What follows belongs to an exercise in optimizing a design on an open flow for small area and a short achievable clock period; a production flow would make more cautious choices. At most, simulation tests tie the RTL to the original design; equivalence was not proved. Some runs may be left out. An edit can pass the tests and still lose a function that they never use. The RTL of runs 2 to 6 was laid out without a check of its function.

**Run 1: selected gate families**

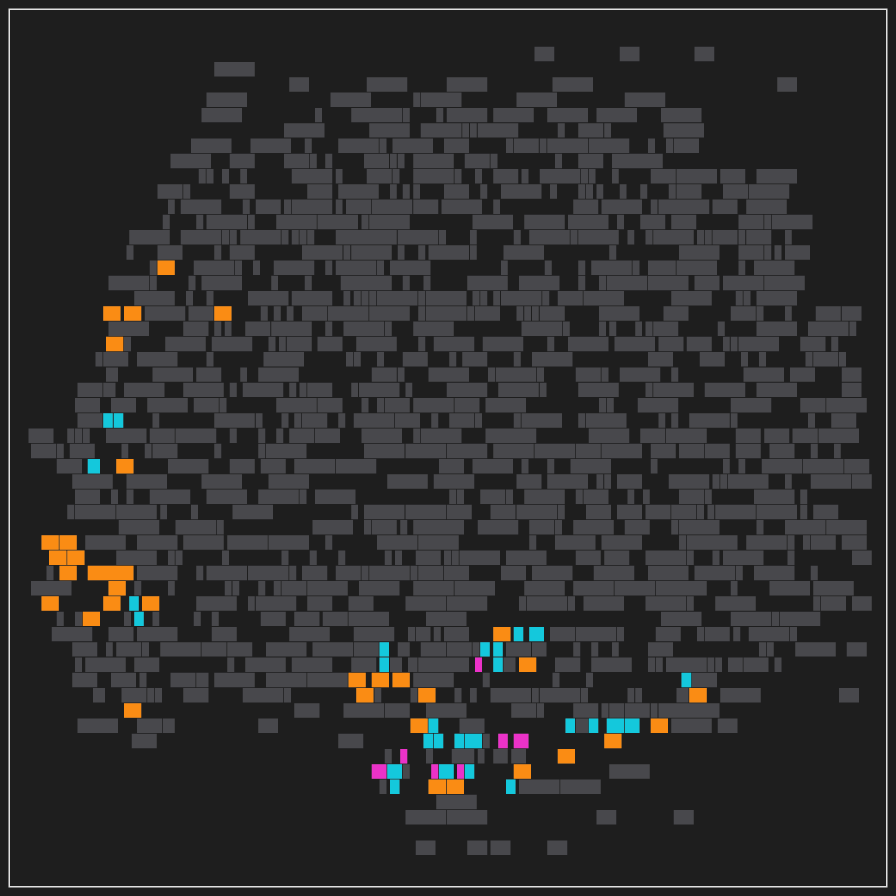
**Run 1: wiring by layer**

Scale bar: 50 um. Only two layers are drawn.
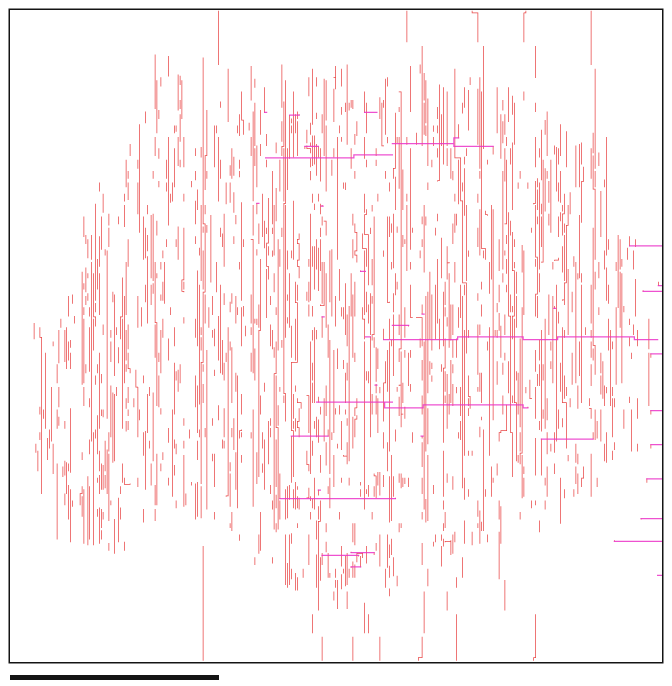
**Run 1: pin map**

Scale bar: 50 um. Pins as bars across the die edge, other pins in grey.
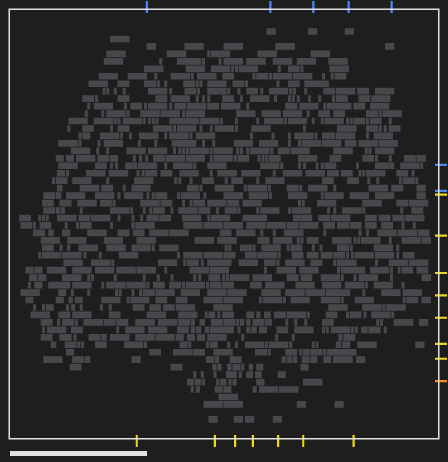
--- flow/config.mk ---
export PLATFORM = sky130hd
export DESIGN_NAME = top
export DESIGN_NICKNAME = top
export VERILOG_FILES = /design/flow/design.v
export SDC_FILE = /design/flow/constraint.sdc
export NUM_CORES = 4
export LEC_CHECK = 0
export CAP_MARGIN = 20
export CORE_MARGIN = 2
export CORE_UTILIZATION = 40
export SLEW_MARGIN = 20
--- flow/constraint.sdc ---
create_clock -name core_clock -period 10.0 [get_ports {clk}]
set_input_delay 2.0000 -clock core_clock [delete_from_list [all_inputs] [get_ports {clk}]]
set_output_delay 2.0000 -clock core_clock [all_outputs]
set_load 0.01 [all_outputs]
--- flow/run.sh ---
#!/bin/bash
# synth_recipe.tcl (not shown) runs the flow's synth.tcl, then flattens the netlist and writes it again
# the make line also repeats each setting of config.mk as NAME=value (left out here)
make -C /OpenROAD-flow-scripts/flow DESIGN_CONFIG=/design/flow/config.mk WORK_HOME=/design/flow/orfs CLKGATE_MAP_FILE= SYNTH_SCRIPT=/design/flow/synth_recipe.tcl finish
--- flow/design.v ---
module top#(parameter m = 7)(
    input clk,
    input signed [m-1:0]noise_in,
    output reg signed [2*m-1:0]filter_out
);
    localparam signed [m-1:0] tap0 = 5;
    localparam signed [m-1:0] tap1 = 8;
    localparam signed [m-1:0] tap2 = 11;
    localparam signed [m-1:0] tap3 = 15;
    localparam signed [m-1:0] tap4 = 17;
    localparam signed [m-1:0] tap5 = 18;
    localparam signed [m-1:0] tap6 = 17;
    localparam signed [m-1:0] tap7 = 15;
    localparam signed [m-1:0] tap8 = 11;
    localparam signed [m-1:0] tap9 = 8;
    localparam signed [m-1:0] tap10 = 5;
    reg signed [m-1:0] register_0;
    reg signed [m-1:0] register_1;
    reg signed [m-1:0] register_2;
    reg signed [m-1:0] register_3;
    reg signed [m-1:0] register_4;
    reg signed [m-1:0] register_5;
    reg signed [m-1:0] register_6;
    reg signed [m-1:0] register_7;
    reg signed [m-1:0] register_8;
    reg signed [m-1:0] register_9;
    always@(posedge clk) begin
        register_0 <= noise_in;
        register_1 <= register_0;
        register_2 <= register_1;
        register_3 <= register_2;
        register_4 <= register_3;
        register_5 <= register_4;
        register_6 <= register_5;
        register_7 <= register_6;
        register_8 <= register_7;
        register_9 <= register_8;  
        filter_out <=  noise_in * tap0 +
                            register_0 * tap1 +
                            register_1 * tap2 +
                            register_2 * tap3 +
                            register_3 * tap4 +
                            register_4 * tap5 +
                            register_5 * tap6 +
                            register_6 * tap7 +
                            register_7 * tap8 +
                            register_8 * tap9 +
                            register_9 * tap10;
    end
endmodule
==> results.py, run 1 <==
metrics = {
    "status": {
        "outcome": "complete, no violations",
    },
    "clocking": {
        "tritoncts.num_buffers": 9,
        "cts_tree": "yes",
        "clk_path_buf_depth": 2,
        "cts.sinks": 84,
        "cts_resized": 0,
        "h-tree-depth": 3,
        "cts_hold_buf": 0,
        "clk-insertion-delay-late_ps": 350,
        "ctsRootBufferMaster": "clkbuf_16",
    },
    "timing": {
        "finalClockSkew_ps": 9.509,
        "hold_slack_ps": 349.9,
        "fin_tns_setup_ps": 0,
        "finalWorstSetupSlack_ps": 1463,
        "max_clock_freq_ghz": 0.1171,
        "tightest_slew_ps": 521.0,
        "min_period_over_period": 0.8537,
        "rsz0062_at_grt": "false",
        "relSlewSlack": 0.6501,
        "setup_violations": 0,
        "final_max_slew_viol_count": 0,
        "layout_min_cycle_time_ps": 8537,
    },
    "critical_path": {
        "r2r_slack_ps": 3060,
        "worstReg2RegStart": "register_2[6]",
        "cp-end-kind": "register",
        "required_ps": 10280,
        "rr_endpoint": "filter_out[11]",
        "path_cells": "clkdlybuf4s50_1 > inv_1 > fa_1 > inv_1 > ha_1 > fa_1 > fa_1 > inv_1 > fa_1 > inv_1 > fa_1 > fa_1 > fa_1 > inv_1 > fa_1 > inv_1 > ha_1 > and2_1 > o21ai_0 > nand3b_1 > a21o_1 > a21oi_1 > xnor2_1",
        "worst-path-stages": 23,
        "cp_slowest_cell": "fa_1",
        "crit_buf_inv": 7,
        "worstSetupStartpointType": "input port",
        "cp_top_family": "adder cells",
        "path_common_cell": "fa_1",
        "cp-startpoint": "noise_in[6]",
        "crit_arrival_ps": 8820,
        "cpPeakStageDelay_ps": 590,
        "critPathKind": "input port to register",
    },
    "route": {
        "drc": 0,
        "wl_met3_um": 304,
        "vias_per_cell": 4.337,
        "met1_length_um": 7367,
        "first_pass_iters": 4,
        "wl_met2_um": 8177,
        "ant_nets": 0,
        "drt_iter0_markers": 123,
        "wirelength_um": 16180,
        "num_vias": 5018,
        "wire_per_inst_um": 13.98,
    },
    "floorplan": {
        "die-height_um": 156.1,
        "start_util": 0.4087,
        "placementRows": 55,
        "die_x_um": 156.1,
        "die_area_um2": 24360,
        "core_um2": 22640,
    },
    "cells_and_area": {
        "seq_share": 0.1660,
        "top_register": "filter_out",
        "largest_reg_flops": 14,
        "layout_commonest_cell": "inv_1",
        "design_area_um2": 10130,
        "top_area_cell_class": "multi-input gates",
        "n_all_buffers": 21,
        "flops_and_latches": 84,
        "nets": 1224,
        "multiInputGateArea_um2": 6396,
        "buf_share": 0.02075,
        "layout_common_cells": "311 x inv_1, 186 x fa_1, 163 x ha_1",
        "diodes": 0,
        "finish.utilization": 0.4475,
        "multi_input_area_share": 0.6313,
        "seq_area_um2": 1682,
        "n_fill_cell": 2137,
        "inverters": 311,
        "areaGrowthSynthToFinish_pct": 9.493,
    },
    "synth": {
        "ys_ff_latch": 84,
        "synth-simple-area-share": 0.01379,
        "yosysMostFrequentCell": "inv_1",
        "synth.avg_cell_area_um2": 11.05,
        "yosysUniqueCellTypes": 26,
        "ys_warn_count": 1,
        "syn_area_um2": 9253,
        "synthFlopType": "dfxtp_1",
        "synth_compound_area_frac": 0.02191,
        "synth_top_area_frac": 0.4024,
        "synthMuxAreaShare": 0,
        "syn_inst": 837,
        "yosysTopAreaCell": "fa_1",
        "synthXorXnorAreaFrac": 0.03272,
        "synth-edff-count": 0,
    },
    "grt": {
        "grt-busiest-layer": "met2",
        "grt.total_usage": 0.1553,
        "antenna_found_initial": 0,
        "grt_pass1_vias": 5794,
        "use_met2": 0.2678,
        "grt_start_max_net_pins": 14,
        "use_met1": 0.2042,
        "met3_usage": 0.02083,
        "grt-ovfl-total": 0,
        "grt_pass1_wl_um": 28860,
    },
    "min_path": {
        "hold_end": "register_9[5]",
        "hold_depth": 0,
    },
    "placement": {
        "dpl.hpwl_um": 14360,
        "gp_congestion": 0.8211,
        "io_buffers": 21,
        "dp_cells": 1141,
        "placed_cell_area_um2": 9812,
    },
    "run": {
        "drv_cap": 0,
    },
}
Notes on 'selected gate families' above:
Key: cyan = aoi and oai cells [cells 27]; magenta = nand cells [cells 7, where south]; orange = xor and xnor cells [cells 33]

Notes on 'wiring by layer' above:
Key: magenta = metal 3 [wire length 304 um]; red = metal 2 [wire length 8180 um]

Notes on 'pin map' above:
Key: yellow = `filter_out` [pins 14, direction output, edge 7 east, 7 south]; blue = `noise_in` [pins 7, direction input, edge 5 north, 2 east]; orange = `clk` [pins 1, direction input, edge east]

--- run 2 (changed files replaced; the others as in run 1) ---
==> flow/design.v <==
module fa (input a, input b, input c, output s, output co);
    assign s = a ^ b ^ c;
    assign co = (a & b) | (c & (a ^ b));
endmodule
module ha (input a, input b, output s, output co);
    assign s = a ^ b;
    assign co = a & b;
endmodule
module top #(parameter m = 7) (
    input clk,
    input signed [m-1:0] noise_in,
    output reg signed [2*m-1:0] filter_out
);
    reg [6:0] d0, d1, d2, d3, d4, d5, d6, d7, d8;
    reg [12:0] ps;
    reg [12:0] pc;
    wire n1, n2, n3, n4, n5, n6, n7, n8, n9, n10, n11, n12;
    wire n13, n14, n15, n16, n17, n18, n19, n20, n21, n22, n23, n24;
    wire n25, n26, n27, n28, n29, n30, n31, n32, n33, n34, n35, n36;
    wire n37, n38, n39, n40, n41, n42, n43, n44, n45, n46, n47, n48;
    wire n49, n50, n51, n52, n53, n54, n55, n56, n57, n58, n59, n60;
    wire n61, n62, n63, n64, n65, n66, n67, n68, n69, n70, n71, n72;
    wire n73, n74, n75, n76, n77, n78, n79, n80, n81, n82, n83, n84;
    wire n85, n86, n87, n88, n89, n90, n91, n92, n93, n94, n95, n96;
    wire n97, n98, n99, n100, n101, n102, n103, n104, n105, n106, n107, n108;
    wire n109, n110, n111, n112, n113, n114, n115, n116, n117, n118, n119, n120;
    wire n121, n122, n123, n124, n125, n126, n127, n128, n129, n130, n131, n132;
    wire n133, n134, n135, n136, n137, n138, n139, n140, n141, n142, n143, n144;
    wire n145, n146, n147, n148, n149, n150, n151, n152, n153, n154, n155, n156;
    wire n157, n158, n159, n160, n161, n162, n163, n164, n165, n166, n167, n168;
    wire n169, n170, n171, n172, n173, n174, n175, n176, n177, n178, n179, n180;
    wire n181, n182, n183, n184, n185, n186, n187, n188, n189, n190, n191, n192;
    wire n193, n194, n195, n196, n197, n198, n199, n200, n201, n202, n203, n204;
    wire n205, n206, n207, n208, n209, n210, n211, n212, n213, n214, n215, n216;
    wire n217, n218, n219, n220, n221, n222, n223, n224, n225, n226, n227, n228;
    wire n229, n230, n231, n232, n233, n234, n235, n236, n237, n238, n239, n240;
    wire n241, n242, n243, n244, n245, n246, n247, n248, n249, n250, n251, n252;
    wire n253, n254, n255, n256, n257, n258, n259, n260, n261, n262, n263, n264;
    wire n265, n266, n267, n268, n269, n270, n271, n272, n273, n274, n275, n276;
    wire n277, n278, n279, n280, n281, n282, n283, n284, n285, n286, n287, n288;
    wire n289, n290, n291, n292;
    ha u2 (d0[0], d0[2], n1, n2);
    fa u4 (d0[1], d0[3], d0[4], n3, n4);
    fa u6 (d1[0], ~d1[4], d2[0], n5, n6);
    fa u8 (d2[4], d3[0], d3[3], n7, n8);
    ha u10 (d4[0], d4[4], n9, n10);
    fa u12 (d0[2], d0[4], d0[5], n11, n12);
    fa u14 (d1[1], ~d1[5], d2[1], n13, n14);
    fa u16 (d2[5], d3[1], d3[4], n15, n16);
    fa u18 (d4[1], d4[5], d5[1], n17, n18);
    fa u20 (~d5[5], d6[2], d6[4], n19, n20);
    fa u22 (d0[3], d0[5], ~d0[6], n21, n22);
    fa u24 (d1[2], d1[6], d2[2], n23, n24);
    fa u26 (~d2[6], d3[2], d3[5], n25, n26);
    fa u28 (d4[2], ~d4[6], d5[2], n27, n28);
    fa u30 (d5[6], d6[3], d6[5], n29, n30);
    ha u32 (~d6[6], d7[3], n31, n32);
    fa u34 (d0[4], ~d0[6], d1[3], n33, n34);
    fa u36 (d2[3], d3[3], ~d3[6], n35, n36);
    ha u38 (d4[3], d5[3], n37, n38);
    ha u40 (d0[0], d0[1], n39, n40);
    fa u42 (d0[1], d0[2], ~d1[2], n41, n42);
    ha u44 (d2[2], d3[1], n43, n44);
    fa u46 (d0[3], ~d1[3], d2[3], n45, n46);
    fa u48 (d3[2], d4[3], ~d5[3], n47, n48);
    fa u50 (d6[0], d6[2], d6[3], n49, n50);
    fa u52 (d5[0], ~d5[4], d6[1], n51, n52);
    fa u54 (d6[3], d6[4], d7[1], n53, n54);
    fa u56 (d8[2], d8[4], n2, n55, n56);
    ha u58 (n9, n3, n57, n58);
    fa u60 (d6[5], d7[2], d8[3], n59, n60);
    fa u62 (d8[5], n10, n4, n61, n62);
    fa u64 (n6, n8, n11, n63, n64);
    fa u66 (n13, n15, n17, n65, n66);
    fa u68 (d8[4], ~d8[6], n31, n67, n68);
    fa u70 (n12, n14, n16, n69, n70);
    fa u72 (n18, n20, n21, n71, n72);
    fa u74 (n23, n25, n27, n73, n74);
    fa u76 (d6[4], ~d6[6], d7[4], n75, n76);
    fa u78 (d8[5], n32, n37, n77, n78);
    fa u80 (n22, n24, n26, n79, n80);
    fa u82 (n28, n30, n33, n81, n82);
    fa u84 (d0[5], d1[4], d2[4], n83, n84);
    fa u86 (d3[4], d4[4], d5[4], n85, n86);
    fa u88 (d6[5], d7[5], ~d8[6], n87, n88);
    ha u90 (n38, n34, n89, n90);
    fa u92 (~d0[6], d1[5], d2[5], n91, n92);
    ha u94 (d3[5], d4[5], n93, n94);
    ha u96 (d0[0], ~d1[0], n95, n96);
    fa u98 (~d1[1], d2[1], d3[0], n97, n98);
    fa u100 (d4[1], ~d5[1], d6[0], n99, n100);
    fa u102 (d4[2], ~d5[2], d6[1], n101, n102);
    fa u104 (d6[2], d8[0], d8[2], n103, n104);
    ha u106 (n40, n43, n105, n106);
    fa u108 (d7[0], d8[1], d8[3], n107, n108);
    fa u110 (n44, n1, n42, n109, n110);
    fa u112 (n45, n47, n49, n111, n112);
    fa u114 (n46, n48, n50, n113, n114);
    fa u116 (n5, n7, n51, n115, n116);
    fa u118 (n53, n55, n57, n117, n118);
    fa u120 (n52, n54, n19, n119, n120);
    fa u122 (n59, n56, n58, n121, n122);
    fa u124 (n61, n63, n65, n123, n124);
    fa u126 (n60, n29, n67, n125, n126);
    fa u128 (n62, n64, n66, n127, n128);
    fa u130 (n69, n71, n73, n129, n130);
    fa u132 (n35, n75, n68, n131, n132);
    fa u134 (n77, n70, n72, n133, n134);
    fa u136 (n74, n79, n81, n135, n136);
    fa u138 (n76, n36, n83, n137, n138);
    fa u140 (n85, n87, n78, n139, n140);
    fa u142 (n89, n80, n82, n141, n142);
    fa u144 (d5[5], ~d6[6], ~d7[6], n143, n144);
    fa u146 (n93, n84, n86, n145, n146);
    fa u148 (n88, n91, n90, n147, n148);
    fa u150 (~d1[6], ~d2[6], ~d3[6], n149, n150);
    fa u152 (~d4[6], ~d5[6], n94, n151, n152);
    fa u154 (d2[0], d4[0], ~d5[0], n153, n154);
    fa u156 (d6[1], d8[1], n96, n155, n156);
    ha u158 (n39, n97, n157, n158);
    fa u160 (n98, n100, n41, n159, n160);
    fa u162 (n101, n103, n105, n161, n162);
    fa u164 (n102, n104, n106, n163, n164);
    fa u166 (n107, n109, n111, n165, n166);
    fa u168 (n108, n110, n112, n167, n168);
    fa u170 (n113, n115, n117, n169, n170);
    fa u172 (n114, n116, n119, n171, n172);
    fa u174 (n118, n121, n123, n173, n174);
    fa u176 (n120, n122, n125, n175, n176);
    fa u178 (n124, n127, n129, n177, n178);
    fa u180 (n126, n131, n128, n179, n180);
    fa u182 (n130, n133, n135, n181, n182);
    fa u184 (n137, n132, n139, n183, n184);
    fa u186 (n134, n136, n141, n185, n186);
    fa u188 (n143, n138, n145, n187, n188);
    fa u190 (n140, n147, n142, n189, n190);
    fa u192 (n144, n92, n149, n191, n192);
    fa u194 (n151, n146, n148, n193, n194);
    ha u196 (d6[0], d8[0], n195, n196);
    fa u198 (n154, n99, n155, n197, n198);
    fa u200 (n156, n158, n159, n199, n200);
    fa u202 (n160, n162, n163, n201, n202);
    fa u204 (n164, n166, n167, n203, n204);
    fa u206 (n168, n171, n170, n205, n206);
    fa u208 (n172, n175, n174, n207, n208);
    fa u210 (n176, n179, n178, n209, n210);
    fa u212 (n183, n180, n182, n211, n212);
    fa u214 (n187, n184, n189, n213, n214);
    fa u216 (n191, n188, n193, n215, n216);
    fa u218 (n150, n152, n192, n217, n218);
    ha u220 (n95, n195, n219, n220);
    fa u222 (n196, n157, n197, n221, n222);
    fa u224 (n161, n198, n199, n223, n224);
    fa u226 (n200, n201, n165, n225, n226);
    fa u228 (n202, n169, n203, n227, n228);
    fa u230 (n204, n173, n205, n229, n230);
    fa u232 (n177, n206, n207, n231, n232);
    fa u234 (n181, n208, n209, n233, n234);
    fa u236 (n185, n210, n211, n235, n236);
    fa u238 (n186, n213, n212, n237, n238);
    fa u240 (n190, n215, n214, n239, n240);
    fa u242 (n217, n194, n216, n241, n242);
    ha u244 (ps[7], pc[7], n243, n244);
    ha u246 (ps[8], pc[8], n245, n246);
    fa u248 (ps[9], pc[9], ~d0[6], n247, n248);
    ha u250 (ps[10], pc[10], n249, n250);
    ha u252 (ps[11], pc[11], n251, n252);
    ha u254 (ps[12], pc[12], n253, n254);
    ha u256 (ps[1], pc[1], n255, n256);
    ha u258 (ps[2], pc[2], n257, n258);
    fa u260 (ps[3], pc[3], d0[0], n259, n260);
    fa u262 (ps[4], pc[4], d0[1], n261, n262);
    fa u264 (ps[5], pc[5], d0[2], n263, n264);
    fa u266 (ps[6], pc[6], d0[3], n265, n266);
    fa u268 (d0[4], n243, 1'b1, n267, n268);
    fa u270 (d0[5], n244, n245, n269, n270);
    fa u272 (n246, n247, 1'b1, n271, n272);
    fa u274 (n249, n248, 1'b1, n273, n274);
    fa u276 (n250, n251, 1'b1, n275, n276);
    fa u278 (n252, n253, 1'b1, n277, n278);
    wire [13:0] ea = {n278, n276, n274, n272, n270, n268, n266, n264, n262, n260, n258, n256, n255, ps[0]};
    wire [13:0] eb = {n254, n277, n275, n273, n271, n269, n267, n265, n263, n261, n259, n257, 1'b0, pc[0]};
    wire [13:0] pb = ea + eb + 14'd2;
    wire [6:0] xi = {~noise_in[6], noise_in[5:0]};
    ha u280 (pb[2], xi[0], n279, n280);
    fa u282 (pb[3], xi[1], xi[3], n281, n282);
    fa u284 (pb[4], xi[2], xi[4], n283, n284);
    fa u286 (pb[5], xi[3], xi[5], n285, n286);
    fa u288 (pb[6], xi[4], xi[6], n287, n288);
    ha u290 (pb[7], xi[5], n289, n290);
    ha u292 (pb[8], xi[6], n291, n292);
    wire [13:0] la = {pb[13], pb[12], pb[11], pb[10], n292, n290, n288, n286, n284, n282, n280, xi[2], pb[1], pb[0]};
    wire [13:0] lb = {1'b0, 1'b0, 1'b0, 1'b0, pb[9], n291, n289, n287, n285, n283, n281, n279, xi[1], xi[0]};
    always @(posedge clk) begin
        d0 <= noise_in; d1 <= d0; d2 <= d1; d3 <= d2; d4 <= d3;
        d5 <= d4; d6 <= d5; d7 <= d6; d8 <= d7;
        ps <= {n242, n240, n238, n236, n234, n232, n230, n228, n226, n224, n222, n220, n153};
        pc <= {n218, n241, n239, n237, n235, n233, n231, n229, n227, n225, n223, n221, n219};
        filter_out <= la + lb;
    end
endmodule
==> flow/config.mk <==
export PLATFORM = sky130hd
export DESIGN_NAME = top
export DESIGN_NICKNAME = top
export VERILOG_FILES = /design/flow/design.v
export SDC_FILE = /design/flow/constraint.sdc
export NUM_CORES = 4
export LEC_CHECK = 0
export CAP_MARGIN = 20
export CORE_MARGIN = 2
export CORE_UTILIZATION = 40
export SLEW_MARGIN = 20
export SYNTH_HIERARCHICAL = 1
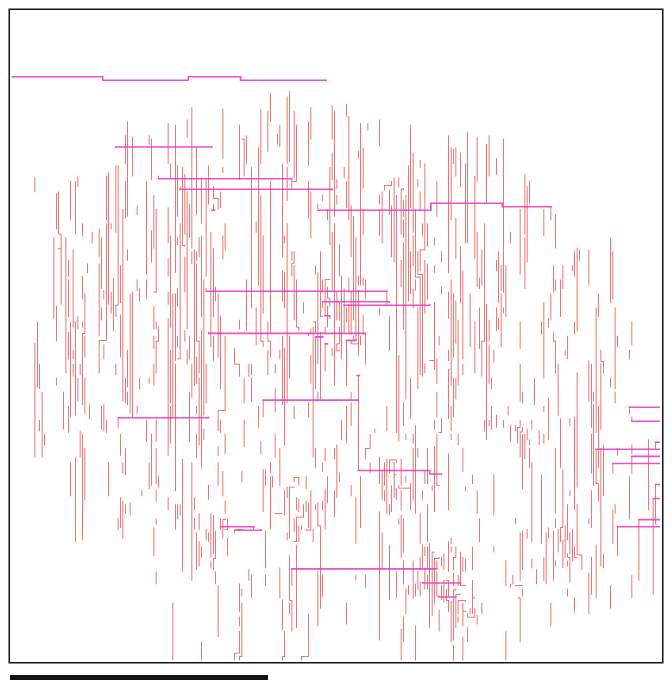
**Above:** run 2 (wiring by layer).
Scale bar: 50 um. Only two layers are drawn.
Key: red = metal 2 [wire length 5220 um]; magenta = metal 3 [wire length 438 um]
WL/cell: 16.49 um
Routed WL: 10600 um
vias: 3092
Global Route Usage Sum: 0.1518

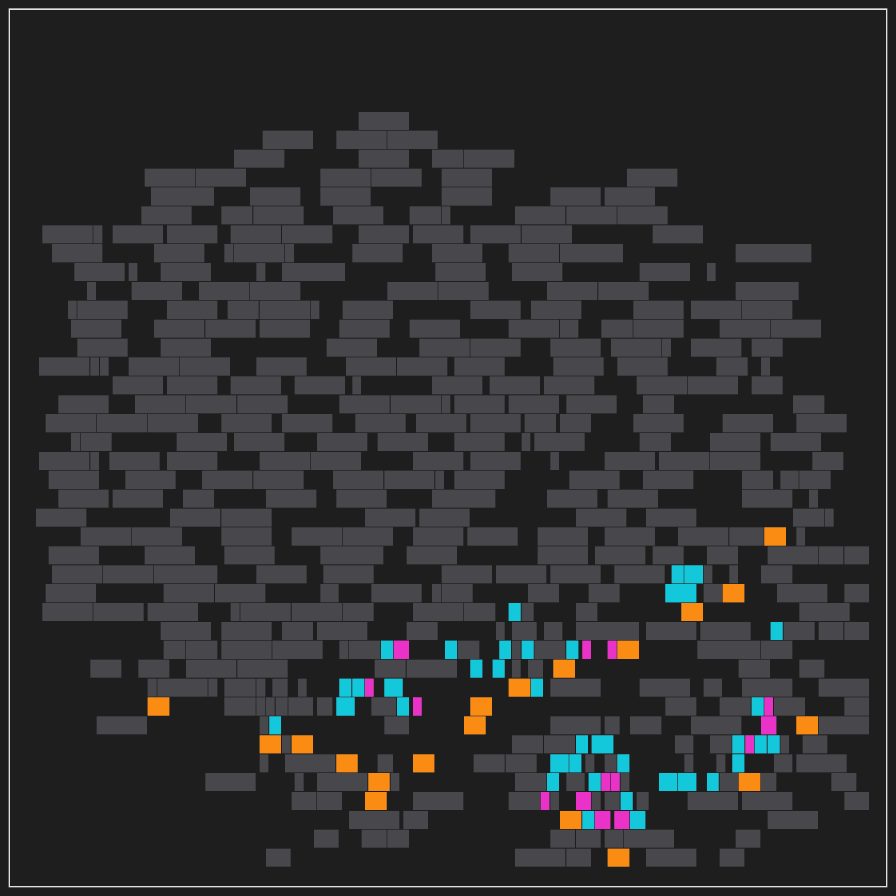
**Above:** run 2 (selected gate families).
Key: cyan = aoi and oai cells [cells 37]; magenta = nand cells [cells 14]; orange = xor and xnor cells [cells 19]
fraction of area in multi-input gates: 0.5670
final std cells w/o fill: 643

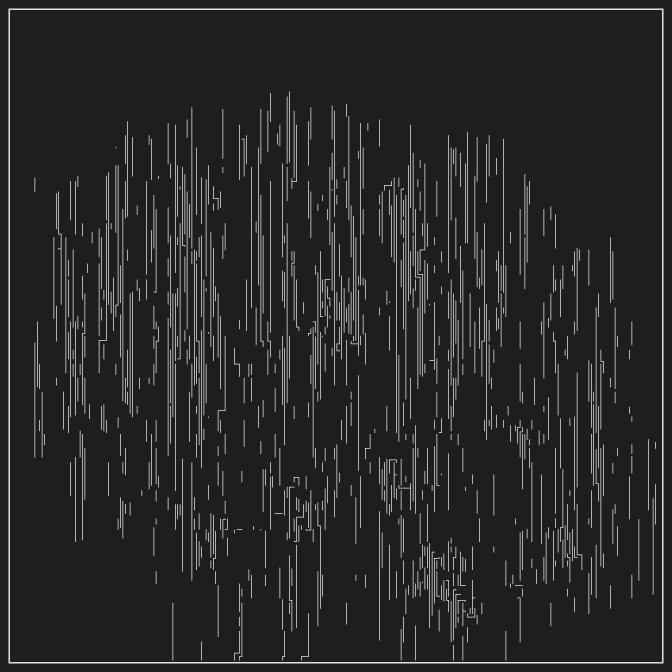
**Above:** run 2 (the metal 2 layer).
The wires run mostly vertical. The layer carries 5220 um of wire. 559 nets have wire on it. The layer holds 49% of the routed length.

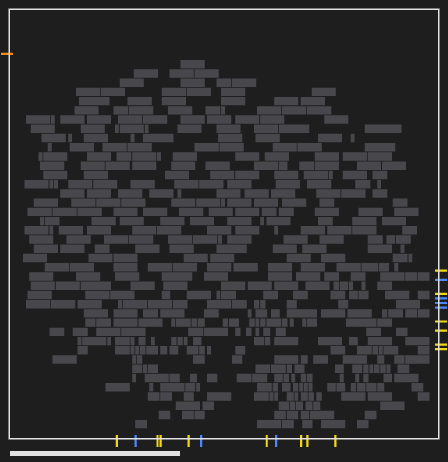
**Above:** run 2 (pin map).
Scale bar: 50 um. Pins as bars across the die edge, other pins in grey.
Key: orange = `clk` [pins 1, direction input, edge west]; yellow = `filter_out` [pins 14, direction output, edge 8 south, 6 east]; blue = `noise_in` [pins 7, direction input, edge 4 east, 3 south]

==> results.py, run 2 <==
metrics = {
    "clocking": {
        "clk_path_buf_depth": 2,
        "clk-insertion-delay-late_ps": 350,
        "cts_resized": 0,
        "cts_hold_buf": 0,
        "cts.sinks": 103,
        "cts_tree": "yes",
        "tritoncts.num_buffers": 9,
    },
    "run": {
        "drv_cap": 0,
    },
    "route": {
        "wl_met2_um": 5224,
        "vias_per_cell": 4.809,
        "drt_iter0_markers": 158,
        "ant_nets": 0,
        "wl_met3_um": 438,
        "met1_length_um": 4843,
        "first_pass_iters": 4,
    },
    "cells_and_area": {
        "nets": 633,
        "buf_share": 0.03127,
        "seq_area_um2": 2062,
        "areaGrowthSynthToFinish_pct": 12.64,
        "reg_top3": "filter_out (14), pc (13), ps (13)",
        "top_register": "filter_out",
        "design_area_um2": 6721,
        "multiInputGateArea_um2": 3811,
        "top_area_cell_class": "multi-input gates",
        "inverters": 29,
        "largest_reg_flops": 14,
        "n_all_buffers": 21,
        "finish.utilization": 0.4625,
        "flops_and_latches": 103,
        "diodes": 0,
        "n_fill_cell": 1321,
    },
    "synth": {
        "synthMuxAreaShare": 0,
        "yosysUniqueCellTypes": 39,
        "synth-simple-area-share": 0.04634,
        "synth_top_area_frac": 0.4127,
        "async_flop_share": 0,
        "ys_warn_count": 7,
        "synth.avg_cell_area_um2": 14.28,
        "synth-edff-count": 0,
        "synthFlopType": "dfxtp_1",
        "syn_area_um2": 5967,
        "synthXorXnorAreaFrac": 0.02789,
        "yosysMostFrequentCell": "fa_1",
        "syn_inst": 418,
    },
    "timing": {
        "relSlewSlack": 0.6290,
        "hold_slack_ps": 351.0,
        "tightest_slew_ps": 549.4,
        "min_period_over_period": 0.4437,
        "setup_violations": 0,
        "fin_tns_setup_ps": 0,
        "finalClockSkew_ps": 7.487,
        "finalWorstSetupSlack_ps": 5563,
        "layout_min_cycle_time_ps": 4437,
        "max_clock_freq_ghz": 0.2254,
        "rsz0062_at_grt": "false",
        "final_max_slew_viol_count": 0,
    },
    "grt": {
        "antenna_found_initial": 0,
        "use_met2": 0.2328,
        "met3_usage": 0.04333,
        "grt_start_max_net_pins": 18,
        "grt_pass1_vias": 3424,
        "grt-busiest-layer": "met2",
        "use_met1": 0.2150,
    },
    "critical_path": {
        "worstReg2RegStart": "d0[1]",
        "critPathKind": "input port to register",
        "cpPeakStageDelay_ps": 580,
        "rr_endpoint": "filter_out[12]",
        "worstSetupStartpointType": "input port",
        "cp_top_family": "adder cells",
        "path_cells": "clkdlybuf4s50_1 > fa_1 > ha_1 > a21oi_1 > nor2b_1 > o31ai_1 > a21boi_0 > or3b_1 > xor2_1",
        "crit_arrival_ps": 4670,
        "reg2reg_depth": 14,
        "crit_buf_inv": 1,
        "cp_slowest_cell": "clkdlybuf4s50_1",
        "worst-path-stages": 9,
        "cp-startpoint": "noise_in[1]",
        "required_ps": 10230,
    },
    "floorplan": {
        "die_x_um": 126.1,
        "start_util": 0.4106,
        "placementRows": 44,
        "core_um2": 14530,
    },
    "min_path": {
        "hold_depth": 0,
        "min_path_type": "register to register",
        "hold_end": "d5[6]",
    },
    "placement": {
        "io_buffers": 21,
        "dpl.hpwl_um": 9145,
        "dp_cells": 627,
        "gp_congestion": 0.8619,
        "placed_cell_area_um2": 6422,
    },
    "status": {
        "outcome": "complete, no violations",
    },
}
## Run 3: files that changed since run 2, shown whole
removed: flow/run.sh
==> flow/design.v <==
module fa (input a, input b, input c, output s, output co);
    assign s = a ^ b ^ c;
    assign co = (a & b) | (c & (a ^ b));
endmodule
module ha (input a, input b, output s, output co);
    assign s = a ^ b;
    assign co = a & b;
endmodule
module g_inv (input a, output y);
    assign y = ~a;
endmodule
module g_nand2 (input a, input b, output y);
    assign y = ~(a & b);
endmodule
module g_nor2 (input a, input b, output y);
    assign y = ~(a | b);
endmodule
module g_xor2 (input a, input b, output y);
    assign y = a ^ b;
endmodule
module g_xnor2 (input a, input b, output y);
    assign y = ~(a ^ b);
endmodule
module g_o21ai (input a1, input a2, input b1, output y);
    assign y = ~((a1 | a2) & b1);
endmodule
module g_a21oi (input a1, input a2, input b1, output y);
    assign y = ~((a1 & a2) | b1);
endmodule
module late (input [13:0] pb, input [6:0] xi, output [13:0] y);
    wire w1, w2, w3, w4, w5, w6, w7, w8, w9, w10, w11, w12;
    wire w13, w14, w15, w16, w17, w18, w19, w20, w21, w22, w23, w24;
    wire w25, w26, w27, w28, w29, w30, w31, w32, w33, w34, w35, w36;
    wire w37, w38, w39, w40, w41, w42, w43, w44, w45, w46, w47, w48;
    wire w49, w50, w51, w52, w53, w54, w55, w56, w57, w58, w59, w60;
    wire w61, w62, w63, w64, w65, w66, w67, w68, w69, w70, w71, w72;
    wire w73, w74, w75, w76, w77, w78, w79, w80, w81, w82, w83, w84;
    wire w85, w86, w87, w88, w89, w90, w91, w92, w93, w94, w95, w96;
    wire w97, w98, w99, w100, w101, w102, w103, w104, w105, w106, w107, w108;
    wire w109, w110, w111, w112, w113, w114, w115, w116, w117, w118, w119, w120;
    wire w121, w122, w123, w124, w125, w126, w127, w128, w129, w130, w131, w132;
    wire w133, w134, w135, w136, w137, w138, w139, w140, w141, w142, w143, w144;
    wire w145, w146, w147, w148, w149;
    g_xor2 i1 (xi[2], xi[0], w1);
    g_xor2 i2 (pb[2], w1, w2);
    g_nand2 i3 (xi[2], xi[0], w3);
    g_nor2 i4 (xi[2], xi[0], w4);
    g_inv i5 (pb[2], w5);
    g_o21ai i6 (w5, w4, w3, w6);
    g_xor2 i7 (xi[3], xi[1], w7);
    g_xor2 i8 (pb[3], w7, w8);
    g_nand2 i9 (xi[3], xi[1], w9);
    g_nor2 i10 (xi[3], xi[1], w10);
    g_inv i11 (pb[3], w11);
    g_o21ai i12 (w11, w10, w9, w12);
    g_xor2 i13 (xi[4], xi[2], w13);
    g_xor2 i14 (pb[4], w13, w14);
    g_nand2 i15 (xi[4], xi[2], w15);
    g_nor2 i16 (xi[4], xi[2], w16);
    g_inv i17 (pb[4], w17);
    g_o21ai i18 (w17, w16, w15, w18);
    g_xor2 i19 (xi[5], xi[3], w19);
    g_xor2 i20 (pb[5], w19, w20);
    g_nand2 i21 (xi[5], xi[3], w21);
    g_nor2 i22 (xi[5], xi[3], w22);
    g_inv i23 (pb[5], w23);
    g_o21ai i24 (w23, w22, w21, w24);
    g_xor2 i25 (xi[6], xi[4], w25);
    g_xor2 i26 (pb[6], w25, w26);
    g_nand2 i27 (xi[6], xi[4], w27);
    g_nor2 i28 (xi[6], xi[4], w28);
    g_inv i29 (pb[6], w29);
    g_o21ai i30 (w29, w28, w27, w30);
    g_xor2 i31 (pb[7], xi[5], w31);
    g_xor2 i32 (pb[8], xi[6], w32);
    g_nand2 i33 (pb[7], xi[5], w33);
    g_nand2 i34 (pb[8], xi[6], w34);
    g_nand2 i35 (pb[0], xi[0], w35);
    g_nand2 i36 (pb[1], xi[1], w36);
    g_nand2 i37 (w8, w6, w37);
    g_nand2 i38 (w14, w12, w38);
    g_nand2 i39 (w20, w18, w39);
    g_nand2 i40 (w26, w24, w40);
    g_nand2 i41 (w31, w30, w41);
    g_inv i42 (w32, w42);
    g_nor2 i43 (w42, w33, w43);
    g_inv i44 (pb[9], w44);
    g_nor2 i45 (w44, w34, w45);
    g_nor2 i46 (pb[0], xi[0], w46);
    g_nor2 i47 (pb[1], xi[1], w47);
    g_nor2 i48 (w8, w6, w48);
    g_nor2 i49 (w14, w12, w49);
    g_nor2 i50 (w20, w18, w50);
    g_nor2 i51 (w26, w24, w51);
    g_nor2 i52 (w31, w30, w52);
    g_inv i53 (w32, w53);
    g_nand2 i54 (w53, w33, w54);
    g_inv i55 (pb[9], w55);
    g_nand2 i56 (w55, w34, w56);
    g_xor2 i57 (pb[0], xi[0], w57);
    g_xor2 i58 (pb[1], xi[1], w58);
    g_xor2 i59 (w8, w6, w59);
    g_xor2 i60 (w14, w12, w60);
    g_xor2 i61 (w20, w18, w61);
    g_xor2 i62 (w26, w24, w62);
    g_xor2 i63 (w31, w30, w63);
    g_xnor2 i64 (w32, w33, w64);
    g_xnor2 i65 (pb[9], w34, w65);
    g_xnor2 i66 (pb[2], w1, w66);
    g_inv i67 (w54, w67);
    g_inv i68 (w56, w68);
    g_inv i69 (pb[10], w69);
    g_inv i70 (pb[11], w70);
    g_inv i71 (pb[12], w71);
    g_inv i72 (pb[13], w72);
    g_o21ai i73 (w47, w35, w36, w73);
    g_nor2 i74 (w66, w36, w74);
    g_nor2 i75 (w66, w47, w75);
    g_nor2 i76 (w48, w66, w76);
    g_o21ai i77 (w49, w37, w38, w77);
    g_nor2 i78 (w49, w48, w78);
    g_o21ai i79 (w50, w38, w39, w79);
    g_nor2 i80 (w50, w49, w80);
    g_o21ai i81 (w51, w39, w40, w81);
    g_nor2 i82 (w51, w50, w82);
    g_o21ai i83 (w52, w40, w41, w83);
    g_nor2 i84 (w52, w51, w84);
    g_inv i85 (w43, w85);
    g_o21ai i86 (w67, w41, w85, w86);
    g_nor2 i87 (w67, w52, w87);
    g_inv i88 (w68, w88);
    g_a21oi i89 (w88, w43, w45, w89);
    g_nor2 i90 (w68, w67, w90);
    g_inv i91 (w45, w91);
    g_nor2 i92 (w69, w91, w92);
    g_nor2 i93 (w69, w68, w93);
    g_nor2 i94 (w70, w69, w94);
    g_nor2 i95 (w71, w70, w95);
    g_nor2 i96 (w72, w71, w96);
    g_inv i97 (w35, w97);
    g_a21oi i98 (w75, w97, w74, w98);
    g_inv i99 (w37, w99);
    g_a21oi i100 (w76, w73, w99, w100);
    g_a21oi i101 (w78, w74, w77, w101);
    g_nand2 i102 (w78, w75, w102);
    g_inv i103 (w37, w103);
    g_a21oi i104 (w80, w103, w79, w104);
    g_nand2 i105 (w80, w76, w105);
    g_a21oi i106 (w82, w77, w81, w106);
    g_nand2 i107 (w82, w78, w107);
    g_a21oi i108 (w84, w79, w83, w108);
    g_nand2 i109 (w84, w80, w109);
    g_a21oi i110 (w87, w81, w86, w110);
    g_nand2 i111 (w87, w82, w111);
    g_inv i112 (w89, w112);
    g_a21oi i113 (w90, w83, w112, w113);
    g_nand2 i114 (w90, w84, w114);
    g_a21oi i115 (w93, w86, w92, w115);
    g_nand2 i116 (w93, w87, w116);
    g_inv i117 (w94, w117);
    g_nor2 i118 (w117, w89, w118);
    g_nand2 i119 (w94, w90, w119);
    g_nand2 i120 (w95, w92, w120);
    g_nand2 i121 (w95, w93, w121);
    g_nand2 i122 (w96, w94, w122);
    g_o21ai i123 (w102, w35, w101, w123);
    g_inv i124 (w73, w124);
    g_o21ai i125 (w105, w124, w104, w125);
    g_o21ai i126 (w107, w98, w106, w126);
    g_o21ai i127 (w109, w100, w108, w127);
    g_o21ai i128 (w111, w101, w110, w128);
    g_nor2 i129 (w111, w102, w129);
    g_o21ai i130 (w114, w104, w113, w130);
    g_nor2 i131 (w114, w105, w131);
    g_o21ai i132 (w116, w106, w115, w132);
    g_nor2 i133 (w116, w107, w133);
    g_inv i134 (w118, w134);
    g_o21ai i135 (w119, w108, w134, w135);
    g_nor2 i136 (w119, w109, w136);
    g_o21ai i137 (w121, w110, w120, w137);
    g_nor2 i138 (w121, w111, w138);
    g_nor2 i139 (w122, w113, w139);
    g_nor2 i140 (w122, w114, w140);
    g_inv i141 (w35, w141);
    g_a21oi i142 (w129, w141, w128, w142);
    g_a21oi i143 (w131, w73, w130, w143);
    g_inv i144 (w98, w144);
    g_a21oi i145 (w133, w144, w132, w145);
    g_inv i146 (w100, w146);
    g_a21oi i147 (w136, w146, w135, w147);
    g_a21oi i148 (w138, w123, w137, w148);
    g_a21oi i149 (w140, w125, w139, w149);
    g_xor2 o0 (w57, 1'b0, y[0]);
    g_xnor2 o1 (w58, w35, y[1]);
    g_xor2 o2 (w2, w73, y[2]);
    g_xnor2 o3 (w59, w98, y[3]);
    g_xnor2 o4 (w60, w100, y[4]);
    g_xor2 o5 (w61, w123, y[5]);
    g_xor2 o6 (w62, w125, y[6]);
    g_xor2 o7 (w63, w126, y[7]);
    g_xor2 o8 (w64, w127, y[8]);
    g_xnor2 o9 (w65, w142, y[9]);
    g_xnor2 o10 (pb[10], w143, y[10]);
    g_xnor2 o11 (pb[11], w145, y[11]);
    g_xnor2 o12 (pb[12], w147, y[12]);
    g_xnor2 o13 (pb[13], w148, y[13]);
endmodule
module top #(parameter m = 7) (
    input clk,
    input signed [m-1:0] noise_in,
    output reg signed [2*m-1:0] filter_out
);
    reg [6:0] d0, d1, d2, d3, d4, d5, d6, d7;
    reg [13:0] s2;
    reg [12:0] c2;
    reg [13:0] s1;
    reg [12:0] c1;
    wire n1, n2, n3, n4, n5, n6, n7, n8, n9, n10, n11, n12;
    wire n13, n14, n15, n16, n17, n18, n19, n20, n21, n22, n23, n24;
    wire n25, n26, n27, n28, n29, n30, n31, n32, n33, n34, n35, n36;
    wire n37, n38, n39, n40, n41, n42, n43, n44, n45, n46, n47, n48;
    wire n49, n50, n51, n52, n53, n54, n55, n56, n57, n58, n59, n60;
    wire n61, n62, n63, n64, n65, n66, n67, n68, n69, n70, n71, n72;
    wire n73, n74, n75, n76, n77, n78, n79, n80, n81, n82, n83, n84;
    wire n85, n86, n87, n88, n89, n90, n91, n92, n93, n94, n95, n96;
    wire n97, n98, n99, n100, n101, n102, n103, n104, n105, n106, n107, n108;
    wire n109, n110, n111, n112, n113, n114, n115, n116, n117, n118, n119, n120;
    wire n121, n122, n123, n124, n125, n126, n127, n128, n129, n130, n131, n132;
    wire n133, n134, n135, n136, n137, n138, n139, n140, n141, n142, n143, n144;
    wire n145, n146, n147, n148, n149, n150, n151, n152, n153, n154, n155, n156;
    wire n157, n158, n159, n160, n161, n162, n163, n164, n165, n166, n167, n168;
    wire n169, n170, n171, n172, n173, n174, n175, n176, n177, n178, n179, n180;
    wire n181, n182, n183, n184, n185, n186, n187, n188, n189, n190, n191, n192;
    wire n193, n194, n195, n196, n197, n198, n199, n200, n201, n202, n203, n204;
    wire n205, n206, n207, n208, n209, n210, n211, n212, n213, n214, n215, n216;
    wire n217, n218, n219, n220, n221, n222, n223, n224, n225, n226, n227, n228;
    wire n229, n230, n231, n232, n233, n234, n235, n236, n237, n238, n239, n240;
    wire n241, n242, n243, n244, n245, n246, n247, n248, n249, n250, n251, n252;
    wire n253, n254, n255, n256, n257, n258, n259, n260, n261, n262, n263, n264;
    wire n265, n266, n267, n268, n269, n270, n271, n272, n273, n274, n275, n276;
    wire n277, n278, n279, n280, n281, n282, n283, n284, n285, n286;
    fa u1 (d2[0], d2[3], d3[0], n1, n2);
    ha u2 (d3[4], d4[0], n3, n4);
    fa u3 (d2[1], d2[4], d3[1], n5, n6);
    fa u4 (d3[5], d4[1], ~d4[5], n7, n8);
    ha u5 (d5[2], d5[4], n9, n10);
    fa u6 (d2[2], d2[5], d3[2], n11, n12);
    fa u7 (~d3[6], d4[2], d4[6], n13, n14);
    fa u8 (d5[3], d5[5], ~d5[6], n15, n16);
    fa u9 (d2[3], ~d2[6], d3[3], n17, n18);
    ha u10 (d4[3], d5[4], n19, n20);
    ha u11 (d2[0], d3[1], n21, n22);
    fa u12 (d2[1], d3[2], ~d4[2], n23, n24);
    fa u13 (d2[2], d3[3], ~d4[3], n25, n26);
    fa u14 (d5[0], d5[2], d5[3], n27, n28);
    fa u15 (~d4[4], d5[1], d5[3], n29, n30);
    fa u16 (d5[4], d6[1], d7[2], n31, n32);
    ha u17 (d7[4], n3, n33, n34);
    fa u18 (d5[5], d6[2], d7[3], n35, n36);
    fa u19 (d7[5], n4, n9, n37, n38);
    fa u20 (n2, n5, n7, n39, n40);
    fa u21 (d6[3], d7[4], ~d7[6], n41, n42);
    fa u22 (n10, n6, n8, n43, n44);
    fa u23 (n11, n13, n15, n45, n46);
    fa u24 (~d5[6], d6[4], d7[5], n47, n48);
    fa u25 (n19, n12, n14, n49, n50);
    fa u26 (n16, n17, 1'b1, n51, n52);
    fa u27 (d2[4], d3[4], d4[4], n53, n54);
    fa u28 (d5[5], d6[5], ~d7[6], n55, n56);
    ha u29 (n20, n18, n57, n58);
    fa u30 (d2[5], d3[5], d4[5], n59, n60);
    ha u31 (~d5[6], ~d6[6], n61, n62);
    fa u32 (~d4[1], d5[0], d5[1], n63, n64);
    fa u33 (d5[1], d5[2], d7[0], n65, n66);
    ha u34 (d7[2], n22, n67, n68);
    fa u35 (d6[0], d7[1], d7[3], n69, n70);
    fa u36 (n24, n25, n27, n71, n72);
    fa u37 (n26, n28, n1, n73, n74);
    fa u38 (n29, n31, n33, n75, n76);
    fa u39 (n30, n32, n35, n77, n78);
    fa u40 (n34, n37, n39, n79, n80);
    fa u41 (n36, n41, n38, n81, n82);
    fa u42 (n40, n43, n45, n83, n84);
    fa u43 (n42, n47, n44, n85, n86);
    fa u44 (n46, n49, n51, n87, n88);
    fa u45 (n48, n53, n55, n89, n90);
    fa u46 (n57, n50, n52, n91, n92);
    fa u47 (n61, n54, n56, n93, n94);
    fa u48 (n59, n58, 1'b1, n95, n96);
    fa u49 (~d2[6], ~d3[6], ~d4[6], n97, n98);
    fa u50 (n62, n60, 1'b1, n99, n100);
    ha u51 (d3[0], ~d4[0], n101, n102);
    fa u52 (d7[1], n21, n63, n103, n104);
    fa u53 (n64, n23, n65, n105, n106);
    fa u54 (n66, n68, n69, n107, n108);
    fa u55 (n70, n72, n73, n109, n110);
    fa u56 (n74, n77, n76, n111, n112);
    fa u57 (n78, n81, n80, n113, n114);
    fa u58 (n82, n85, n84, n115, n116);
    fa u59 (n89, n86, n88, n117, n118);
    fa u60 (n90, n93, n95, n119, n120);
    fa u61 (n97, n94, n99, n121, n122);
    ha u62 (n98, n100, n123, n124);
    ha u63 (d5[0], d7[0], n125, n126);
    fa u64 (n102, n103, 1'b1, n127, n128);
    fa u65 (n67, n104, n105, n129, n130);
    fa u66 (n106, n71, n107, n131, n132);
    fa u67 (n108, n75, n109, n133, n134);
    fa u68 (n110, n79, n111, n135, n136);
    fa u69 (n112, n83, n113, n137, n138);
    fa u70 (n87, n114, n115, n139, n140);
    fa u71 (n91, n116, n117, n141, n142);
    fa u72 (n92, n119, n118, n143, n144);
    fa u73 (n96, n121, n120, n145, n146);
    fa u74 (n123, n122, 1'b1, n147, n148);
    ha u75 (n124, 1'b1, n149, n150);
    ha u76 (s2[3], c2[3], n151, n152);
    fa u77 (s2[4], c2[4], d0[1], n153, n154);
    fa u78 (d0[3], d0[4], d1[0], n155, n156);
    fa u79 (s2[5], c2[5], d0[2], n157, n158);
    fa u80 (d0[4], d0[5], d1[1], n159, n160);
    ha u81 (~d1[5], d2[1], n161, n162);
    fa u82 (s2[6], c2[6], d0[3], n163, n164);
    fa u83 (d0[5], ~d0[6], d1[2], n165, n166);
    fa u84 (d1[6], d2[2], ~d2[6], n167, n168);
    fa u85 (s2[7], c2[7], d0[4], n169, n170);
    ha u86 (~d0[6], d1[3], n171, n172);
    ha u87 (s2[8], c2[8], n173, n174);
    ha u88 (s2[0], c2[0], n175, n176);
    fa u89 (s2[1], c2[1], d0[0], n177, n178);
    ha u90 (d0[1], ~d1[1], n179, n180);
    fa u91 (s2[2], c2[2], d0[1], n181, n182);
    fa u92 (d0[2], ~d1[2], d2[2], n183, n184);
    fa u93 (d0[0], d0[2], d0[3], n185, n186);
    fa u94 (~d1[3], d2[3], n151, n187, n188);
    fa u95 (~d1[4], d2[0], d2[4], n189, n190);
    fa u96 (n152, n153, n155, n191, n192);
    fa u97 (d2[5], n161, n154, n193, n194);
    fa u98 (n156, n157, n159, n195, n196);
    fa u99 (n162, n158, n160, n197, n198);
    fa u100 (n163, n165, n167, n199, n200);
    fa u101 (d2[3], n171, n164, n201, n202);
    fa u102 (n166, n168, n169, n203, n204);
    fa u103 (d0[5], d1[4], d2[4], n205, n206);
    fa u104 (n172, n173, n170, n207, n208);
    fa u105 (s2[9], c2[9], ~d0[6], n209, n210);
    fa u106 (d1[5], d2[5], n174, n211, n212);
    fa u107 (s2[10], c2[10], ~d1[6], n213, n214);
    ha u108 (d0[0], ~d1[0], n215, n216);
    fa u109 (d2[1], n176, n179, n217, n218);
    fa u110 (n180, n178, n181, n219, n220);
    fa u111 (n182, n184, n185, n221, n222);
    fa u112 (n186, n189, n188, n223, n224);
    fa u113 (n190, n192, n193, n225, n226);
    fa u114 (n194, n196, n197, n227, n228);
    fa u115 (n198, n200, n201, n229, n230);
    fa u116 (n205, n202, n204, n231, n232);
    fa u117 (n206, n209, n211, n233, n234);
    fa u118 (~d2[6], n210, n213, n235, n236);
    ha u119 (s2[11], c2[11], n237, n238);
    ha u120 (d2[0], n175, n239, n240);
    fa u121 (n216, n177, n217, n241, n242);
    fa u122 (n183, n218, n219, n243, n244);
    fa u123 (n187, n220, n221, n245, n246);
    fa u124 (n222, n191, n223, n247, n248);
    fa u125 (n195, n224, n225, n249, n250);
    fa u126 (n199, n226, n227, n251, n252);
    fa u127 (n203, n228, n229, n253, n254);
    fa u128 (n207, n230, n231, n255, n256);
    fa u129 (n208, n233, n232, n257, n258);
    fa u130 (n212, n235, n234, n259, n260);
    fa u131 (n237, n214, n236, n261, n262);
    fa u132 (s2[12], c2[12], n238, n263, n264);
    fa u133 (n244, n245, noise_in[0], n265, n266);
    fa u134 (n246, n247, noise_in[1], n267, n268);
    fa u135 (n248, noise_in[2], n249, n269, n270);
    fa u136 (n250, noise_in[3], n251, n271, n272);
    fa u137 (n252, noise_in[4], n253, n273, n274);
    fa u138 (n254, noise_in[5], n255, n275, n276);
    fa u139 (n257, n256, ~noise_in[6], n277, n278);
    ha u140 (n259, n258, n279, n280);
    ha u141 (n261, n260, n281, n282);
    ha u142 (n263, n262, n283, n284);
    ha u143 (s2[13], n264, n285, n286);
    wire [13:0] ea = {s1[13], s1[12], s1[11], s1[10], s1[9], s1[8], s1[7], s1[6], s1[5], s1[4], s1[3], s1[2], s1[1], s1[0]};
    wire [13:0] eb = {c1[12], c1[11], c1[10], c1[9], c1[8], c1[7], c1[6], c1[5], c1[4], c1[3], 1'b0, c1[2], c1[1], c1[0]};
    wire [13:0] pb = ea + eb + 14'd0;
    wire [13:0] y;
    late u_late (pb, {~noise_in[6], noise_in[5:0]}, y);
    always @(posedge clk) begin
        d0 <= noise_in;
        d1 <= d0;
        d2 <= d1;
        d3 <= d2;
        d4 <= d3;
        d5 <= d4;
        d6 <= d5;
        d7 <= d6;
        s2 <= {n150, n148, n146, n144, n142, n140, n138, n136, n134, n132, n130, n128, n126, n101};
        c2 <= {n149, n147, n145, n143, n141, n139, n137, n135, n133, n131, n129, n127, n125};
        s1 <= {n284, n282, n280, n278, n276, n274, n272, n270, n268, n266, n265, n242, n240, n215};
        c1 <= {n285, n283, n281, n279, n277, n275, n273, n271, n269, n267, n243, n241, n239};
        filter_out <= y;
    end
endmodule
==> flow/flow/run.sh <==
#!/bin/bash
# The standard ORFS layout, with one change: the port buffers are buf_4
# cells instead of the delay buffer that buffer_ports picks by default, which
# puts about half a nanosecond on every path from an input.
set -euo pipefail
export BUFFER_PORTS_ARGS="-buffer_cell sky130_fd_sc_hd__buf_4"
bash standard.sh finish > standard.log 2>&1
==> flow/standard.sh <==
#!/bin/bash
# synth_recipe.tcl (not shown) runs the flow's synth.tcl, then flattens the netlist and writes it again
# the make line also repeats each setting of config.mk as NAME=value (left out here)
make -C /OpenROAD-flow-scripts/flow DESIGN_CONFIG=/design/flow/config.mk WORK_HOME=/design/flow/orfs CLKGATE_MAP_FILE= SYNTH_SCRIPT=/design/flow/synth_recipe.tcl "${@:-finish}"
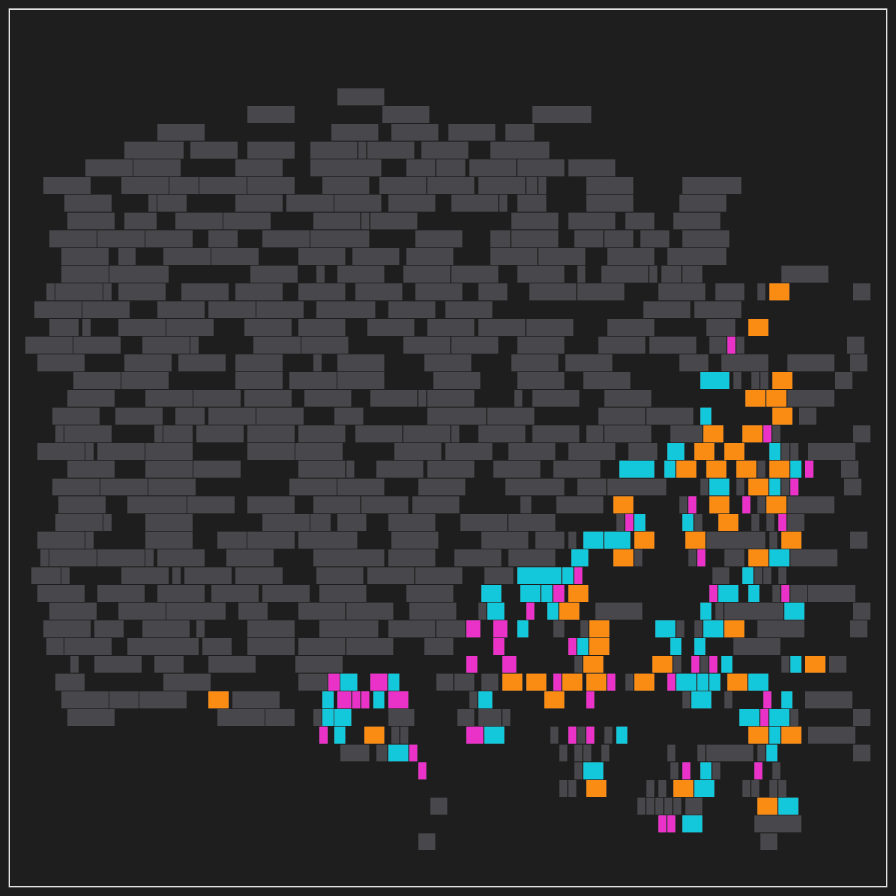
**Above:** run 3 (selected gate families).
Key: magenta = nand cells [cells 44]; orange = xor and xnor cells [cells 46]; cyan = aoi and oai cells [cells 61]

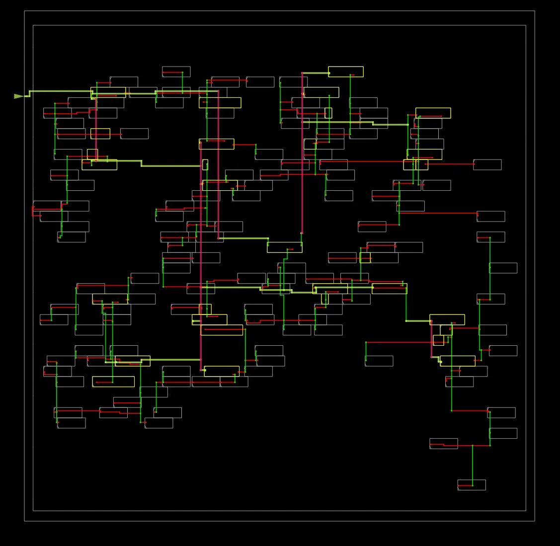
**Above:** run 3 (clock routing).
Clock Sinks: 124
CTS buffer count: 17
clk_skew: 9.566 ps
clock buffer count: 19

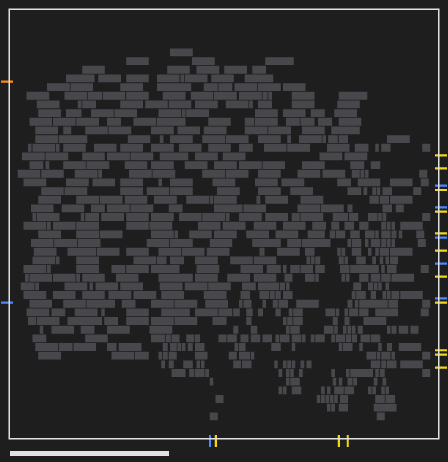
**Above:** run 3 (pin map).
Scale bar: 50 um. Pins as bars across the die edge, other pins in grey.
Key: blue = `noise_in` [pins 7, direction input, edge 5 east, 1 south, 1 west]; orange = `clk` [pins 1, direction input, edge west]; yellow = `filter_out` [pins 14, direction output, edge 11 east, 3 south]
IO Port Bufs: 21
die height: 134.4 um
Chip Width: 134.4 um

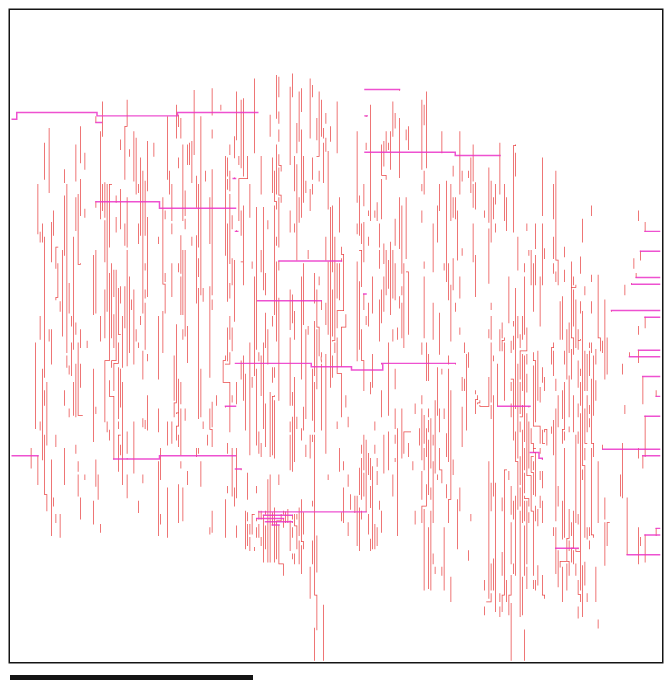
**Above:** run 3 (wiring by layer).
Scale bar: 50 um. Only two layers are drawn.
Key: red = metal 2 [wire length 6050 um]; magenta = metal 3 [wire length 359 um]

==> results.py, run 3 <==
metrics = {
    "status": {
        "outcome": "complete, no violations",
    },
    "critical_path": {
        "crit_arrival_ps": 3630,
        "cpPeakStageDelay_ps": 280,
        "worstSetupStartpointType": "input port",
        "cp-startpoint": "noise_in[6]",
        "r2r_slack_ps": 6920,
        "cp-end-kind": "register",
        "worstReg2RegStart": "c1[0]",
        "path_cells": "buf_4 > inv_1 > xor2_1 > xor2_1 > nor2_1 > nor2_1 > nand2_1 > nor2_1 > a21oi_2 > xnor2_1",
        "cp_top_family": "XOR/XNOR gates",
        "required_ps": 10300,
        "crit_end": "filter_out[13]",
        "cp_max_fo": 6,
        "rr_endpoint": "filter_out[10]",
        "path_common_cell": "nor2_1",
        "worst-path-stages": 10,
        "cp_slowest_cell": "xor2_1",
        "critPathKind": "input port to register",
        "reg2reg_depth": 16,
        "crit_buf_inv": 2,
    },
    "floorplan": {
        "taps": 220,
        "die_area_um2": 18050,
        "io-pin-count": 22,
        "start_util": 0.4099,
        "placementRows": 47,
        "core_um2": 16580,
    },
    "timing": {
        "min_period_over_period": 0.3326,
        "fin_tns_setup_ps": 0,
        "rsz0062_at_grt": "false",
        "layout_min_cycle_time_ps": 3326,
        "finalWorstSetupSlack_ps": 6674,
        "max_clock_freq_ghz": 0.3007,
        "setup_violations": 0,
        "final_max_slew_viol_count": 0,
        "hold_slack_ps": 350.5,
        "finalHoldViolCount": 0,
    },
    "synth": {
        "synth_common_cells": "124 x dfxtp_1, 119 x fa_1, 56 x inv_1",
        "synth_compound_area_frac": 0.06737,
        "synth-edff-count": 0,
        "yosysMostFrequentCell": "dfxtp_1",
        "syn_inst": 536,
        "synthFlopType": "dfxtp_1",
        "synth.avg_cell_area_um2": 12.68,
        "synthAdderAreaFrac": 0.4186,
        "synthMuxAreaShare": 0.001472,
        "synth_top_area_frac": 0.3652,
        "synth_area_leaders": "dfxtp_1 37%, fa_1 35%, ha_1 6.8%",
        "synth-simple-area-share": 0.05467,
        "yosysTopAreaCell": "dfxtp_1",
        "ys_warn_count": 7,
        "synth_top_family_by_area": "adder cells",
        "async_flop_share": 0,
        "ys_ff_latch": 124,
        "synthXorXnorAreaFrac": 0.05927,
        "yosysUniqueCellTypes": 37,
        "synth_seq_area_share": 0.3652,
        "syn_area_um2": 6798,
    },
    "min_path": {
        "worstHoldStart": "d0[6]",
        "hold_end": "d1[6]",
        "min_path_type": "register to register",
        "hold_depth": 0,
    },
    "route": {
        "num_vias": 3763,
        "vias_per_cell": 4.634,
        "wl_met3_um": 358,
        "ant_nets": 0,
        "met1_length_um": 5365,
        "topRoutingLayerUsed": "met4",
        "first_pass_iters": 4,
        "wirelength_um": 11940,
        "wl_met2_um": 6050,
        "drc": 0,
        "wire_per_inst_um": 14.71,
        "drt_iter0_markers": 144,
    },
    "cells_and_area": {
        "flops_and_latches": 124,
        "top_area_cell_class": "multi-input gates",
        "design_area_um2": 7849,
        "reg_top3": "filter_out (14), s1 (14), s2 (14)",
        "multi_input_area_share": 0.5242,
        "multiInputGateArea_um2": 4114,
        "n_all_buffers": 21,
        "nets": 743,
        "seq_area_um2": 2482,
        "multi_input_cells": 359,
        "layout_commonest_cell": "dfxtp_1",
        "finish.utilization": 0.4733,
        "inverters": 56,
        "stdcell_count": 812,
        "n_fill_cell": 1502,
        "clkCellAreaFrac": 0.07763,
        "layout_common_cells": "124 x dfxtp_1, 119 x fa_1, 56 x inv_1",
        "diodes": 0,
        "buf_share": 0.02009,
        "drive_gt1_frac": 0.1267,
        "seq_share": 0.3163,
        "areaGrowthSynthToFinish_pct": 15.46,
    },
    "grt": {
        "use_met1": 0.1821,
        "use_met2": 0.2526,
        "grt-ovfl-total": 0,
        "antenna_found_initial": 0,
        "grt_start_max_net_pins": 17,
        "grt_pass1_wl_um": 20140,
        "grt-busiest-layer": "met2",
        "grt_pass1_vias": 4103,
        "met3_usage": 0.03930,
        "grt.total_usage": 0.1485,
    },
    "clocking": {
        "cts_resized": 0,
        "clk-insertion-delay-late_ps": 420,
        "clk_path_buf_depth": 2,
        "cts_hold_buf": 0,
        "cts_setup_buffers": 0,
        "h-tree-depth": 4,
        "clkSlewWorstSetupHoldPaths_ps": 60,
        "ctsRootBufferMaster": "clkbuf_16",
        "cts_tree": "yes",
    },
    "placement": {
        "dp_cells": 780,
        "placed_cell_area_um2": 7239,
        "gp_congestion": 0.8089,
        "dpl.hpwl_um": 9827,
        "place_ws_ps": 6249,
    },
    "run": {
        "drv_cap": 0,
    },
}
==> inputs of run 4 (changes only) <==
==> flow/run.sh (new file) <==
#!/bin/bash
# synth_recipe.tcl (not shown) runs the flow's synth.tcl, then flattens the netlist and writes it again
# the make line also repeats each setting of config.mk as NAME=value (left out here)
make -C /OpenROAD-flow-scripts/flow DESIGN_CONFIG=/design/flow/config.mk WORK_HOME=/design/flow/orfs CLKGATE_MAP_FILE= SYNTH_SCRIPT=/design/flow/synth_recipe.tcl finish
removed: flow/flow/run.sh
removed: flow/standard.sh
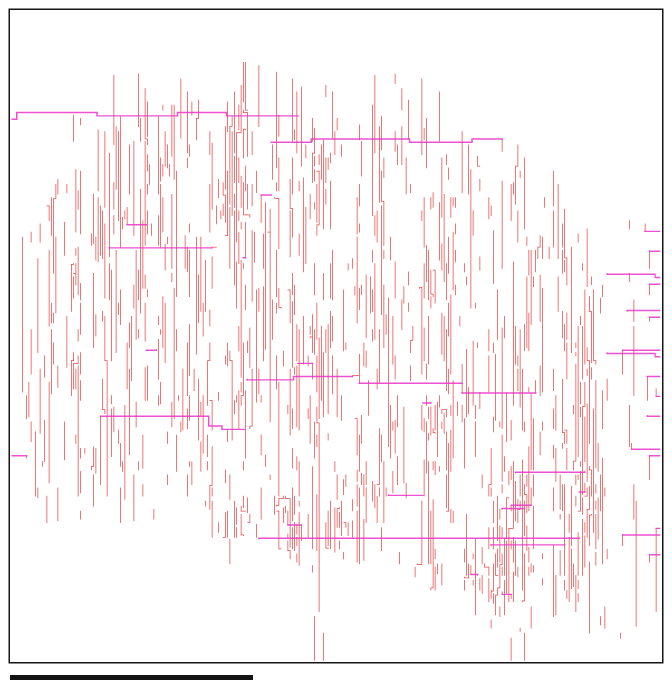
**Above:** run 4 (wiring by layer).
Scale bar: 50 um. Only two layers are drawn.
Key: red = metal 2 [wire length 6020 um]; magenta = metal 3 [wire length 429 um]
Routed WL: 11910 um
WL/cell: 14.67 um

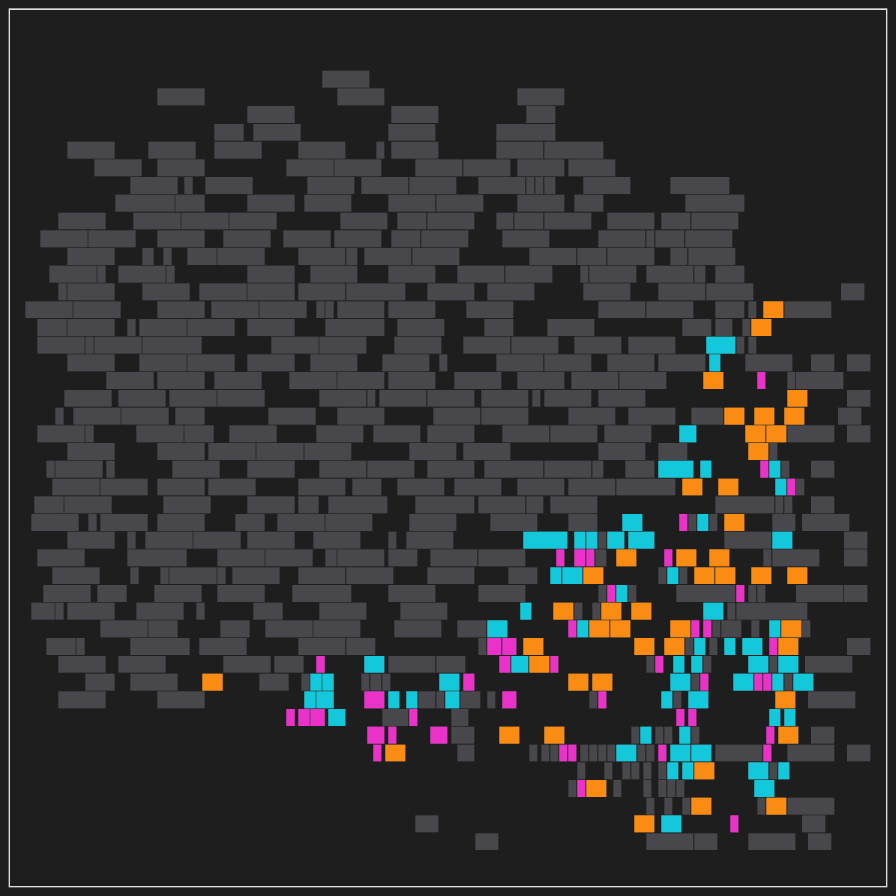
**Above:** run 4 (selected gate families).
Key: cyan = aoi and oai cells [cells 61]; magenta = nand cells [cells 44]; orange = xor and xnor cells [cells 46]

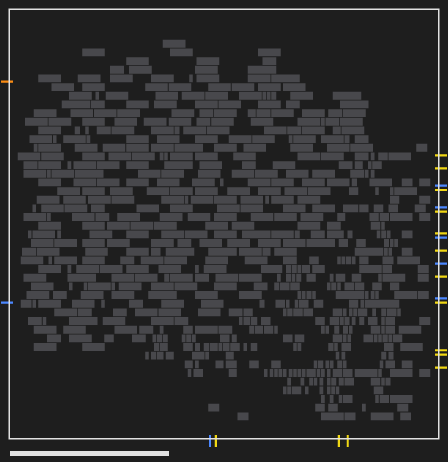
**Above:** run 4 (pin map).
Scale bar: 50 um. Pins as bars across the die edge, other pins in grey.
Key: blue = `noise_in` [pins 7, direction input, edge 5 east, 1 south, 1 west]; yellow = `filter_out` [pins 14, direction output, edge 11 east, 3 south]; orange = `clk` [pins 1, direction input, edge west]

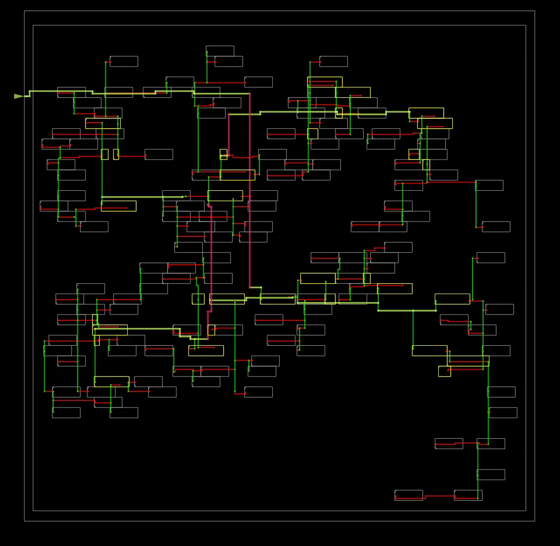
**Above:** run 4 (clock routing).
Worst-Skew Late Latency: 410 ps
clock buffer count: 20

==> results.py, run 4 <==
metrics = {
    "status": {
        "outcome": "complete, no violations",
    },
    "grt": {
        "grt.total_usage": 0.1497,
        "grt_start_max_net_pins": 17,
        "use_met1": 0.1868,
        "grt-ovfl-total": 0,
        "use_met2": 0.2480,
        "grt_pass1_wl_um": 20520,
        "grt-busiest-layer": "met2",
        "grt_pass1_vias": 4305,
        "met3_usage": 0.04611,
    },
    "synth": {
        "synth_top_family_by_area": "adder cells",
        "synthAdderAreaFrac": 0.4186,
        "synth_seq_area_share": 0.3652,
        "synth-simple-area-share": 0.05467,
        "synthMuxAreaShare": 0.001472,
        "synthXorXnorAreaFrac": 0.05927,
        "yosysMostFrequentCell": "dfxtp_1",
        "syn_area_um2": 6798,
        "ys_ff_latch": 124,
        "synthFlopType": "dfxtp_1",
        "yosysTopAreaCell": "dfxtp_1",
        "synth_compound_area_frac": 0.06737,
        "yosysUniqueCellTypes": 37,
        "synth_top_area_frac": 0.3652,
    },
    "route": {
        "ant_nets": 0,
        "met1_length_um": 5312,
        "wl_met2_um": 6018,
        "topRoutingLayerUsed": "met4",
        "wl_met3_um": 428,
        "num_vias": 3747,
        "first_pass_iters": 4,
        "drt_iter0_markers": 117,
        "drc": 0,
    },
    "floorplan": {
        "taps": 220,
        "placementRows": 47,
        "die_x_um": 134.4,
        "die_area_um2": 18050,
        "io-pin-count": 22,
        "start_util": 0.4099,
    },
    "critical_path": {
        "cp-startpoint": "noise_in[4]",
        "reg2reg_depth": 16,
        "path_cells": "clkdlybuf4s50_1 > xor2_1 > xor2_1 > nor2_1 > nor2_1 > nand2_1 > o21ai_1 > a21oi_2 > xnor2_1",
        "cpPeakStageDelay_ps": 710,
        "cp_max_fo": 8,
        "rr_endpoint": "filter_out[13]",
        "critPathKind": "input port to register",
        "cp_slowest_cell": "clkdlybuf4s50_1",
        "required_ps": 10290,
        "cp_top_family": "buffers and inverters",
        "crit_end": "filter_out[13]",
    },
    "timing": {
        "final_max_slew_viol_count": 0,
        "max_clock_freq_ghz": 0.2652,
        "min_period_over_period": 0.3770,
        "relSlewSlack": 0.6451,
        "hold_slack_ps": 349.8,
        "finalWorstSetupSlack_ps": 6230,
        "rsz0062_at_grt": "false",
        "tightest_slew_ps": 528.8,
        "finalHoldViolCount": 0,
    },
    "cells_and_area": {
        "reg_top3": "filter_out (14), s1 (14), s2 (14)",
        "drive_gt1_frac": 0.08784,
        "buf_share": 0.02685,
        "diodes": 0,
        "multi_input_area_share": 0.5255,
        "inverters": 56,
        "n_all_buffers": 21,
        "clkCellAreaFrac": 0.06856,
        "layout_commonest_cell": "dfxtp_1",
        "multiInputGateArea_um2": 4114,
        "design_area_um2": 7829,
        "seq_share": 0.3171,
        "multi_input_cells": 359,
        "flops_and_latches": 124,
        "seq_area_um2": 2482,
        "top_area_cell_class": "multi-input gates",
        "n_fill_cell": 1482,
        "stdcell_count": 812,
    },
    "placement": {
        "placed_cell_area_um2": 7292,
        "io_buffers": 21,
        "place_ws_ps": 5806,
    },
    "clocking": {
        "cts_tree": "yes",
        "h-tree-depth": 4,
        "tritoncts.num_buffers": 17,
        "clk_path_buf_depth": 2,
        "cts_resized": 0,
        "cts.sinks": 124,
        "cts_setup_buffers": 0,
    },
    "min_path": {
        "hold_depth": 0,
        "worstHoldStart": "d0[6]",
    },
}
--- run 5 (changed files replaced; the others as in run 4) ---
removed: flow/run.sh
==> flow/design.v <==
module fa (input a, input b, input c, output s, output co);
    assign s = a ^ b ^ c;
    assign co = (a & b) | (c & (a ^ b));
endmodule
module ha (input a, input b, output s, output co);
    assign s = a ^ b;
    assign co = a & b;
endmodule
module g_inv (input a, output y);
    assign y = ~a;
endmodule
module g_nand2 (input a, input b, output y);
    assign y = ~(a & b);
endmodule
module g_nor2 (input a, input b, output y);
    assign y = ~(a | b);
endmodule
module g_nand2b (input an, input b, output y);
    assign y = ~(~an & b);
endmodule
module g_nor2b (input a, input bn, output y);
    assign y = ~(a | ~bn);
endmodule
module g_xor2 (input a, input b, output y);
    assign y = a ^ b;
endmodule
module g_xnor2 (input a, input b, output y);
    assign y = ~(a ^ b);
endmodule
module g_o21ai (input a1, input a2, input b1, output y);
    assign y = ~((a1 | a2) & b1);
endmodule
module g_a21oi (input a1, input a2, input b1, output y);
    assign y = ~((a1 & a2) | b1);
endmodule
module late (input [13:0] pb, input [6:0] xr, output [13:0] y);
    wire w1, w2, w3, w4, w5, w6, w7, w8, w9, w10, w11, w12;
    wire w13, w14, w15, w16, w17, w18, w19, w20, w21, w22, w23, w24;
    wire w25, w26, w27, w28, w29, w30, w31, w32, w33, w34, w35, w36;
    wire w37, w38, w39, w40, w41, w42, w43, w44, w45, w46, w47, w48;
    wire w49, w50, w51, w52, w53, w54, w55, w56, w57, w58, w59, w60;
    wire w61, w62, w63, w64, w65, w66, w67, w68, w69, w70, w71, w72;
    wire w73, w74, w75, w76, w77, w78, w79, w80, w81, w82, w83, w84;
    wire w85, w86, w87, w88, w89, w90, w91, w92, w93, w94, w95, w96;
    wire w97, w98, w99, w100, w101, w102, w103, w104, w105, w106, w107, w108;
    wire w109, w110, w111, w112, w113, w114, w115, w116, w117, w118, w119, w120;
    wire w121, w122, w123, w124, w125, w126, w127, w128, w129, w130, w131, w132;
    wire w133, w134, w135, w136, w137;
    g_xor2 i1 (xr[2], xr[0], w1);
    g_xor2 i2 (pb[2], w1, w2);
    g_nand2 i3 (xr[2], xr[0], w3);
    g_nor2 i4 (xr[2], xr[0], w4);
    g_inv i5 (pb[2], w5);
    g_o21ai i6 (w5, w4, w3, w6);
    g_xor2 i7 (xr[3], xr[1], w7);
    g_xor2 i8 (pb[3], w7, w8);
    g_nand2 i9 (xr[3], xr[1], w9);
    g_nor2 i10 (xr[3], xr[1], w10);
    g_inv i11 (pb[3], w11);
    g_o21ai i12 (w11, w10, w9, w12);
    g_xor2 i13 (xr[4], xr[2], w13);
    g_xor2 i14 (pb[4], w13, w14);
    g_nand2 i15 (xr[4], xr[2], w15);
    g_nor2 i16 (xr[4], xr[2], w16);
    g_inv i17 (pb[4], w17);
    g_o21ai i18 (w17, w16, w15, w18);
    g_xor2 i19 (xr[5], xr[3], w19);
    g_xor2 i20 (pb[5], w19, w20);
    g_nand2 i21 (xr[5], xr[3], w21);
    g_nor2 i22 (xr[5], xr[3], w22);
    g_inv i23 (pb[5], w23);
    g_o21ai i24 (w23, w22, w21, w24);
    g_xnor2 i25 (xr[6], xr[4], w25);
    g_xor2 i26 (pb[6], w25, w26);
    g_nand2b i27 (xr[6], xr[4], w27);
    g_nor2b i28 (xr[4], xr[6], w28);
    g_inv i29 (pb[6], w29);
    g_o21ai i30 (w29, w28, w27, w30);
    g_xor2 i31 (pb[7], xr[5], w31);
    g_xnor2 i32 (pb[8], xr[6], w32);
    g_nand2 i33 (pb[7], xr[5], w33);
    g_nand2b i34 (xr[6], pb[8], w34);
    g_nand2 i35 (pb[0], xr[0], w35);
    g_nand2 i36 (pb[1], xr[1], w36);
    g_nand2 i37 (w8, w6, w37);
    g_nand2 i38 (w14, w12, w38);
    g_nand2 i39 (w20, w18, w39);
    g_nand2 i40 (w26, w24, w40);
    g_nand2 i41 (w31, w30, w41);
    g_nand2b i42 (w33, w32, w42);
    g_nand2b i43 (w34, pb[9], w43);
    g_nor2 i44 (pb[0], xr[0], w44);
    g_nor2 i45 (pb[1], xr[1], w45);
    g_nor2 i46 (w8, w6, w46);
    g_nor2 i47 (w14, w12, w47);
    g_nor2 i48 (w20, w18, w48);
    g_nor2 i49 (w26, w24, w49);
    g_nor2 i50 (w31, w30, w50);
    g_nor2b i51 (w32, w33, w51);
    g_nor2b i52 (pb[9], w34, w52);
    g_xor2 i53 (pb[0], xr[0], w53);
    g_xor2 i54 (pb[1], xr[1], w54);
    g_xor2 i55 (w8, w6, w55);
    g_xor2 i56 (w14, w12, w56);
    g_xor2 i57 (w20, w18, w57);
    g_xor2 i58 (w26, w24, w58);
    g_xor2 i59 (w31, w30, w59);
    g_xnor2 i60 (w32, w33, w60);
    g_xnor2 i61 (pb[9], w34, w61);
    g_xnor2 i62 (pb[2], w1, w62);
    g_inv i63 (pb[10], w63);
    g_inv i64 (pb[11], w64);
    g_inv i65 (pb[12], w65);
    g_inv i66 (pb[13], w66);
    g_o21ai i67 (w45, w35, w36, w67);
    g_nor2 i68 (w62, w36, w68);
    g_nor2 i69 (w62, w45, w69);
    g_nor2 i70 (w46, w62, w70);
    g_o21ai i71 (w47, w37, w38, w71);
    g_nor2 i72 (w47, w46, w72);
    g_o21ai i73 (w48, w38, w39, w73);
    g_nor2 i74 (w48, w47, w74);
    g_o21ai i75 (w49, w39, w40, w75);
    g_nor2 i76 (w49, w48, w76);
    g_o21ai i77 (w50, w40, w41, w77);
    g_nor2 i78 (w50, w49, w78);
    g_o21ai i79 (w51, w41, w42, w79);
    g_nor2 i80 (w51, w50, w80);
    g_o21ai i81 (w52, w42, w43, w81);
    g_nor2 i82 (w52, w51, w82);
    g_nor2 i83 (w63, w43, w83);
    g_nor2 i84 (w63, w52, w84);
    g_nor2 i85 (w64, w63, w85);
    g_nor2 i86 (w65, w64, w86);
    g_nor2 i87 (w66, w65, w87);
    g_inv i88 (w35, w88);
    g_a21oi i89 (w69, w88, w68, w89);
    g_inv i90 (w37, w90);
    g_a21oi i91 (w70, w67, w90, w91);
    g_a21oi i92 (w72, w68, w71, w92);
    g_nand2 i93 (w72, w69, w93);
    g_inv i94 (w37, w94);
    g_a21oi i95 (w74, w94, w73, w95);
    g_nand2 i96 (w74, w70, w96);
    g_a21oi i97 (w76, w71, w75, w97);
    g_nand2 i98 (w76, w72, w98);
    g_a21oi i99 (w78, w73, w77, w99);
    g_nand2 i100 (w78, w74, w100);
    g_a21oi i101 (w80, w75, w79, w101);
    g_nand2 i102 (w80, w76, w102);
    g_a21oi i103 (w82, w77, w81, w103);
    g_nand2 i104 (w82, w78, w104);
    g_a21oi i105 (w84, w79, w83, w105);
    g_nand2 i106 (w84, w80, w106);
    g_nand2 i107 (w85, w81, w107);
    g_nand2 i108 (w85, w82, w108);
    g_nand2 i109 (w86, w83, w109);
    g_nand2 i110 (w86, w84, w110);
    g_nand2 i111 (w87, w85, w111);
    g_o21ai i112 (w93, w35, w92, w112);
    g_inv i113 (w67, w113);
    g_o21ai i114 (w96, w113, w95, w114);
    g_o21ai i115 (w98, w89, w97, w115);
    g_o21ai i116 (w100, w91, w99, w116);
    g_o21ai i117 (w102, w92, w101, w117);
    g_nor2 i118 (w102, w93, w118);
    g_o21ai i119 (w104, w95, w103, w119);
    g_nor2 i120 (w104, w96, w120);
    g_o21ai i121 (w106, w97, w105, w121);
    g_nor2 i122 (w106, w98, w122);
    g_o21ai i123 (w108, w99, w107, w123);
    g_nor2 i124 (w108, w100, w124);
    g_o21ai i125 (w110, w101, w109, w125);
    g_nor2 i126 (w110, w102, w126);
    g_nor2 i127 (w111, w103, w127);
    g_nor2 i128 (w111, w104, w128);
    g_inv i129 (w35, w129);
    g_a21oi i130 (w118, w129, w117, w130);
    g_a21oi i131 (w120, w67, w119, w131);
    g_inv i132 (w89, w132);
    g_a21oi i133 (w122, w132, w121, w133);
    g_inv i134 (w91, w134);
    g_a21oi i135 (w124, w134, w123, w135);
    g_a21oi i136 (w126, w112, w125, w136);
    g_a21oi i137 (w128, w114, w127, w137);
    g_xor2 o0 (w53, 1'b0, y[0]);
    g_xnor2 o1 (w54, w35, y[1]);
    g_xor2 o2 (w2, w67, y[2]);
    g_xnor2 o3 (w55, w89, y[3]);
    g_xnor2 o4 (w56, w91, y[4]);
    g_xor2 o5 (w57, w112, y[5]);
    g_xor2 o6 (w58, w114, y[6]);
    g_xor2 o7 (w59, w115, y[7]);
    g_xor2 o8 (w60, w116, y[8]);
    g_xnor2 o9 (w61, w130, y[9]);
    g_xnor2 o10 (pb[10], w131, y[10]);
    g_xnor2 o11 (pb[11], w133, y[11]);
    g_xnor2 o12 (pb[12], w135, y[12]);
    g_xnor2 o13 (pb[13], w136, y[13]);
endmodule
module top #(parameter m = 7) (
    input clk,
    input signed [m-1:0] noise_in,
    output reg signed [2*m-1:0] filter_out
);
    reg [6:0] d0, d1, d2, d3, d4, d5, d6, d7;
    reg [13:0] s2;
    reg [12:0] c2;
    reg [13:0] s1;
    reg [12:0] c1;
    wire n1, n2, n3, n4, n5, n6, n7, n8, n9, n10, n11, n12;
    wire n13, n14, n15, n16, n17, n18, n19, n20, n21, n22, n23, n24;
    wire n25, n26, n27, n28, n29, n30, n31, n32, n33, n34, n35, n36;
    wire n37, n38, n39, n40, n41, n42, n43, n44, n45, n46, n47, n48;
    wire n49, n50, n51, n52, n53, n54, n55, n56, n57, n58, n59, n60;
    wire n61, n62, n63, n64, n65, n66, n67, n68, n69, n70, n71, n72;
    wire n73, n74, n75, n76, n77, n78, n79, n80, n81, n82, n83, n84;
    wire n85, n86, n87, n88, n89, n90, n91, n92, n93, n94, n95, n96;
    wire n97, n98, n99, n100, n101, n102, n103, n104, n105, n106, n107, n108;
    wire n109, n110, n111, n112, n113, n114, n115, n116, n117, n118, n119, n120;
    wire n121, n122, n123, n124, n125, n126, n127, n128, n129, n130, n131, n132;
    wire n133, n134, n135, n136, n137, n138, n139, n140, n141, n142, n143, n144;
    wire n145, n146, n147, n148, n149, n150, n151, n152, n153, n154, n155, n156;
    wire n157, n158, n159, n160, n161, n162, n163, n164, n165, n166, n167, n168;
    wire n169, n170, n171, n172, n173, n174, n175, n176, n177, n178, n179, n180;
    wire n181, n182, n183, n184, n185, n186, n187, n188, n189, n190, n191, n192;
    wire n193, n194, n195, n196, n197, n198, n199, n200, n201, n202, n203, n204;
    wire n205, n206, n207, n208, n209, n210, n211, n212, n213, n214, n215, n216;
    wire n217, n218, n219, n220, n221, n222, n223, n224, n225, n226, n227, n228;
    wire n229, n230, n231, n232, n233, n234, n235, n236, n237, n238, n239, n240;
    wire n241, n242, n243, n244, n245, n246, n247, n248, n249, n250, n251, n252;
    wire n253, n254, n255, n256, n257, n258, n259, n260, n261, n262, n263, n264;
    wire n265, n266, n267, n268, n269, n270, n271, n272, n273, n274, n275, n276;
    wire n277, n278, n279, n280, n281, n282, n283, n284, n285, n286;
    fa u1 (d2[0], d2[3], d3[0], n1, n2);
    ha u2 (d3[4], d4[0], n3, n4);
    fa u3 (d2[1], d2[4], d3[1], n5, n6);
    fa u4 (d3[5], d4[1], ~d4[5], n7, n8);
    ha u5 (d5[2], d5[4], n9, n10);
    fa u6 (d2[2], d2[5], d3[2], n11, n12);
    fa u7 (~d3[6], d4[2], d4[6], n13, n14);
    fa u8 (d5[3], d5[5], ~d5[6], n15, n16);
    fa u9 (d2[3], ~d2[6], d3[3], n17, n18);
    ha u10 (d4[3], d5[4], n19, n20);
    ha u11 (d2[0], d3[1], n21, n22);
    fa u12 (d2[1], d3[2], ~d4[2], n23, n24);
    fa u13 (d2[2], d3[3], ~d4[3], n25, n26);
    fa u14 (d5[0], d5[2], d5[3], n27, n28);
    fa u15 (~d4[4], d5[1], d5[3], n29, n30);
    fa u16 (d5[4], d6[1], d7[2], n31, n32);
    ha u17 (d7[4], n3, n33, n34);
    fa u18 (d5[5], d6[2], d7[3], n35, n36);
    fa u19 (d7[5], n4, n9, n37, n38);
    fa u20 (n2, n5, n7, n39, n40);
    fa u21 (d6[3], d7[4], ~d7[6], n41, n42);
    fa u22 (n10, n6, n8, n43, n44);
    fa u23 (n11, n13, n15, n45, n46);
    fa u24 (~d5[6], d6[4], d7[5], n47, n48);
    fa u25 (n19, n12, n14, n49, n50);
    fa u26 (n16, n17, 1'b1, n51, n52);
    fa u27 (d2[4], d3[4], d4[4], n53, n54);
    fa u28 (d5[5], d6[5], ~d7[6], n55, n56);
    ha u29 (n20, n18, n57, n58);
    fa u30 (d2[5], d3[5], d4[5], n59, n60);
    ha u31 (~d5[6], ~d6[6], n61, n62);
    fa u32 (~d4[1], d5[0], d5[1], n63, n64);
    fa u33 (d5[1], d5[2], d7[0], n65, n66);
    ha u34 (d7[2], n22, n67, n68);
    fa u35 (d6[0], d7[1], d7[3], n69, n70);
    fa u36 (n24, n25, n27, n71, n72);
    fa u37 (n26, n28, n1, n73, n74);
    fa u38 (n29, n31, n33, n75, n76);
    fa u39 (n30, n32, n35, n77, n78);
    fa u40 (n34, n37, n39, n79, n80);
    fa u41 (n36, n41, n38, n81, n82);
    fa u42 (n40, n43, n45, n83, n84);
    fa u43 (n42, n47, n44, n85, n86);
    fa u44 (n46, n49, n51, n87, n88);
    fa u45 (n48, n53, n55, n89, n90);
    fa u46 (n57, n50, n52, n91, n92);
    fa u47 (n61, n54, n56, n93, n94);
    fa u48 (n59, n58, 1'b1, n95, n96);
    fa u49 (~d2[6], ~d3[6], ~d4[6], n97, n98);
    fa u50 (n62, n60, 1'b1, n99, n100);
    ha u51 (d3[0], ~d4[0], n101, n102);
    fa u52 (d7[1], n21, n63, n103, n104);
    fa u53 (n64, n23, n65, n105, n106);
    fa u54 (n66, n68, n69, n107, n108);
    fa u55 (n70, n72, n73, n109, n110);
    fa u56 (n74, n77, n76, n111, n112);
    fa u57 (n78, n81, n80, n113, n114);
    fa u58 (n82, n85, n84, n115, n116);
    fa u59 (n89, n86, n88, n117, n118);
    fa u60 (n90, n93, n95, n119, n120);
    fa u61 (n97, n94, n99, n121, n122);
    ha u62 (n98, n100, n123, n124);
    ha u63 (d5[0], d7[0], n125, n126);
    fa u64 (n102, n103, 1'b1, n127, n128);
    fa u65 (n67, n104, n105, n129, n130);
    fa u66 (n106, n71, n107, n131, n132);
    fa u67 (n108, n75, n109, n133, n134);
    fa u68 (n110, n79, n111, n135, n136);
    fa u69 (n112, n83, n113, n137, n138);
    fa u70 (n87, n114, n115, n139, n140);
    fa u71 (n91, n116, n117, n141, n142);
    fa u72 (n92, n119, n118, n143, n144);
    fa u73 (n96, n121, n120, n145, n146);
    fa u74 (n123, n122, 1'b1, n147, n148);
    ha u75 (n124, 1'b1, n149, n150);
    ha u76 (s2[3], c2[3], n151, n152);
    fa u77 (s2[4], c2[4], d0[1], n153, n154);
    fa u78 (d0[3], d0[4], d1[0], n155, n156);
    fa u79 (s2[5], c2[5], d0[2], n157, n158);
    fa u80 (d0[4], d0[5], d1[1], n159, n160);
    ha u81 (~d1[5], d2[1], n161, n162);
    fa u82 (s2[6], c2[6], d0[3], n163, n164);
    fa u83 (d0[5], ~d0[6], d1[2], n165, n166);
    fa u84 (d1[6], d2[2], ~d2[6], n167, n168);
    fa u85 (s2[7], c2[7], d0[4], n169, n170);
    ha u86 (~d0[6], d1[3], n171, n172);
    ha u87 (s2[8], c2[8], n173, n174);
    ha u88 (s2[0], c2[0], n175, n176);
    fa u89 (s2[1], c2[1], d0[0], n177, n178);
    ha u90 (d0[1], ~d1[1], n179, n180);
    fa u91 (s2[2], c2[2], d0[1], n181, n182);
    fa u92 (d0[2], ~d1[2], d2[2], n183, n184);
    fa u93 (d0[0], d0[2], d0[3], n185, n186);
    fa u94 (~d1[3], d2[3], n151, n187, n188);
    fa u95 (~d1[4], d2[0], d2[4], n189, n190);
    fa u96 (n152, n153, n155, n191, n192);
    fa u97 (d2[5], n161, n154, n193, n194);
    fa u98 (n156, n157, n159, n195, n196);
    fa u99 (n162, n158, n160, n197, n198);
    fa u100 (n163, n165, n167, n199, n200);
    fa u101 (d2[3], n171, n164, n201, n202);
    fa u102 (n166, n168, n169, n203, n204);
    fa u103 (d0[5], d1[4], d2[4], n205, n206);
    fa u104 (n172, n173, n170, n207, n208);
    fa u105 (s2[9], c2[9], ~d0[6], n209, n210);
    fa u106 (d1[5], d2[5], n174, n211, n212);
    fa u107 (s2[10], c2[10], ~d1[6], n213, n214);
    ha u108 (d0[0], ~d1[0], n215, n216);
    fa u109 (d2[1], n176, n179, n217, n218);
    fa u110 (n180, n178, n181, n219, n220);
    fa u111 (n182, n184, n185, n221, n222);
    fa u112 (n186, n189, n188, n223, n224);
    fa u113 (n190, n192, n193, n225, n226);
    fa u114 (n194, n196, n197, n227, n228);
    fa u115 (n198, n200, n201, n229, n230);
    fa u116 (n205, n202, n204, n231, n232);
    fa u117 (n206, n209, n211, n233, n234);
    fa u118 (~d2[6], n210, n213, n235, n236);
    ha u119 (s2[11], c2[11], n237, n238);
    ha u120 (d2[0], n175, n239, n240);
    fa u121 (n216, n177, n217, n241, n242);
    fa u122 (n183, n218, n219, n243, n244);
    fa u123 (n187, n220, n221, n245, n246);
    fa u124 (n222, n191, n223, n247, n248);
    fa u125 (n195, n224, n225, n249, n250);
    fa u126 (n199, n226, n227, n251, n252);
    fa u127 (n203, n228, n229, n253, n254);
    fa u128 (n207, n230, n231, n255, n256);
    fa u129 (n208, n233, n232, n257, n258);
    fa u130 (n212, n235, n234, n259, n260);
    fa u131 (n237, n214, n236, n261, n262);
    fa u132 (s2[12], c2[12], n238, n263, n264);
    fa u133 (n244, n245, noise_in[0], n265, n266);
    fa u134 (n246, n247, noise_in[1], n267, n268);
    fa u135 (n248, noise_in[2], n249, n269, n270);
    fa u136 (n250, noise_in[3], n251, n271, n272);
    fa u137 (n252, noise_in[4], n253, n273, n274);
    fa u138 (n254, noise_in[5], n255, n275, n276);
    fa u139 (n257, n256, ~noise_in[6], n277, n278);
    ha u140 (n259, n258, n279, n280);
    ha u141 (n261, n260, n281, n282);
    ha u142 (n263, n262, n283, n284);
    ha u143 (s2[13], n264, n285, n286);
    wire [13:0] ea = {s1[13], s1[12], s1[11], s1[10], s1[9], s1[8], s1[7], s1[6], s1[5], s1[4], s1[3], s1[2], s1[1], s1[0]};
    wire [13:0] eb = {c1[12], c1[11], c1[10], c1[9], c1[8], c1[7], c1[6], c1[5], c1[4], c1[3], 1'b0, c1[2], c1[1], c1[0]};
    wire [13:0] pb = ea + eb + 14'd0;
    wire [13:0] y;
    late u_late (pb, noise_in, y);
    always @(posedge clk) begin
        d0 <= noise_in;
        d1 <= d0;
        d2 <= d1;
        d3 <= d2;
        d4 <= d3;
        d5 <= d4;
        d6 <= d5;
        d7 <= d6;
        s2 <= {n150, n148, n146, n144, n142, n140, n138, n136, n134, n132, n130, n128, n126, n101};
        c2 <= {n149, n147, n145, n143, n141, n139, n137, n135, n133, n131, n129, n127, n125};
        s1 <= {n284, n282, n280, n278, n276, n274, n272, n270, n268, n266, n265, n242, n240, n215};
        c1 <= {n285, n283, n281, n279, n277, n275, n273, n271, n269, n267, n243, n241, n239};
        filter_out <= y;
    end
endmodule
==> flow/flow/run.sh <==
#!/bin/bash
# The standard ORFS layout, with one change: the port buffers are buf_4
# cells instead of the delay buffer that buffer_ports picks by default, which
# puts about half a nanosecond on every path from an input.
set -euo pipefail
export BUFFER_PORTS_ARGS="-buffer_cell sky130_fd_sc_hd__buf_4"
export SETUP_SLACK_MARGIN=7.0
bash standard.sh finish > standard.log 2>&1
==> flow/standard.sh <==
#!/bin/bash
# synth_recipe.tcl (not shown) runs the flow's synth.tcl, then flattens the netlist and writes it again
# the make line also repeats each setting of config.mk as NAME=value (left out here)
make -C /OpenROAD-flow-scripts/flow DESIGN_CONFIG=/design/flow/config.mk WORK_HOME=/design/flow/orfs CLKGATE_MAP_FILE= SYNTH_SCRIPT=/design/flow/synth_recipe.tcl "${@:-finish}"
==> flow/config.mk <==
export PLATFORM = sky130hd
export DESIGN_NAME = top
export DESIGN_NICKNAME = top
export VERILOG_FILES = /design/flow/design.v
export SDC_FILE = /design/flow/constraint.sdc
export NUM_CORES = 4
export LEC_CHECK = 0
export CAP_MARGIN = 20
export CORE_MARGIN = 2
export CORE_UTILIZATION = 60
export CTS_BUF_LIST = sky130_fd_sc_hd__clkbuf_4
export SLEW_MARGIN = 20
export SYNTH_HIERARCHICAL = 1
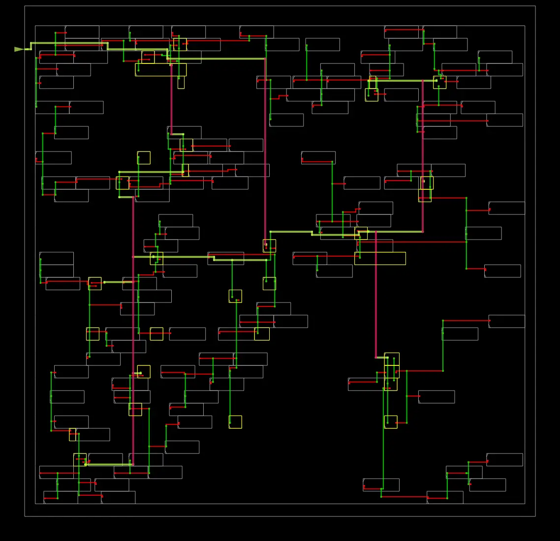
**Above:** run 5 (clock routing).
clock buffer count: 17
Worst-Skew Late Latency: 530 ps

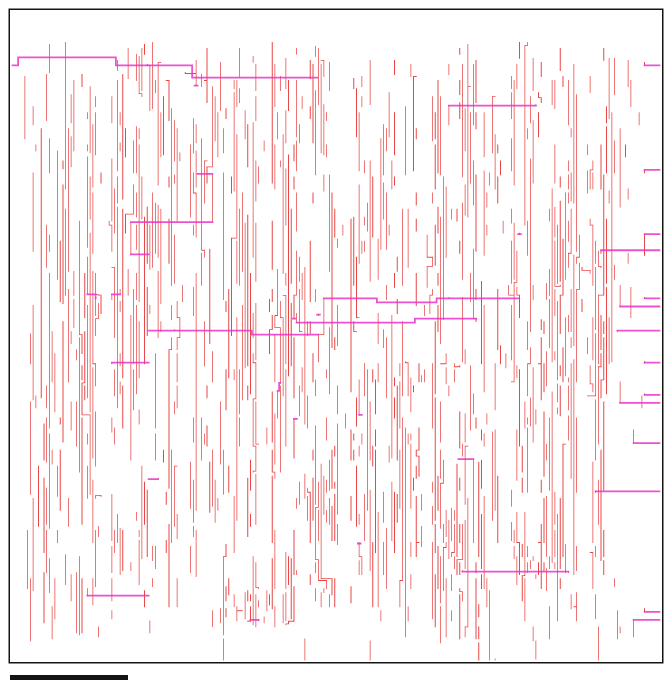
**Above:** run 5 (wiring by layer).
Scale bar: 20 um. Only two layers are drawn.
Key: red = metal 2 [wire length 6390 um]; magenta = metal 3 [wire length 300 um]

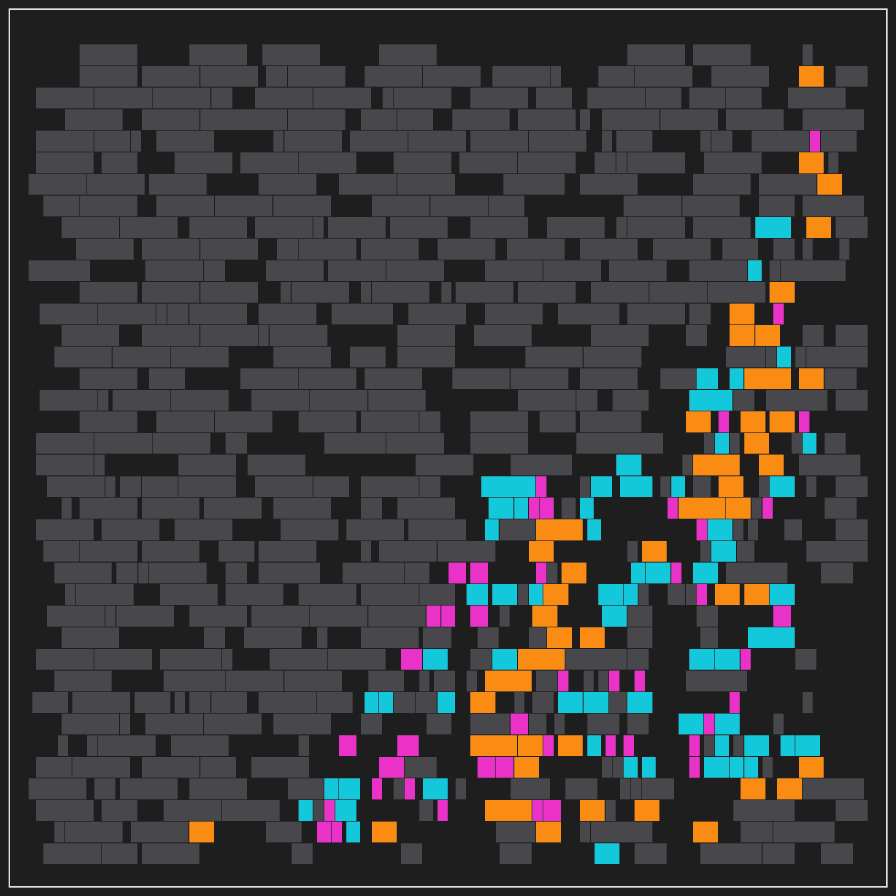
**Above:** run 5 (selected gate families).
Key: orange = xor and xnor cells [cells 46]; cyan = aoi and oai cells [cells 61]; magenta = nand cells [cells 45]

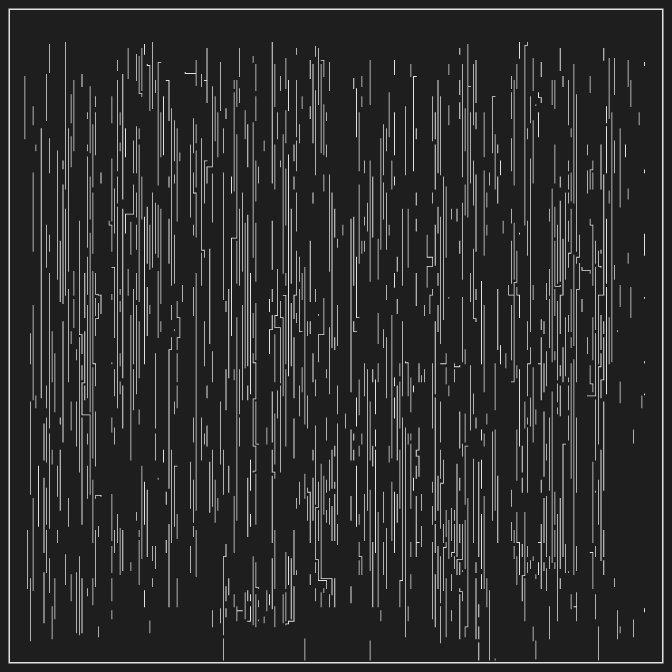
**Above:** run 5 (the metal 2 layer).
The layer holds 54% of the routed length. The longest straight run is 45.6 um. 667 nets have wire on it. The wires run mostly vertical.
Routed WL: 11910 um
vias: 3779
met2 GRT Util: 0.3975

==> results.py, run 5 <==
metrics = {
    "cells_and_area": {
        "seq_area_um2": 2514,
        "multi_input_area_share": 0.5582,
        "diodes": 0,
        "drive_gt1_frac": 0.2287,
        "finish.utilization": 0.7018,
        "reg_top3": "filter_out (14), s1 (14), s2 (14)",
        "n_fill_cell": 810,
        "clkCellAreaFrac": 0.03570,
        "multiInputGateArea_um2": 4284,
        "seq_share": 0.3275,
        "buf_share": 0.03424,
        "design_area_um2": 7675,
        "layout_common_cells": "118 x fa_1, 99 x dfxtp_1, 42 x inv_1",
        "areaGrowthSynthToFinish_pct": 13.05,
        "n_all_buffers": 27,
        "nets": 737,
        "top_area_cell_class": "multi-input gates",
        "stdcell_count": 726,
        "layout_commonest_cell": "fa_1",
        "multi_input_cells": 359,
        "flops_and_latches": 124,
        "inverters": 44,
    },
    "synth": {
        "syn_inst": 524,
        "synth_compound_area_frac": 0.06690,
        "synth_seq_area_share": 0.3656,
        "synthAdderAreaFrac": 0.4191,
        "synthXorXnorAreaFrac": 0.05934,
        "synthFlopType": "dfxtp_1",
        "synth_common_cells": "124 x dfxtp_1, 119 x fa_1, 44 x inv_1",
        "ys_ff_latch": 124,
        "synth_top_family_by_area": "adder cells",
        "yosysMostFrequentCell": "dfxtp_1",
        "synth_area_leaders": "dfxtp_1 37%, fa_1 35%, ha_1 6.8%",
        "yosysTopAreaCell": "dfxtp_1",
        "synth_top_area_frac": 0.3656,
        "syn_area_um2": 6789,
        "async_flop_share": 0,
        "yosysUniqueCellTypes": 38,
        "synth-simple-area-share": 0.06063,
        "synth.avg_cell_area_um2": 12.96,
        "ys_warn_count": 7,
        "synthMuxAreaShare": 0.001474,
        "synth-edff-count": 0,
    },
    "clocking": {
        "cts_setup_buffers": 2,
        "cts_hold_buf": 0,
        "cts_tree": "yes",
        "h-tree-depth": 4,
        "cts.sinks": 124,
        "ctsRootBufferMaster": "clkbuf_4",
        "cts_resized": 26,
        "clk_path_buf_depth": 2,
        "tritoncts.num_buffers": 17,
        "clkSlewWorstSetupHoldPaths_ps": 110,
    },
    "critical_path": {
        "rr_endpoint": "c2[8]",
        "worstReg2RegStart": "d5[3]",
        "crit_buf_inv": 1,
        "critPathKind": "input port to register",
        "path_cells": "buf_4 > xor2_2 > xor2_2 > nor2_2 > o21ai_2 > a21oi_2 > o21ai_4 > a21oi_2 > xnor2_1",
        "cp_top_family": "compound AO/OA/AOI/OAI gates",
        "worstSetupStartpointType": "input port",
        "crit_arrival_ps": 3410,
        "crit_end": "filter_out[13]",
        "cpPeakStageDelay_ps": 210,
        "required_ps": 10420,
        "cp-end-kind": "register",
        "worst-path-stages": 9,
        "cp_max_fo": 8,
        "reg2reg_depth": 5,
        "r2r_slack_ps": 7100,
        "cp_slowest_cell": "nor2_2",
        "cp-startpoint": "noise_in[2]",
    },
    "min_path": {
        "hold_end": "d6[6]",
        "min_path_type": "register to register",
        "worstHoldStart": "d5[6]",
        "hold_depth": 0,
    },
    "route": {
        "wire_per_inst_um": 16.40,
        "wl_met2_um": 6394,
        "wl_met3_um": 299,
        "first_pass_iters": 4,
        "vias_per_cell": 5.205,
        "ant_nets": 0,
        "met1_length_um": 4999,
        "topRoutingLayerUsed": "met4",
        "drc": 0,
        "drt_iter0_markers": 149,
    },
    "grt": {
        "grt_pass1_wl_um": 19760,
        "grt.total_usage": 0.2268,
        "grt-ovfl-total": 0,
        "use_met1": 0.2763,
        "met3_usage": 0.04409,
        "grt_start_max_net_pins": 17,
        "grt_pass1_vias": 4124,
        "grt-busiest-layer": "met2",
        "antenna_found_initial": 0,
    },
    "floorplan": {
        "core_um2": 10940,
        "io-pin-count": 22,
        "die_x_um": 110.4,
        "taps": 140,
        "placementRows": 38,
        "die_area_um2": 12180,
        "start_util": 0.6208,
        "die-height_um": 110.4,
    },
    "placement": {
        "placed_cell_area_um2": 7164,
        "gp_congestion": 0.8435,
        "place_ws_ps": 6377,
        "io_buffers": 21,
        "dpl.hpwl_um": 9885,
        "dp_cells": 688,
    },
    "timing": {
        "min_period_over_period": 0.2997,
        "hold_slack_ps": 359.5,
        "finalClockSkew_ps": 16.86,
        "finalHoldViolCount": 0,
        "max_clock_freq_ghz": 0.3336,
        "final_max_slew_viol_count": 0,
        "setup_violations": 0,
        "finalWorstSetupSlack_ps": 7003,
        "layout_min_cycle_time_ps": 2997,
        "rsz0062_at_grt": "true",
        "fin_tns_setup_ps": 0,
    },
    "status": {
        "outcome": "complete, no violations",
    },
    "run": {
        "drv_cap": 0,
    },
}
==> inputs of run 6 (changes only) <==
--- a/flow/flow/run.sh
+++ b/flow/flow/run.sh
@@ -5,4 +5,3 @@
 set -euo pipefail
 export BUFFER_PORTS_ARGS="-buffer_cell sky130_fd_sc_hd__buf_4"
-export SETUP_SLACK_MARGIN=7.0
 bash standard.sh finish > standard.log 2>&1
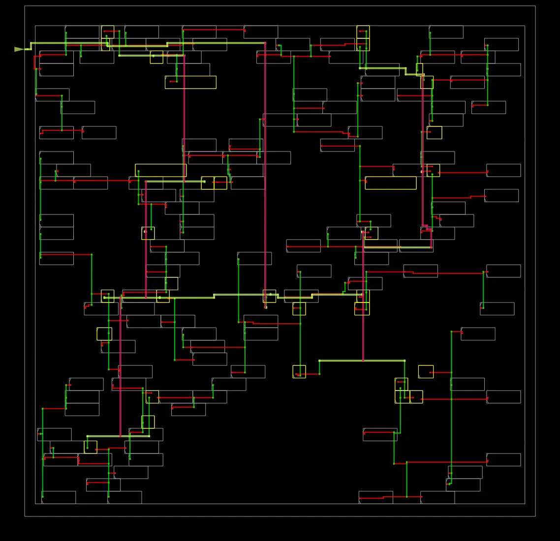
**Above:** run 6 (clock routing).
Worst-Skew Late Latency: 550 ps
Seq cells: 124
clock buffer count: 19

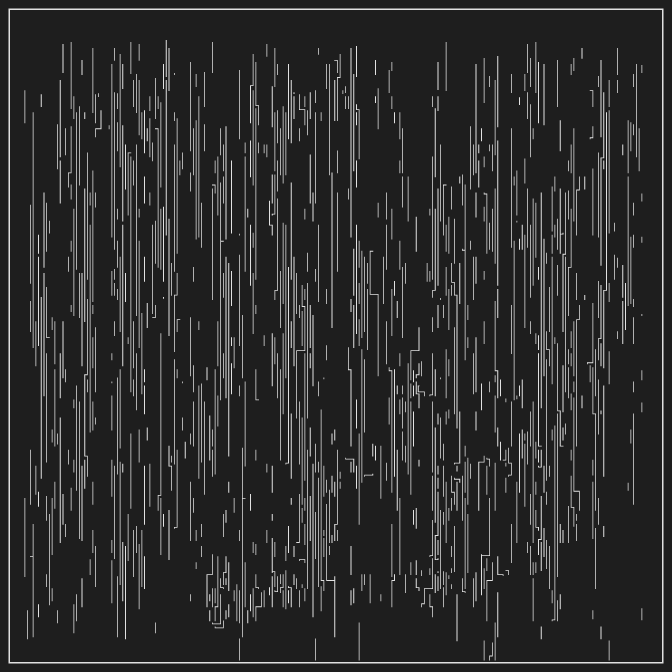
**Above:** run 6 (the metal 2 layer).
660 nets have wire on it. The wires run mostly vertical. The layer holds 53% of the routed length. The layer carries 6140 um of wire. The longest straight run is 39.8 um.
met2 GRT Util: 0.3891
Routed WL: 11690 um
vias: 3745

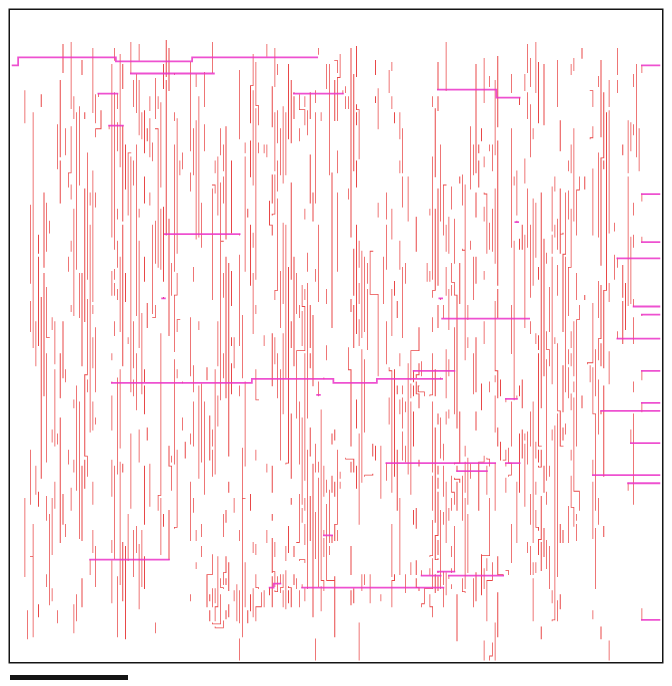
**Above:** run 6 (wiring by layer).
Scale bar: 20 um. Only two layers are drawn.
Key: red = metal 2 [wire length 6140 um]; magenta = metal 3 [wire length 345 um]
WL/cell: 16.21 um
Global Route Usage Sum: 0.2280

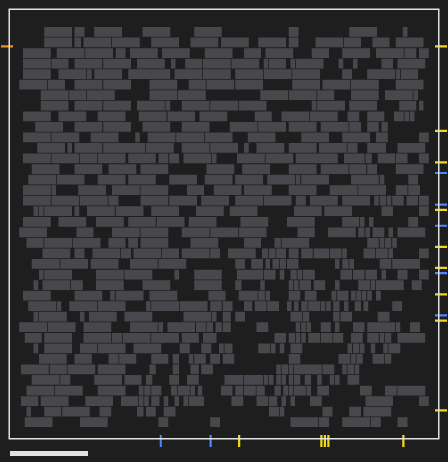
**Above:** run 6 (pin map).
Scale bar: 20 um. Pins as bars across the die edge, other pins in grey.
Key: blue = `noise_in` [pins 7, direction input, edge 5 east, 2 south]; yellow = `filter_out` [pins 14, direction output, edge 9 east, 5 south]; orange = `clk` [pins 1, direction input, edge west]

==> results.py, run 6 <==
metrics = {
    "clocking": {
        "clkSlewWorstSetupHoldPaths_ps": 110,
        "cts_setup_buffers": 0,
        "h-tree-depth": 4,
        "ctsRootBufferMaster": "clkbuf_4",
        "cts_hold_buf": 0,
        "cts.sinks": 124,
        "tritoncts.num_buffers": 17,
        "cts_resized": 0,
        "clk_path_buf_depth": 2,
        "cts_tree": "yes",
    },
    "critical_path": {
        "r2r_slack_ps": 6970,
        "cp_max_fo": 8,
        "path_cells": "buf_4 > xor2_1 > xor2_1 > nor2_1 > nor2_1 > nand2_1 > o21ai_1 > a21oi_2 > xnor2_1",
        "worstReg2RegStart": "d2[5]",
        "cpPeakStageDelay_ps": 300,
        "cp_slowest_cell": "xor2_1",
        "critPathKind": "input port to register",
        "worstSetupStartpointType": "input port",
        "reg2reg_depth": 5,
        "crit_buf_inv": 1,
        "crit_arrival_ps": 3520,
        "worst-path-stages": 9,
        "cp-end-kind": "register",
        "cp-startpoint": "noise_in[3]",
        "required_ps": 10430,
        "cp_top_family": "XOR/XNOR gates",
        "crit_end": "filter_out[13]",
        "rr_endpoint": "c2[7]",
    },
    "cells_and_area": {
        "multi_input_cells": 359,
        "drive_gt1_frac": 0.1328,
        "clkCellAreaFrac": 0.04137,
        "finish.utilization": 0.6804,
        "layout_common_cells": "124 x dfxtp_1, 119 x fa_1, 44 x inv_1",
        "multiInputGateArea_um2": 4150,
        "nets": 731,
        "multi_input_area_share": 0.5578,
        "buf_share": 0.02119,
        "layout_commonest_cell": "dfxtp_1",
        "design_area_um2": 7441,
        "diodes": 1,
        "inverters": 44,
        "top_area_cell_class": "multi-input gates",
        "stdcell_count": 721,
        "n_all_buffers": 21,
        "n_fill_cell": 820,
        "areaGrowthSynthToFinish_pct": 9.602,
        "seq_area_um2": 2482,
        "reg_top3": "filter_out (14), s1 (14), s2 (14)",
        "seq_share": 0.3336,
    },
    "synth": {
        "ys_warn_count": 7,
        "synth-edff-count": 0,
        "yosysUniqueCellTypes": 38,
        "synth_area_leaders": "dfxtp_1 37%, fa_1 35%, ha_1 6.8%",
        "synthMuxAreaShare": 0.001474,
        "syn_area_um2": 6789,
        "synth_seq_area_share": 0.3656,
        "ys_ff_latch": 124,
        "synthAdderAreaFrac": 0.4191,
        "synth-simple-area-share": 0.06063,
        "synth.avg_cell_area_um2": 12.96,
        "yosysTopAreaCell": "dfxtp_1",
        "synth_top_family_by_area": "adder cells",
        "synthXorXnorAreaFrac": 0.05934,
        "yosysMostFrequentCell": "dfxtp_1",
        "async_flop_share": 0,
        "syn_inst": 524,
        "synth_common_cells": "124 x dfxtp_1, 119 x fa_1, 44 x inv_1",
        "synth_compound_area_frac": 0.06690,
        "synth_top_area_frac": 0.3656,
        "synthFlopType": "dfxtp_1",
    },
    "floorplan": {
        "die_area_um2": 12180,
        "start_util": 0.6208,
        "core_um2": 10940,
        "io-pin-count": 22,
        "taps": 140,
        "die_x_um": 110.4,
        "die-height_um": 110.4,
        "placementRows": 38,
    },
    "route": {
        "wl_met2_um": 6144,
        "first_pass_iters": 4,
        "met1_length_um": 4994,
        "wl_met3_um": 345,
        "ant_nets": 0,
        "drt_iter0_markers": 190,
        "drc": 0,
        "vias_per_cell": 5.194,
        "topRoutingLayerUsed": "met4",
    },
    "min_path": {
        "worstHoldStart": "d5[6]",
        "hold_end": "d6[6]",
        "min_path_type": "register to register",
        "hold_depth": 0,
    },
    "timing": {
        "hold_slack_ps": 361.5,
        "rsz0062_at_grt": "false",
        "finalClockSkew_ps": 16.68,
        "layout_min_cycle_time_ps": 3084,
        "relSlewSlack": 0.6499,
        "tightest_slew_ps": 521.6,
        "finalHoldViolCount": 0,
        "fin_tns_setup_ps": 0,
        "final_max_slew_viol_count": 0,
        "max_clock_freq_ghz": 0.3243,
        "setup_violations": 0,
        "finalWorstSetupSlack_ps": 6916,
        "min_period_over_period": 0.3084,
    },
    "placement": {
        "io_buffers": 21,
        "dpl.hpwl_um": 9683,
        "place_ws_ps": 6348,
        "dp_cells": 688,
        "gp_congestion": 0.8416,
        "placed_cell_area_um2": 7131,
    },
    "grt": {
        "grt_pass1_wl_um": 19690,
        "grt-ovfl-total": 0,
        "grt_start_max_net_pins": 17,
        "met3_usage": 0.05115,
        "antenna_found_initial": 1,
        "grt-busiest-layer": "met2",
        "use_met1": 0.2867,
        "grt_pass1_vias": 4023,
    },
    "run": {
        "drv_cap": 0,
    },
    "status": {
        "outcome": "complete, no violations",
    },
}

==> gallery <==
The metal 2 layer.
picture 1
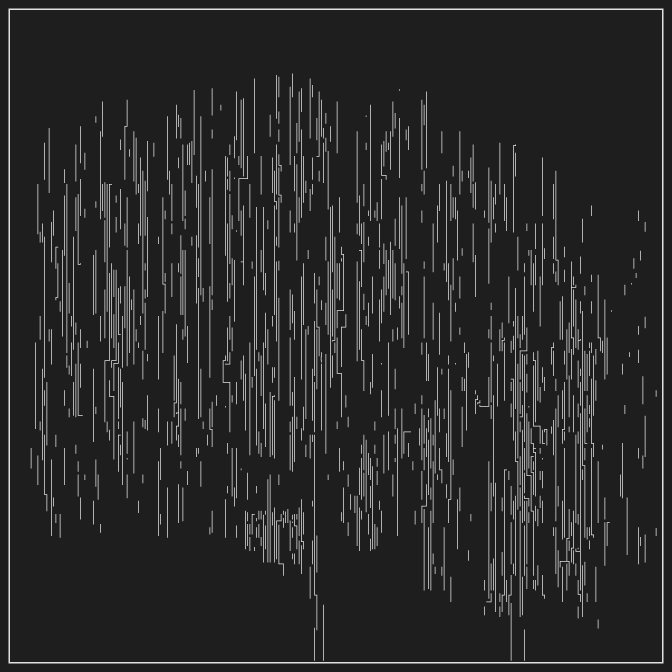
picture 2
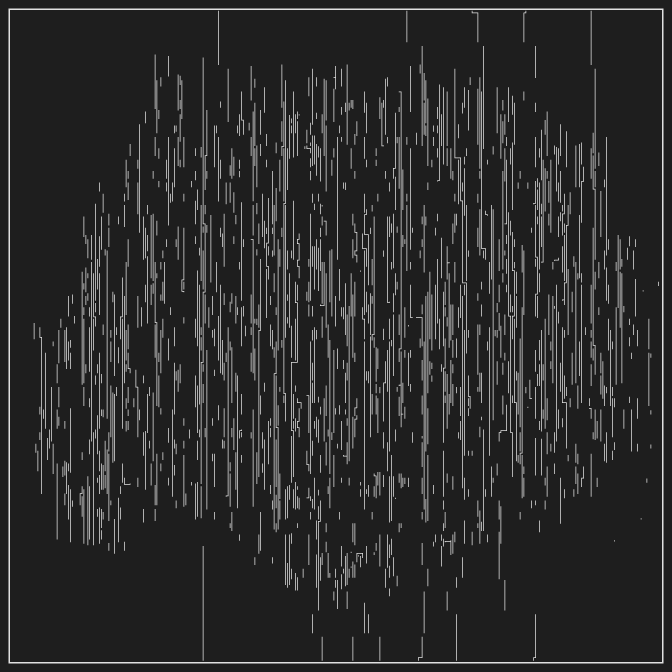
- run 1 = picture 2
- run 3 = picture 1

## port drivers added, routing unchanged
The results above use ideal ports. As a check the final layouts listed here were re-extracted and re-timed, cells and wires unchanged.
Step 1 sets driving cells, clkbuf_16 on the clock port and buf_2 on the other inputs (assumed; they add their load-dependent delay and slew).
Step 2, shift: input delay + t, output delay - t, t = (earliest + latest rising clock arrival at the registers) / 2. This alone moves slack from input paths to output paths.
a / b / c = ideal / step 1 / step 2; a / b = the first two.
run | t, ns | setup WS [ns] | hold slack, ns
run 1 | 0.387 | 1.463 / 1.480 / 1.093 | 0.350 / 0.350 / 0.350
run 2 | 0.386 | 5.563 / 5.565 / 5.179 | 0.351 / 0.351 / 0.351
run 3 | 0.452 | 6.674 / 6.688 / 6.236 | 0.351 / 0.351 / 0.351
run 4 | 0.448 | 6.230 / 6.248 / 5.800 | 0.350 / 0.350 / 0.350
run 5 | 0.555 | 7.003 / 6.978 / 6.458 | 0.360 / 0.360 / 0.360
run 6 | 0.575 | 6.916 / 6.924 / 6.349 | 0.362 / 0.362 / 0.362
After both steps setup and hold are still met in every run listed. For run 6, which loses most, drivers alone change the setup slack by +0.008 ns; drivers and shift together by -0.567 ns.
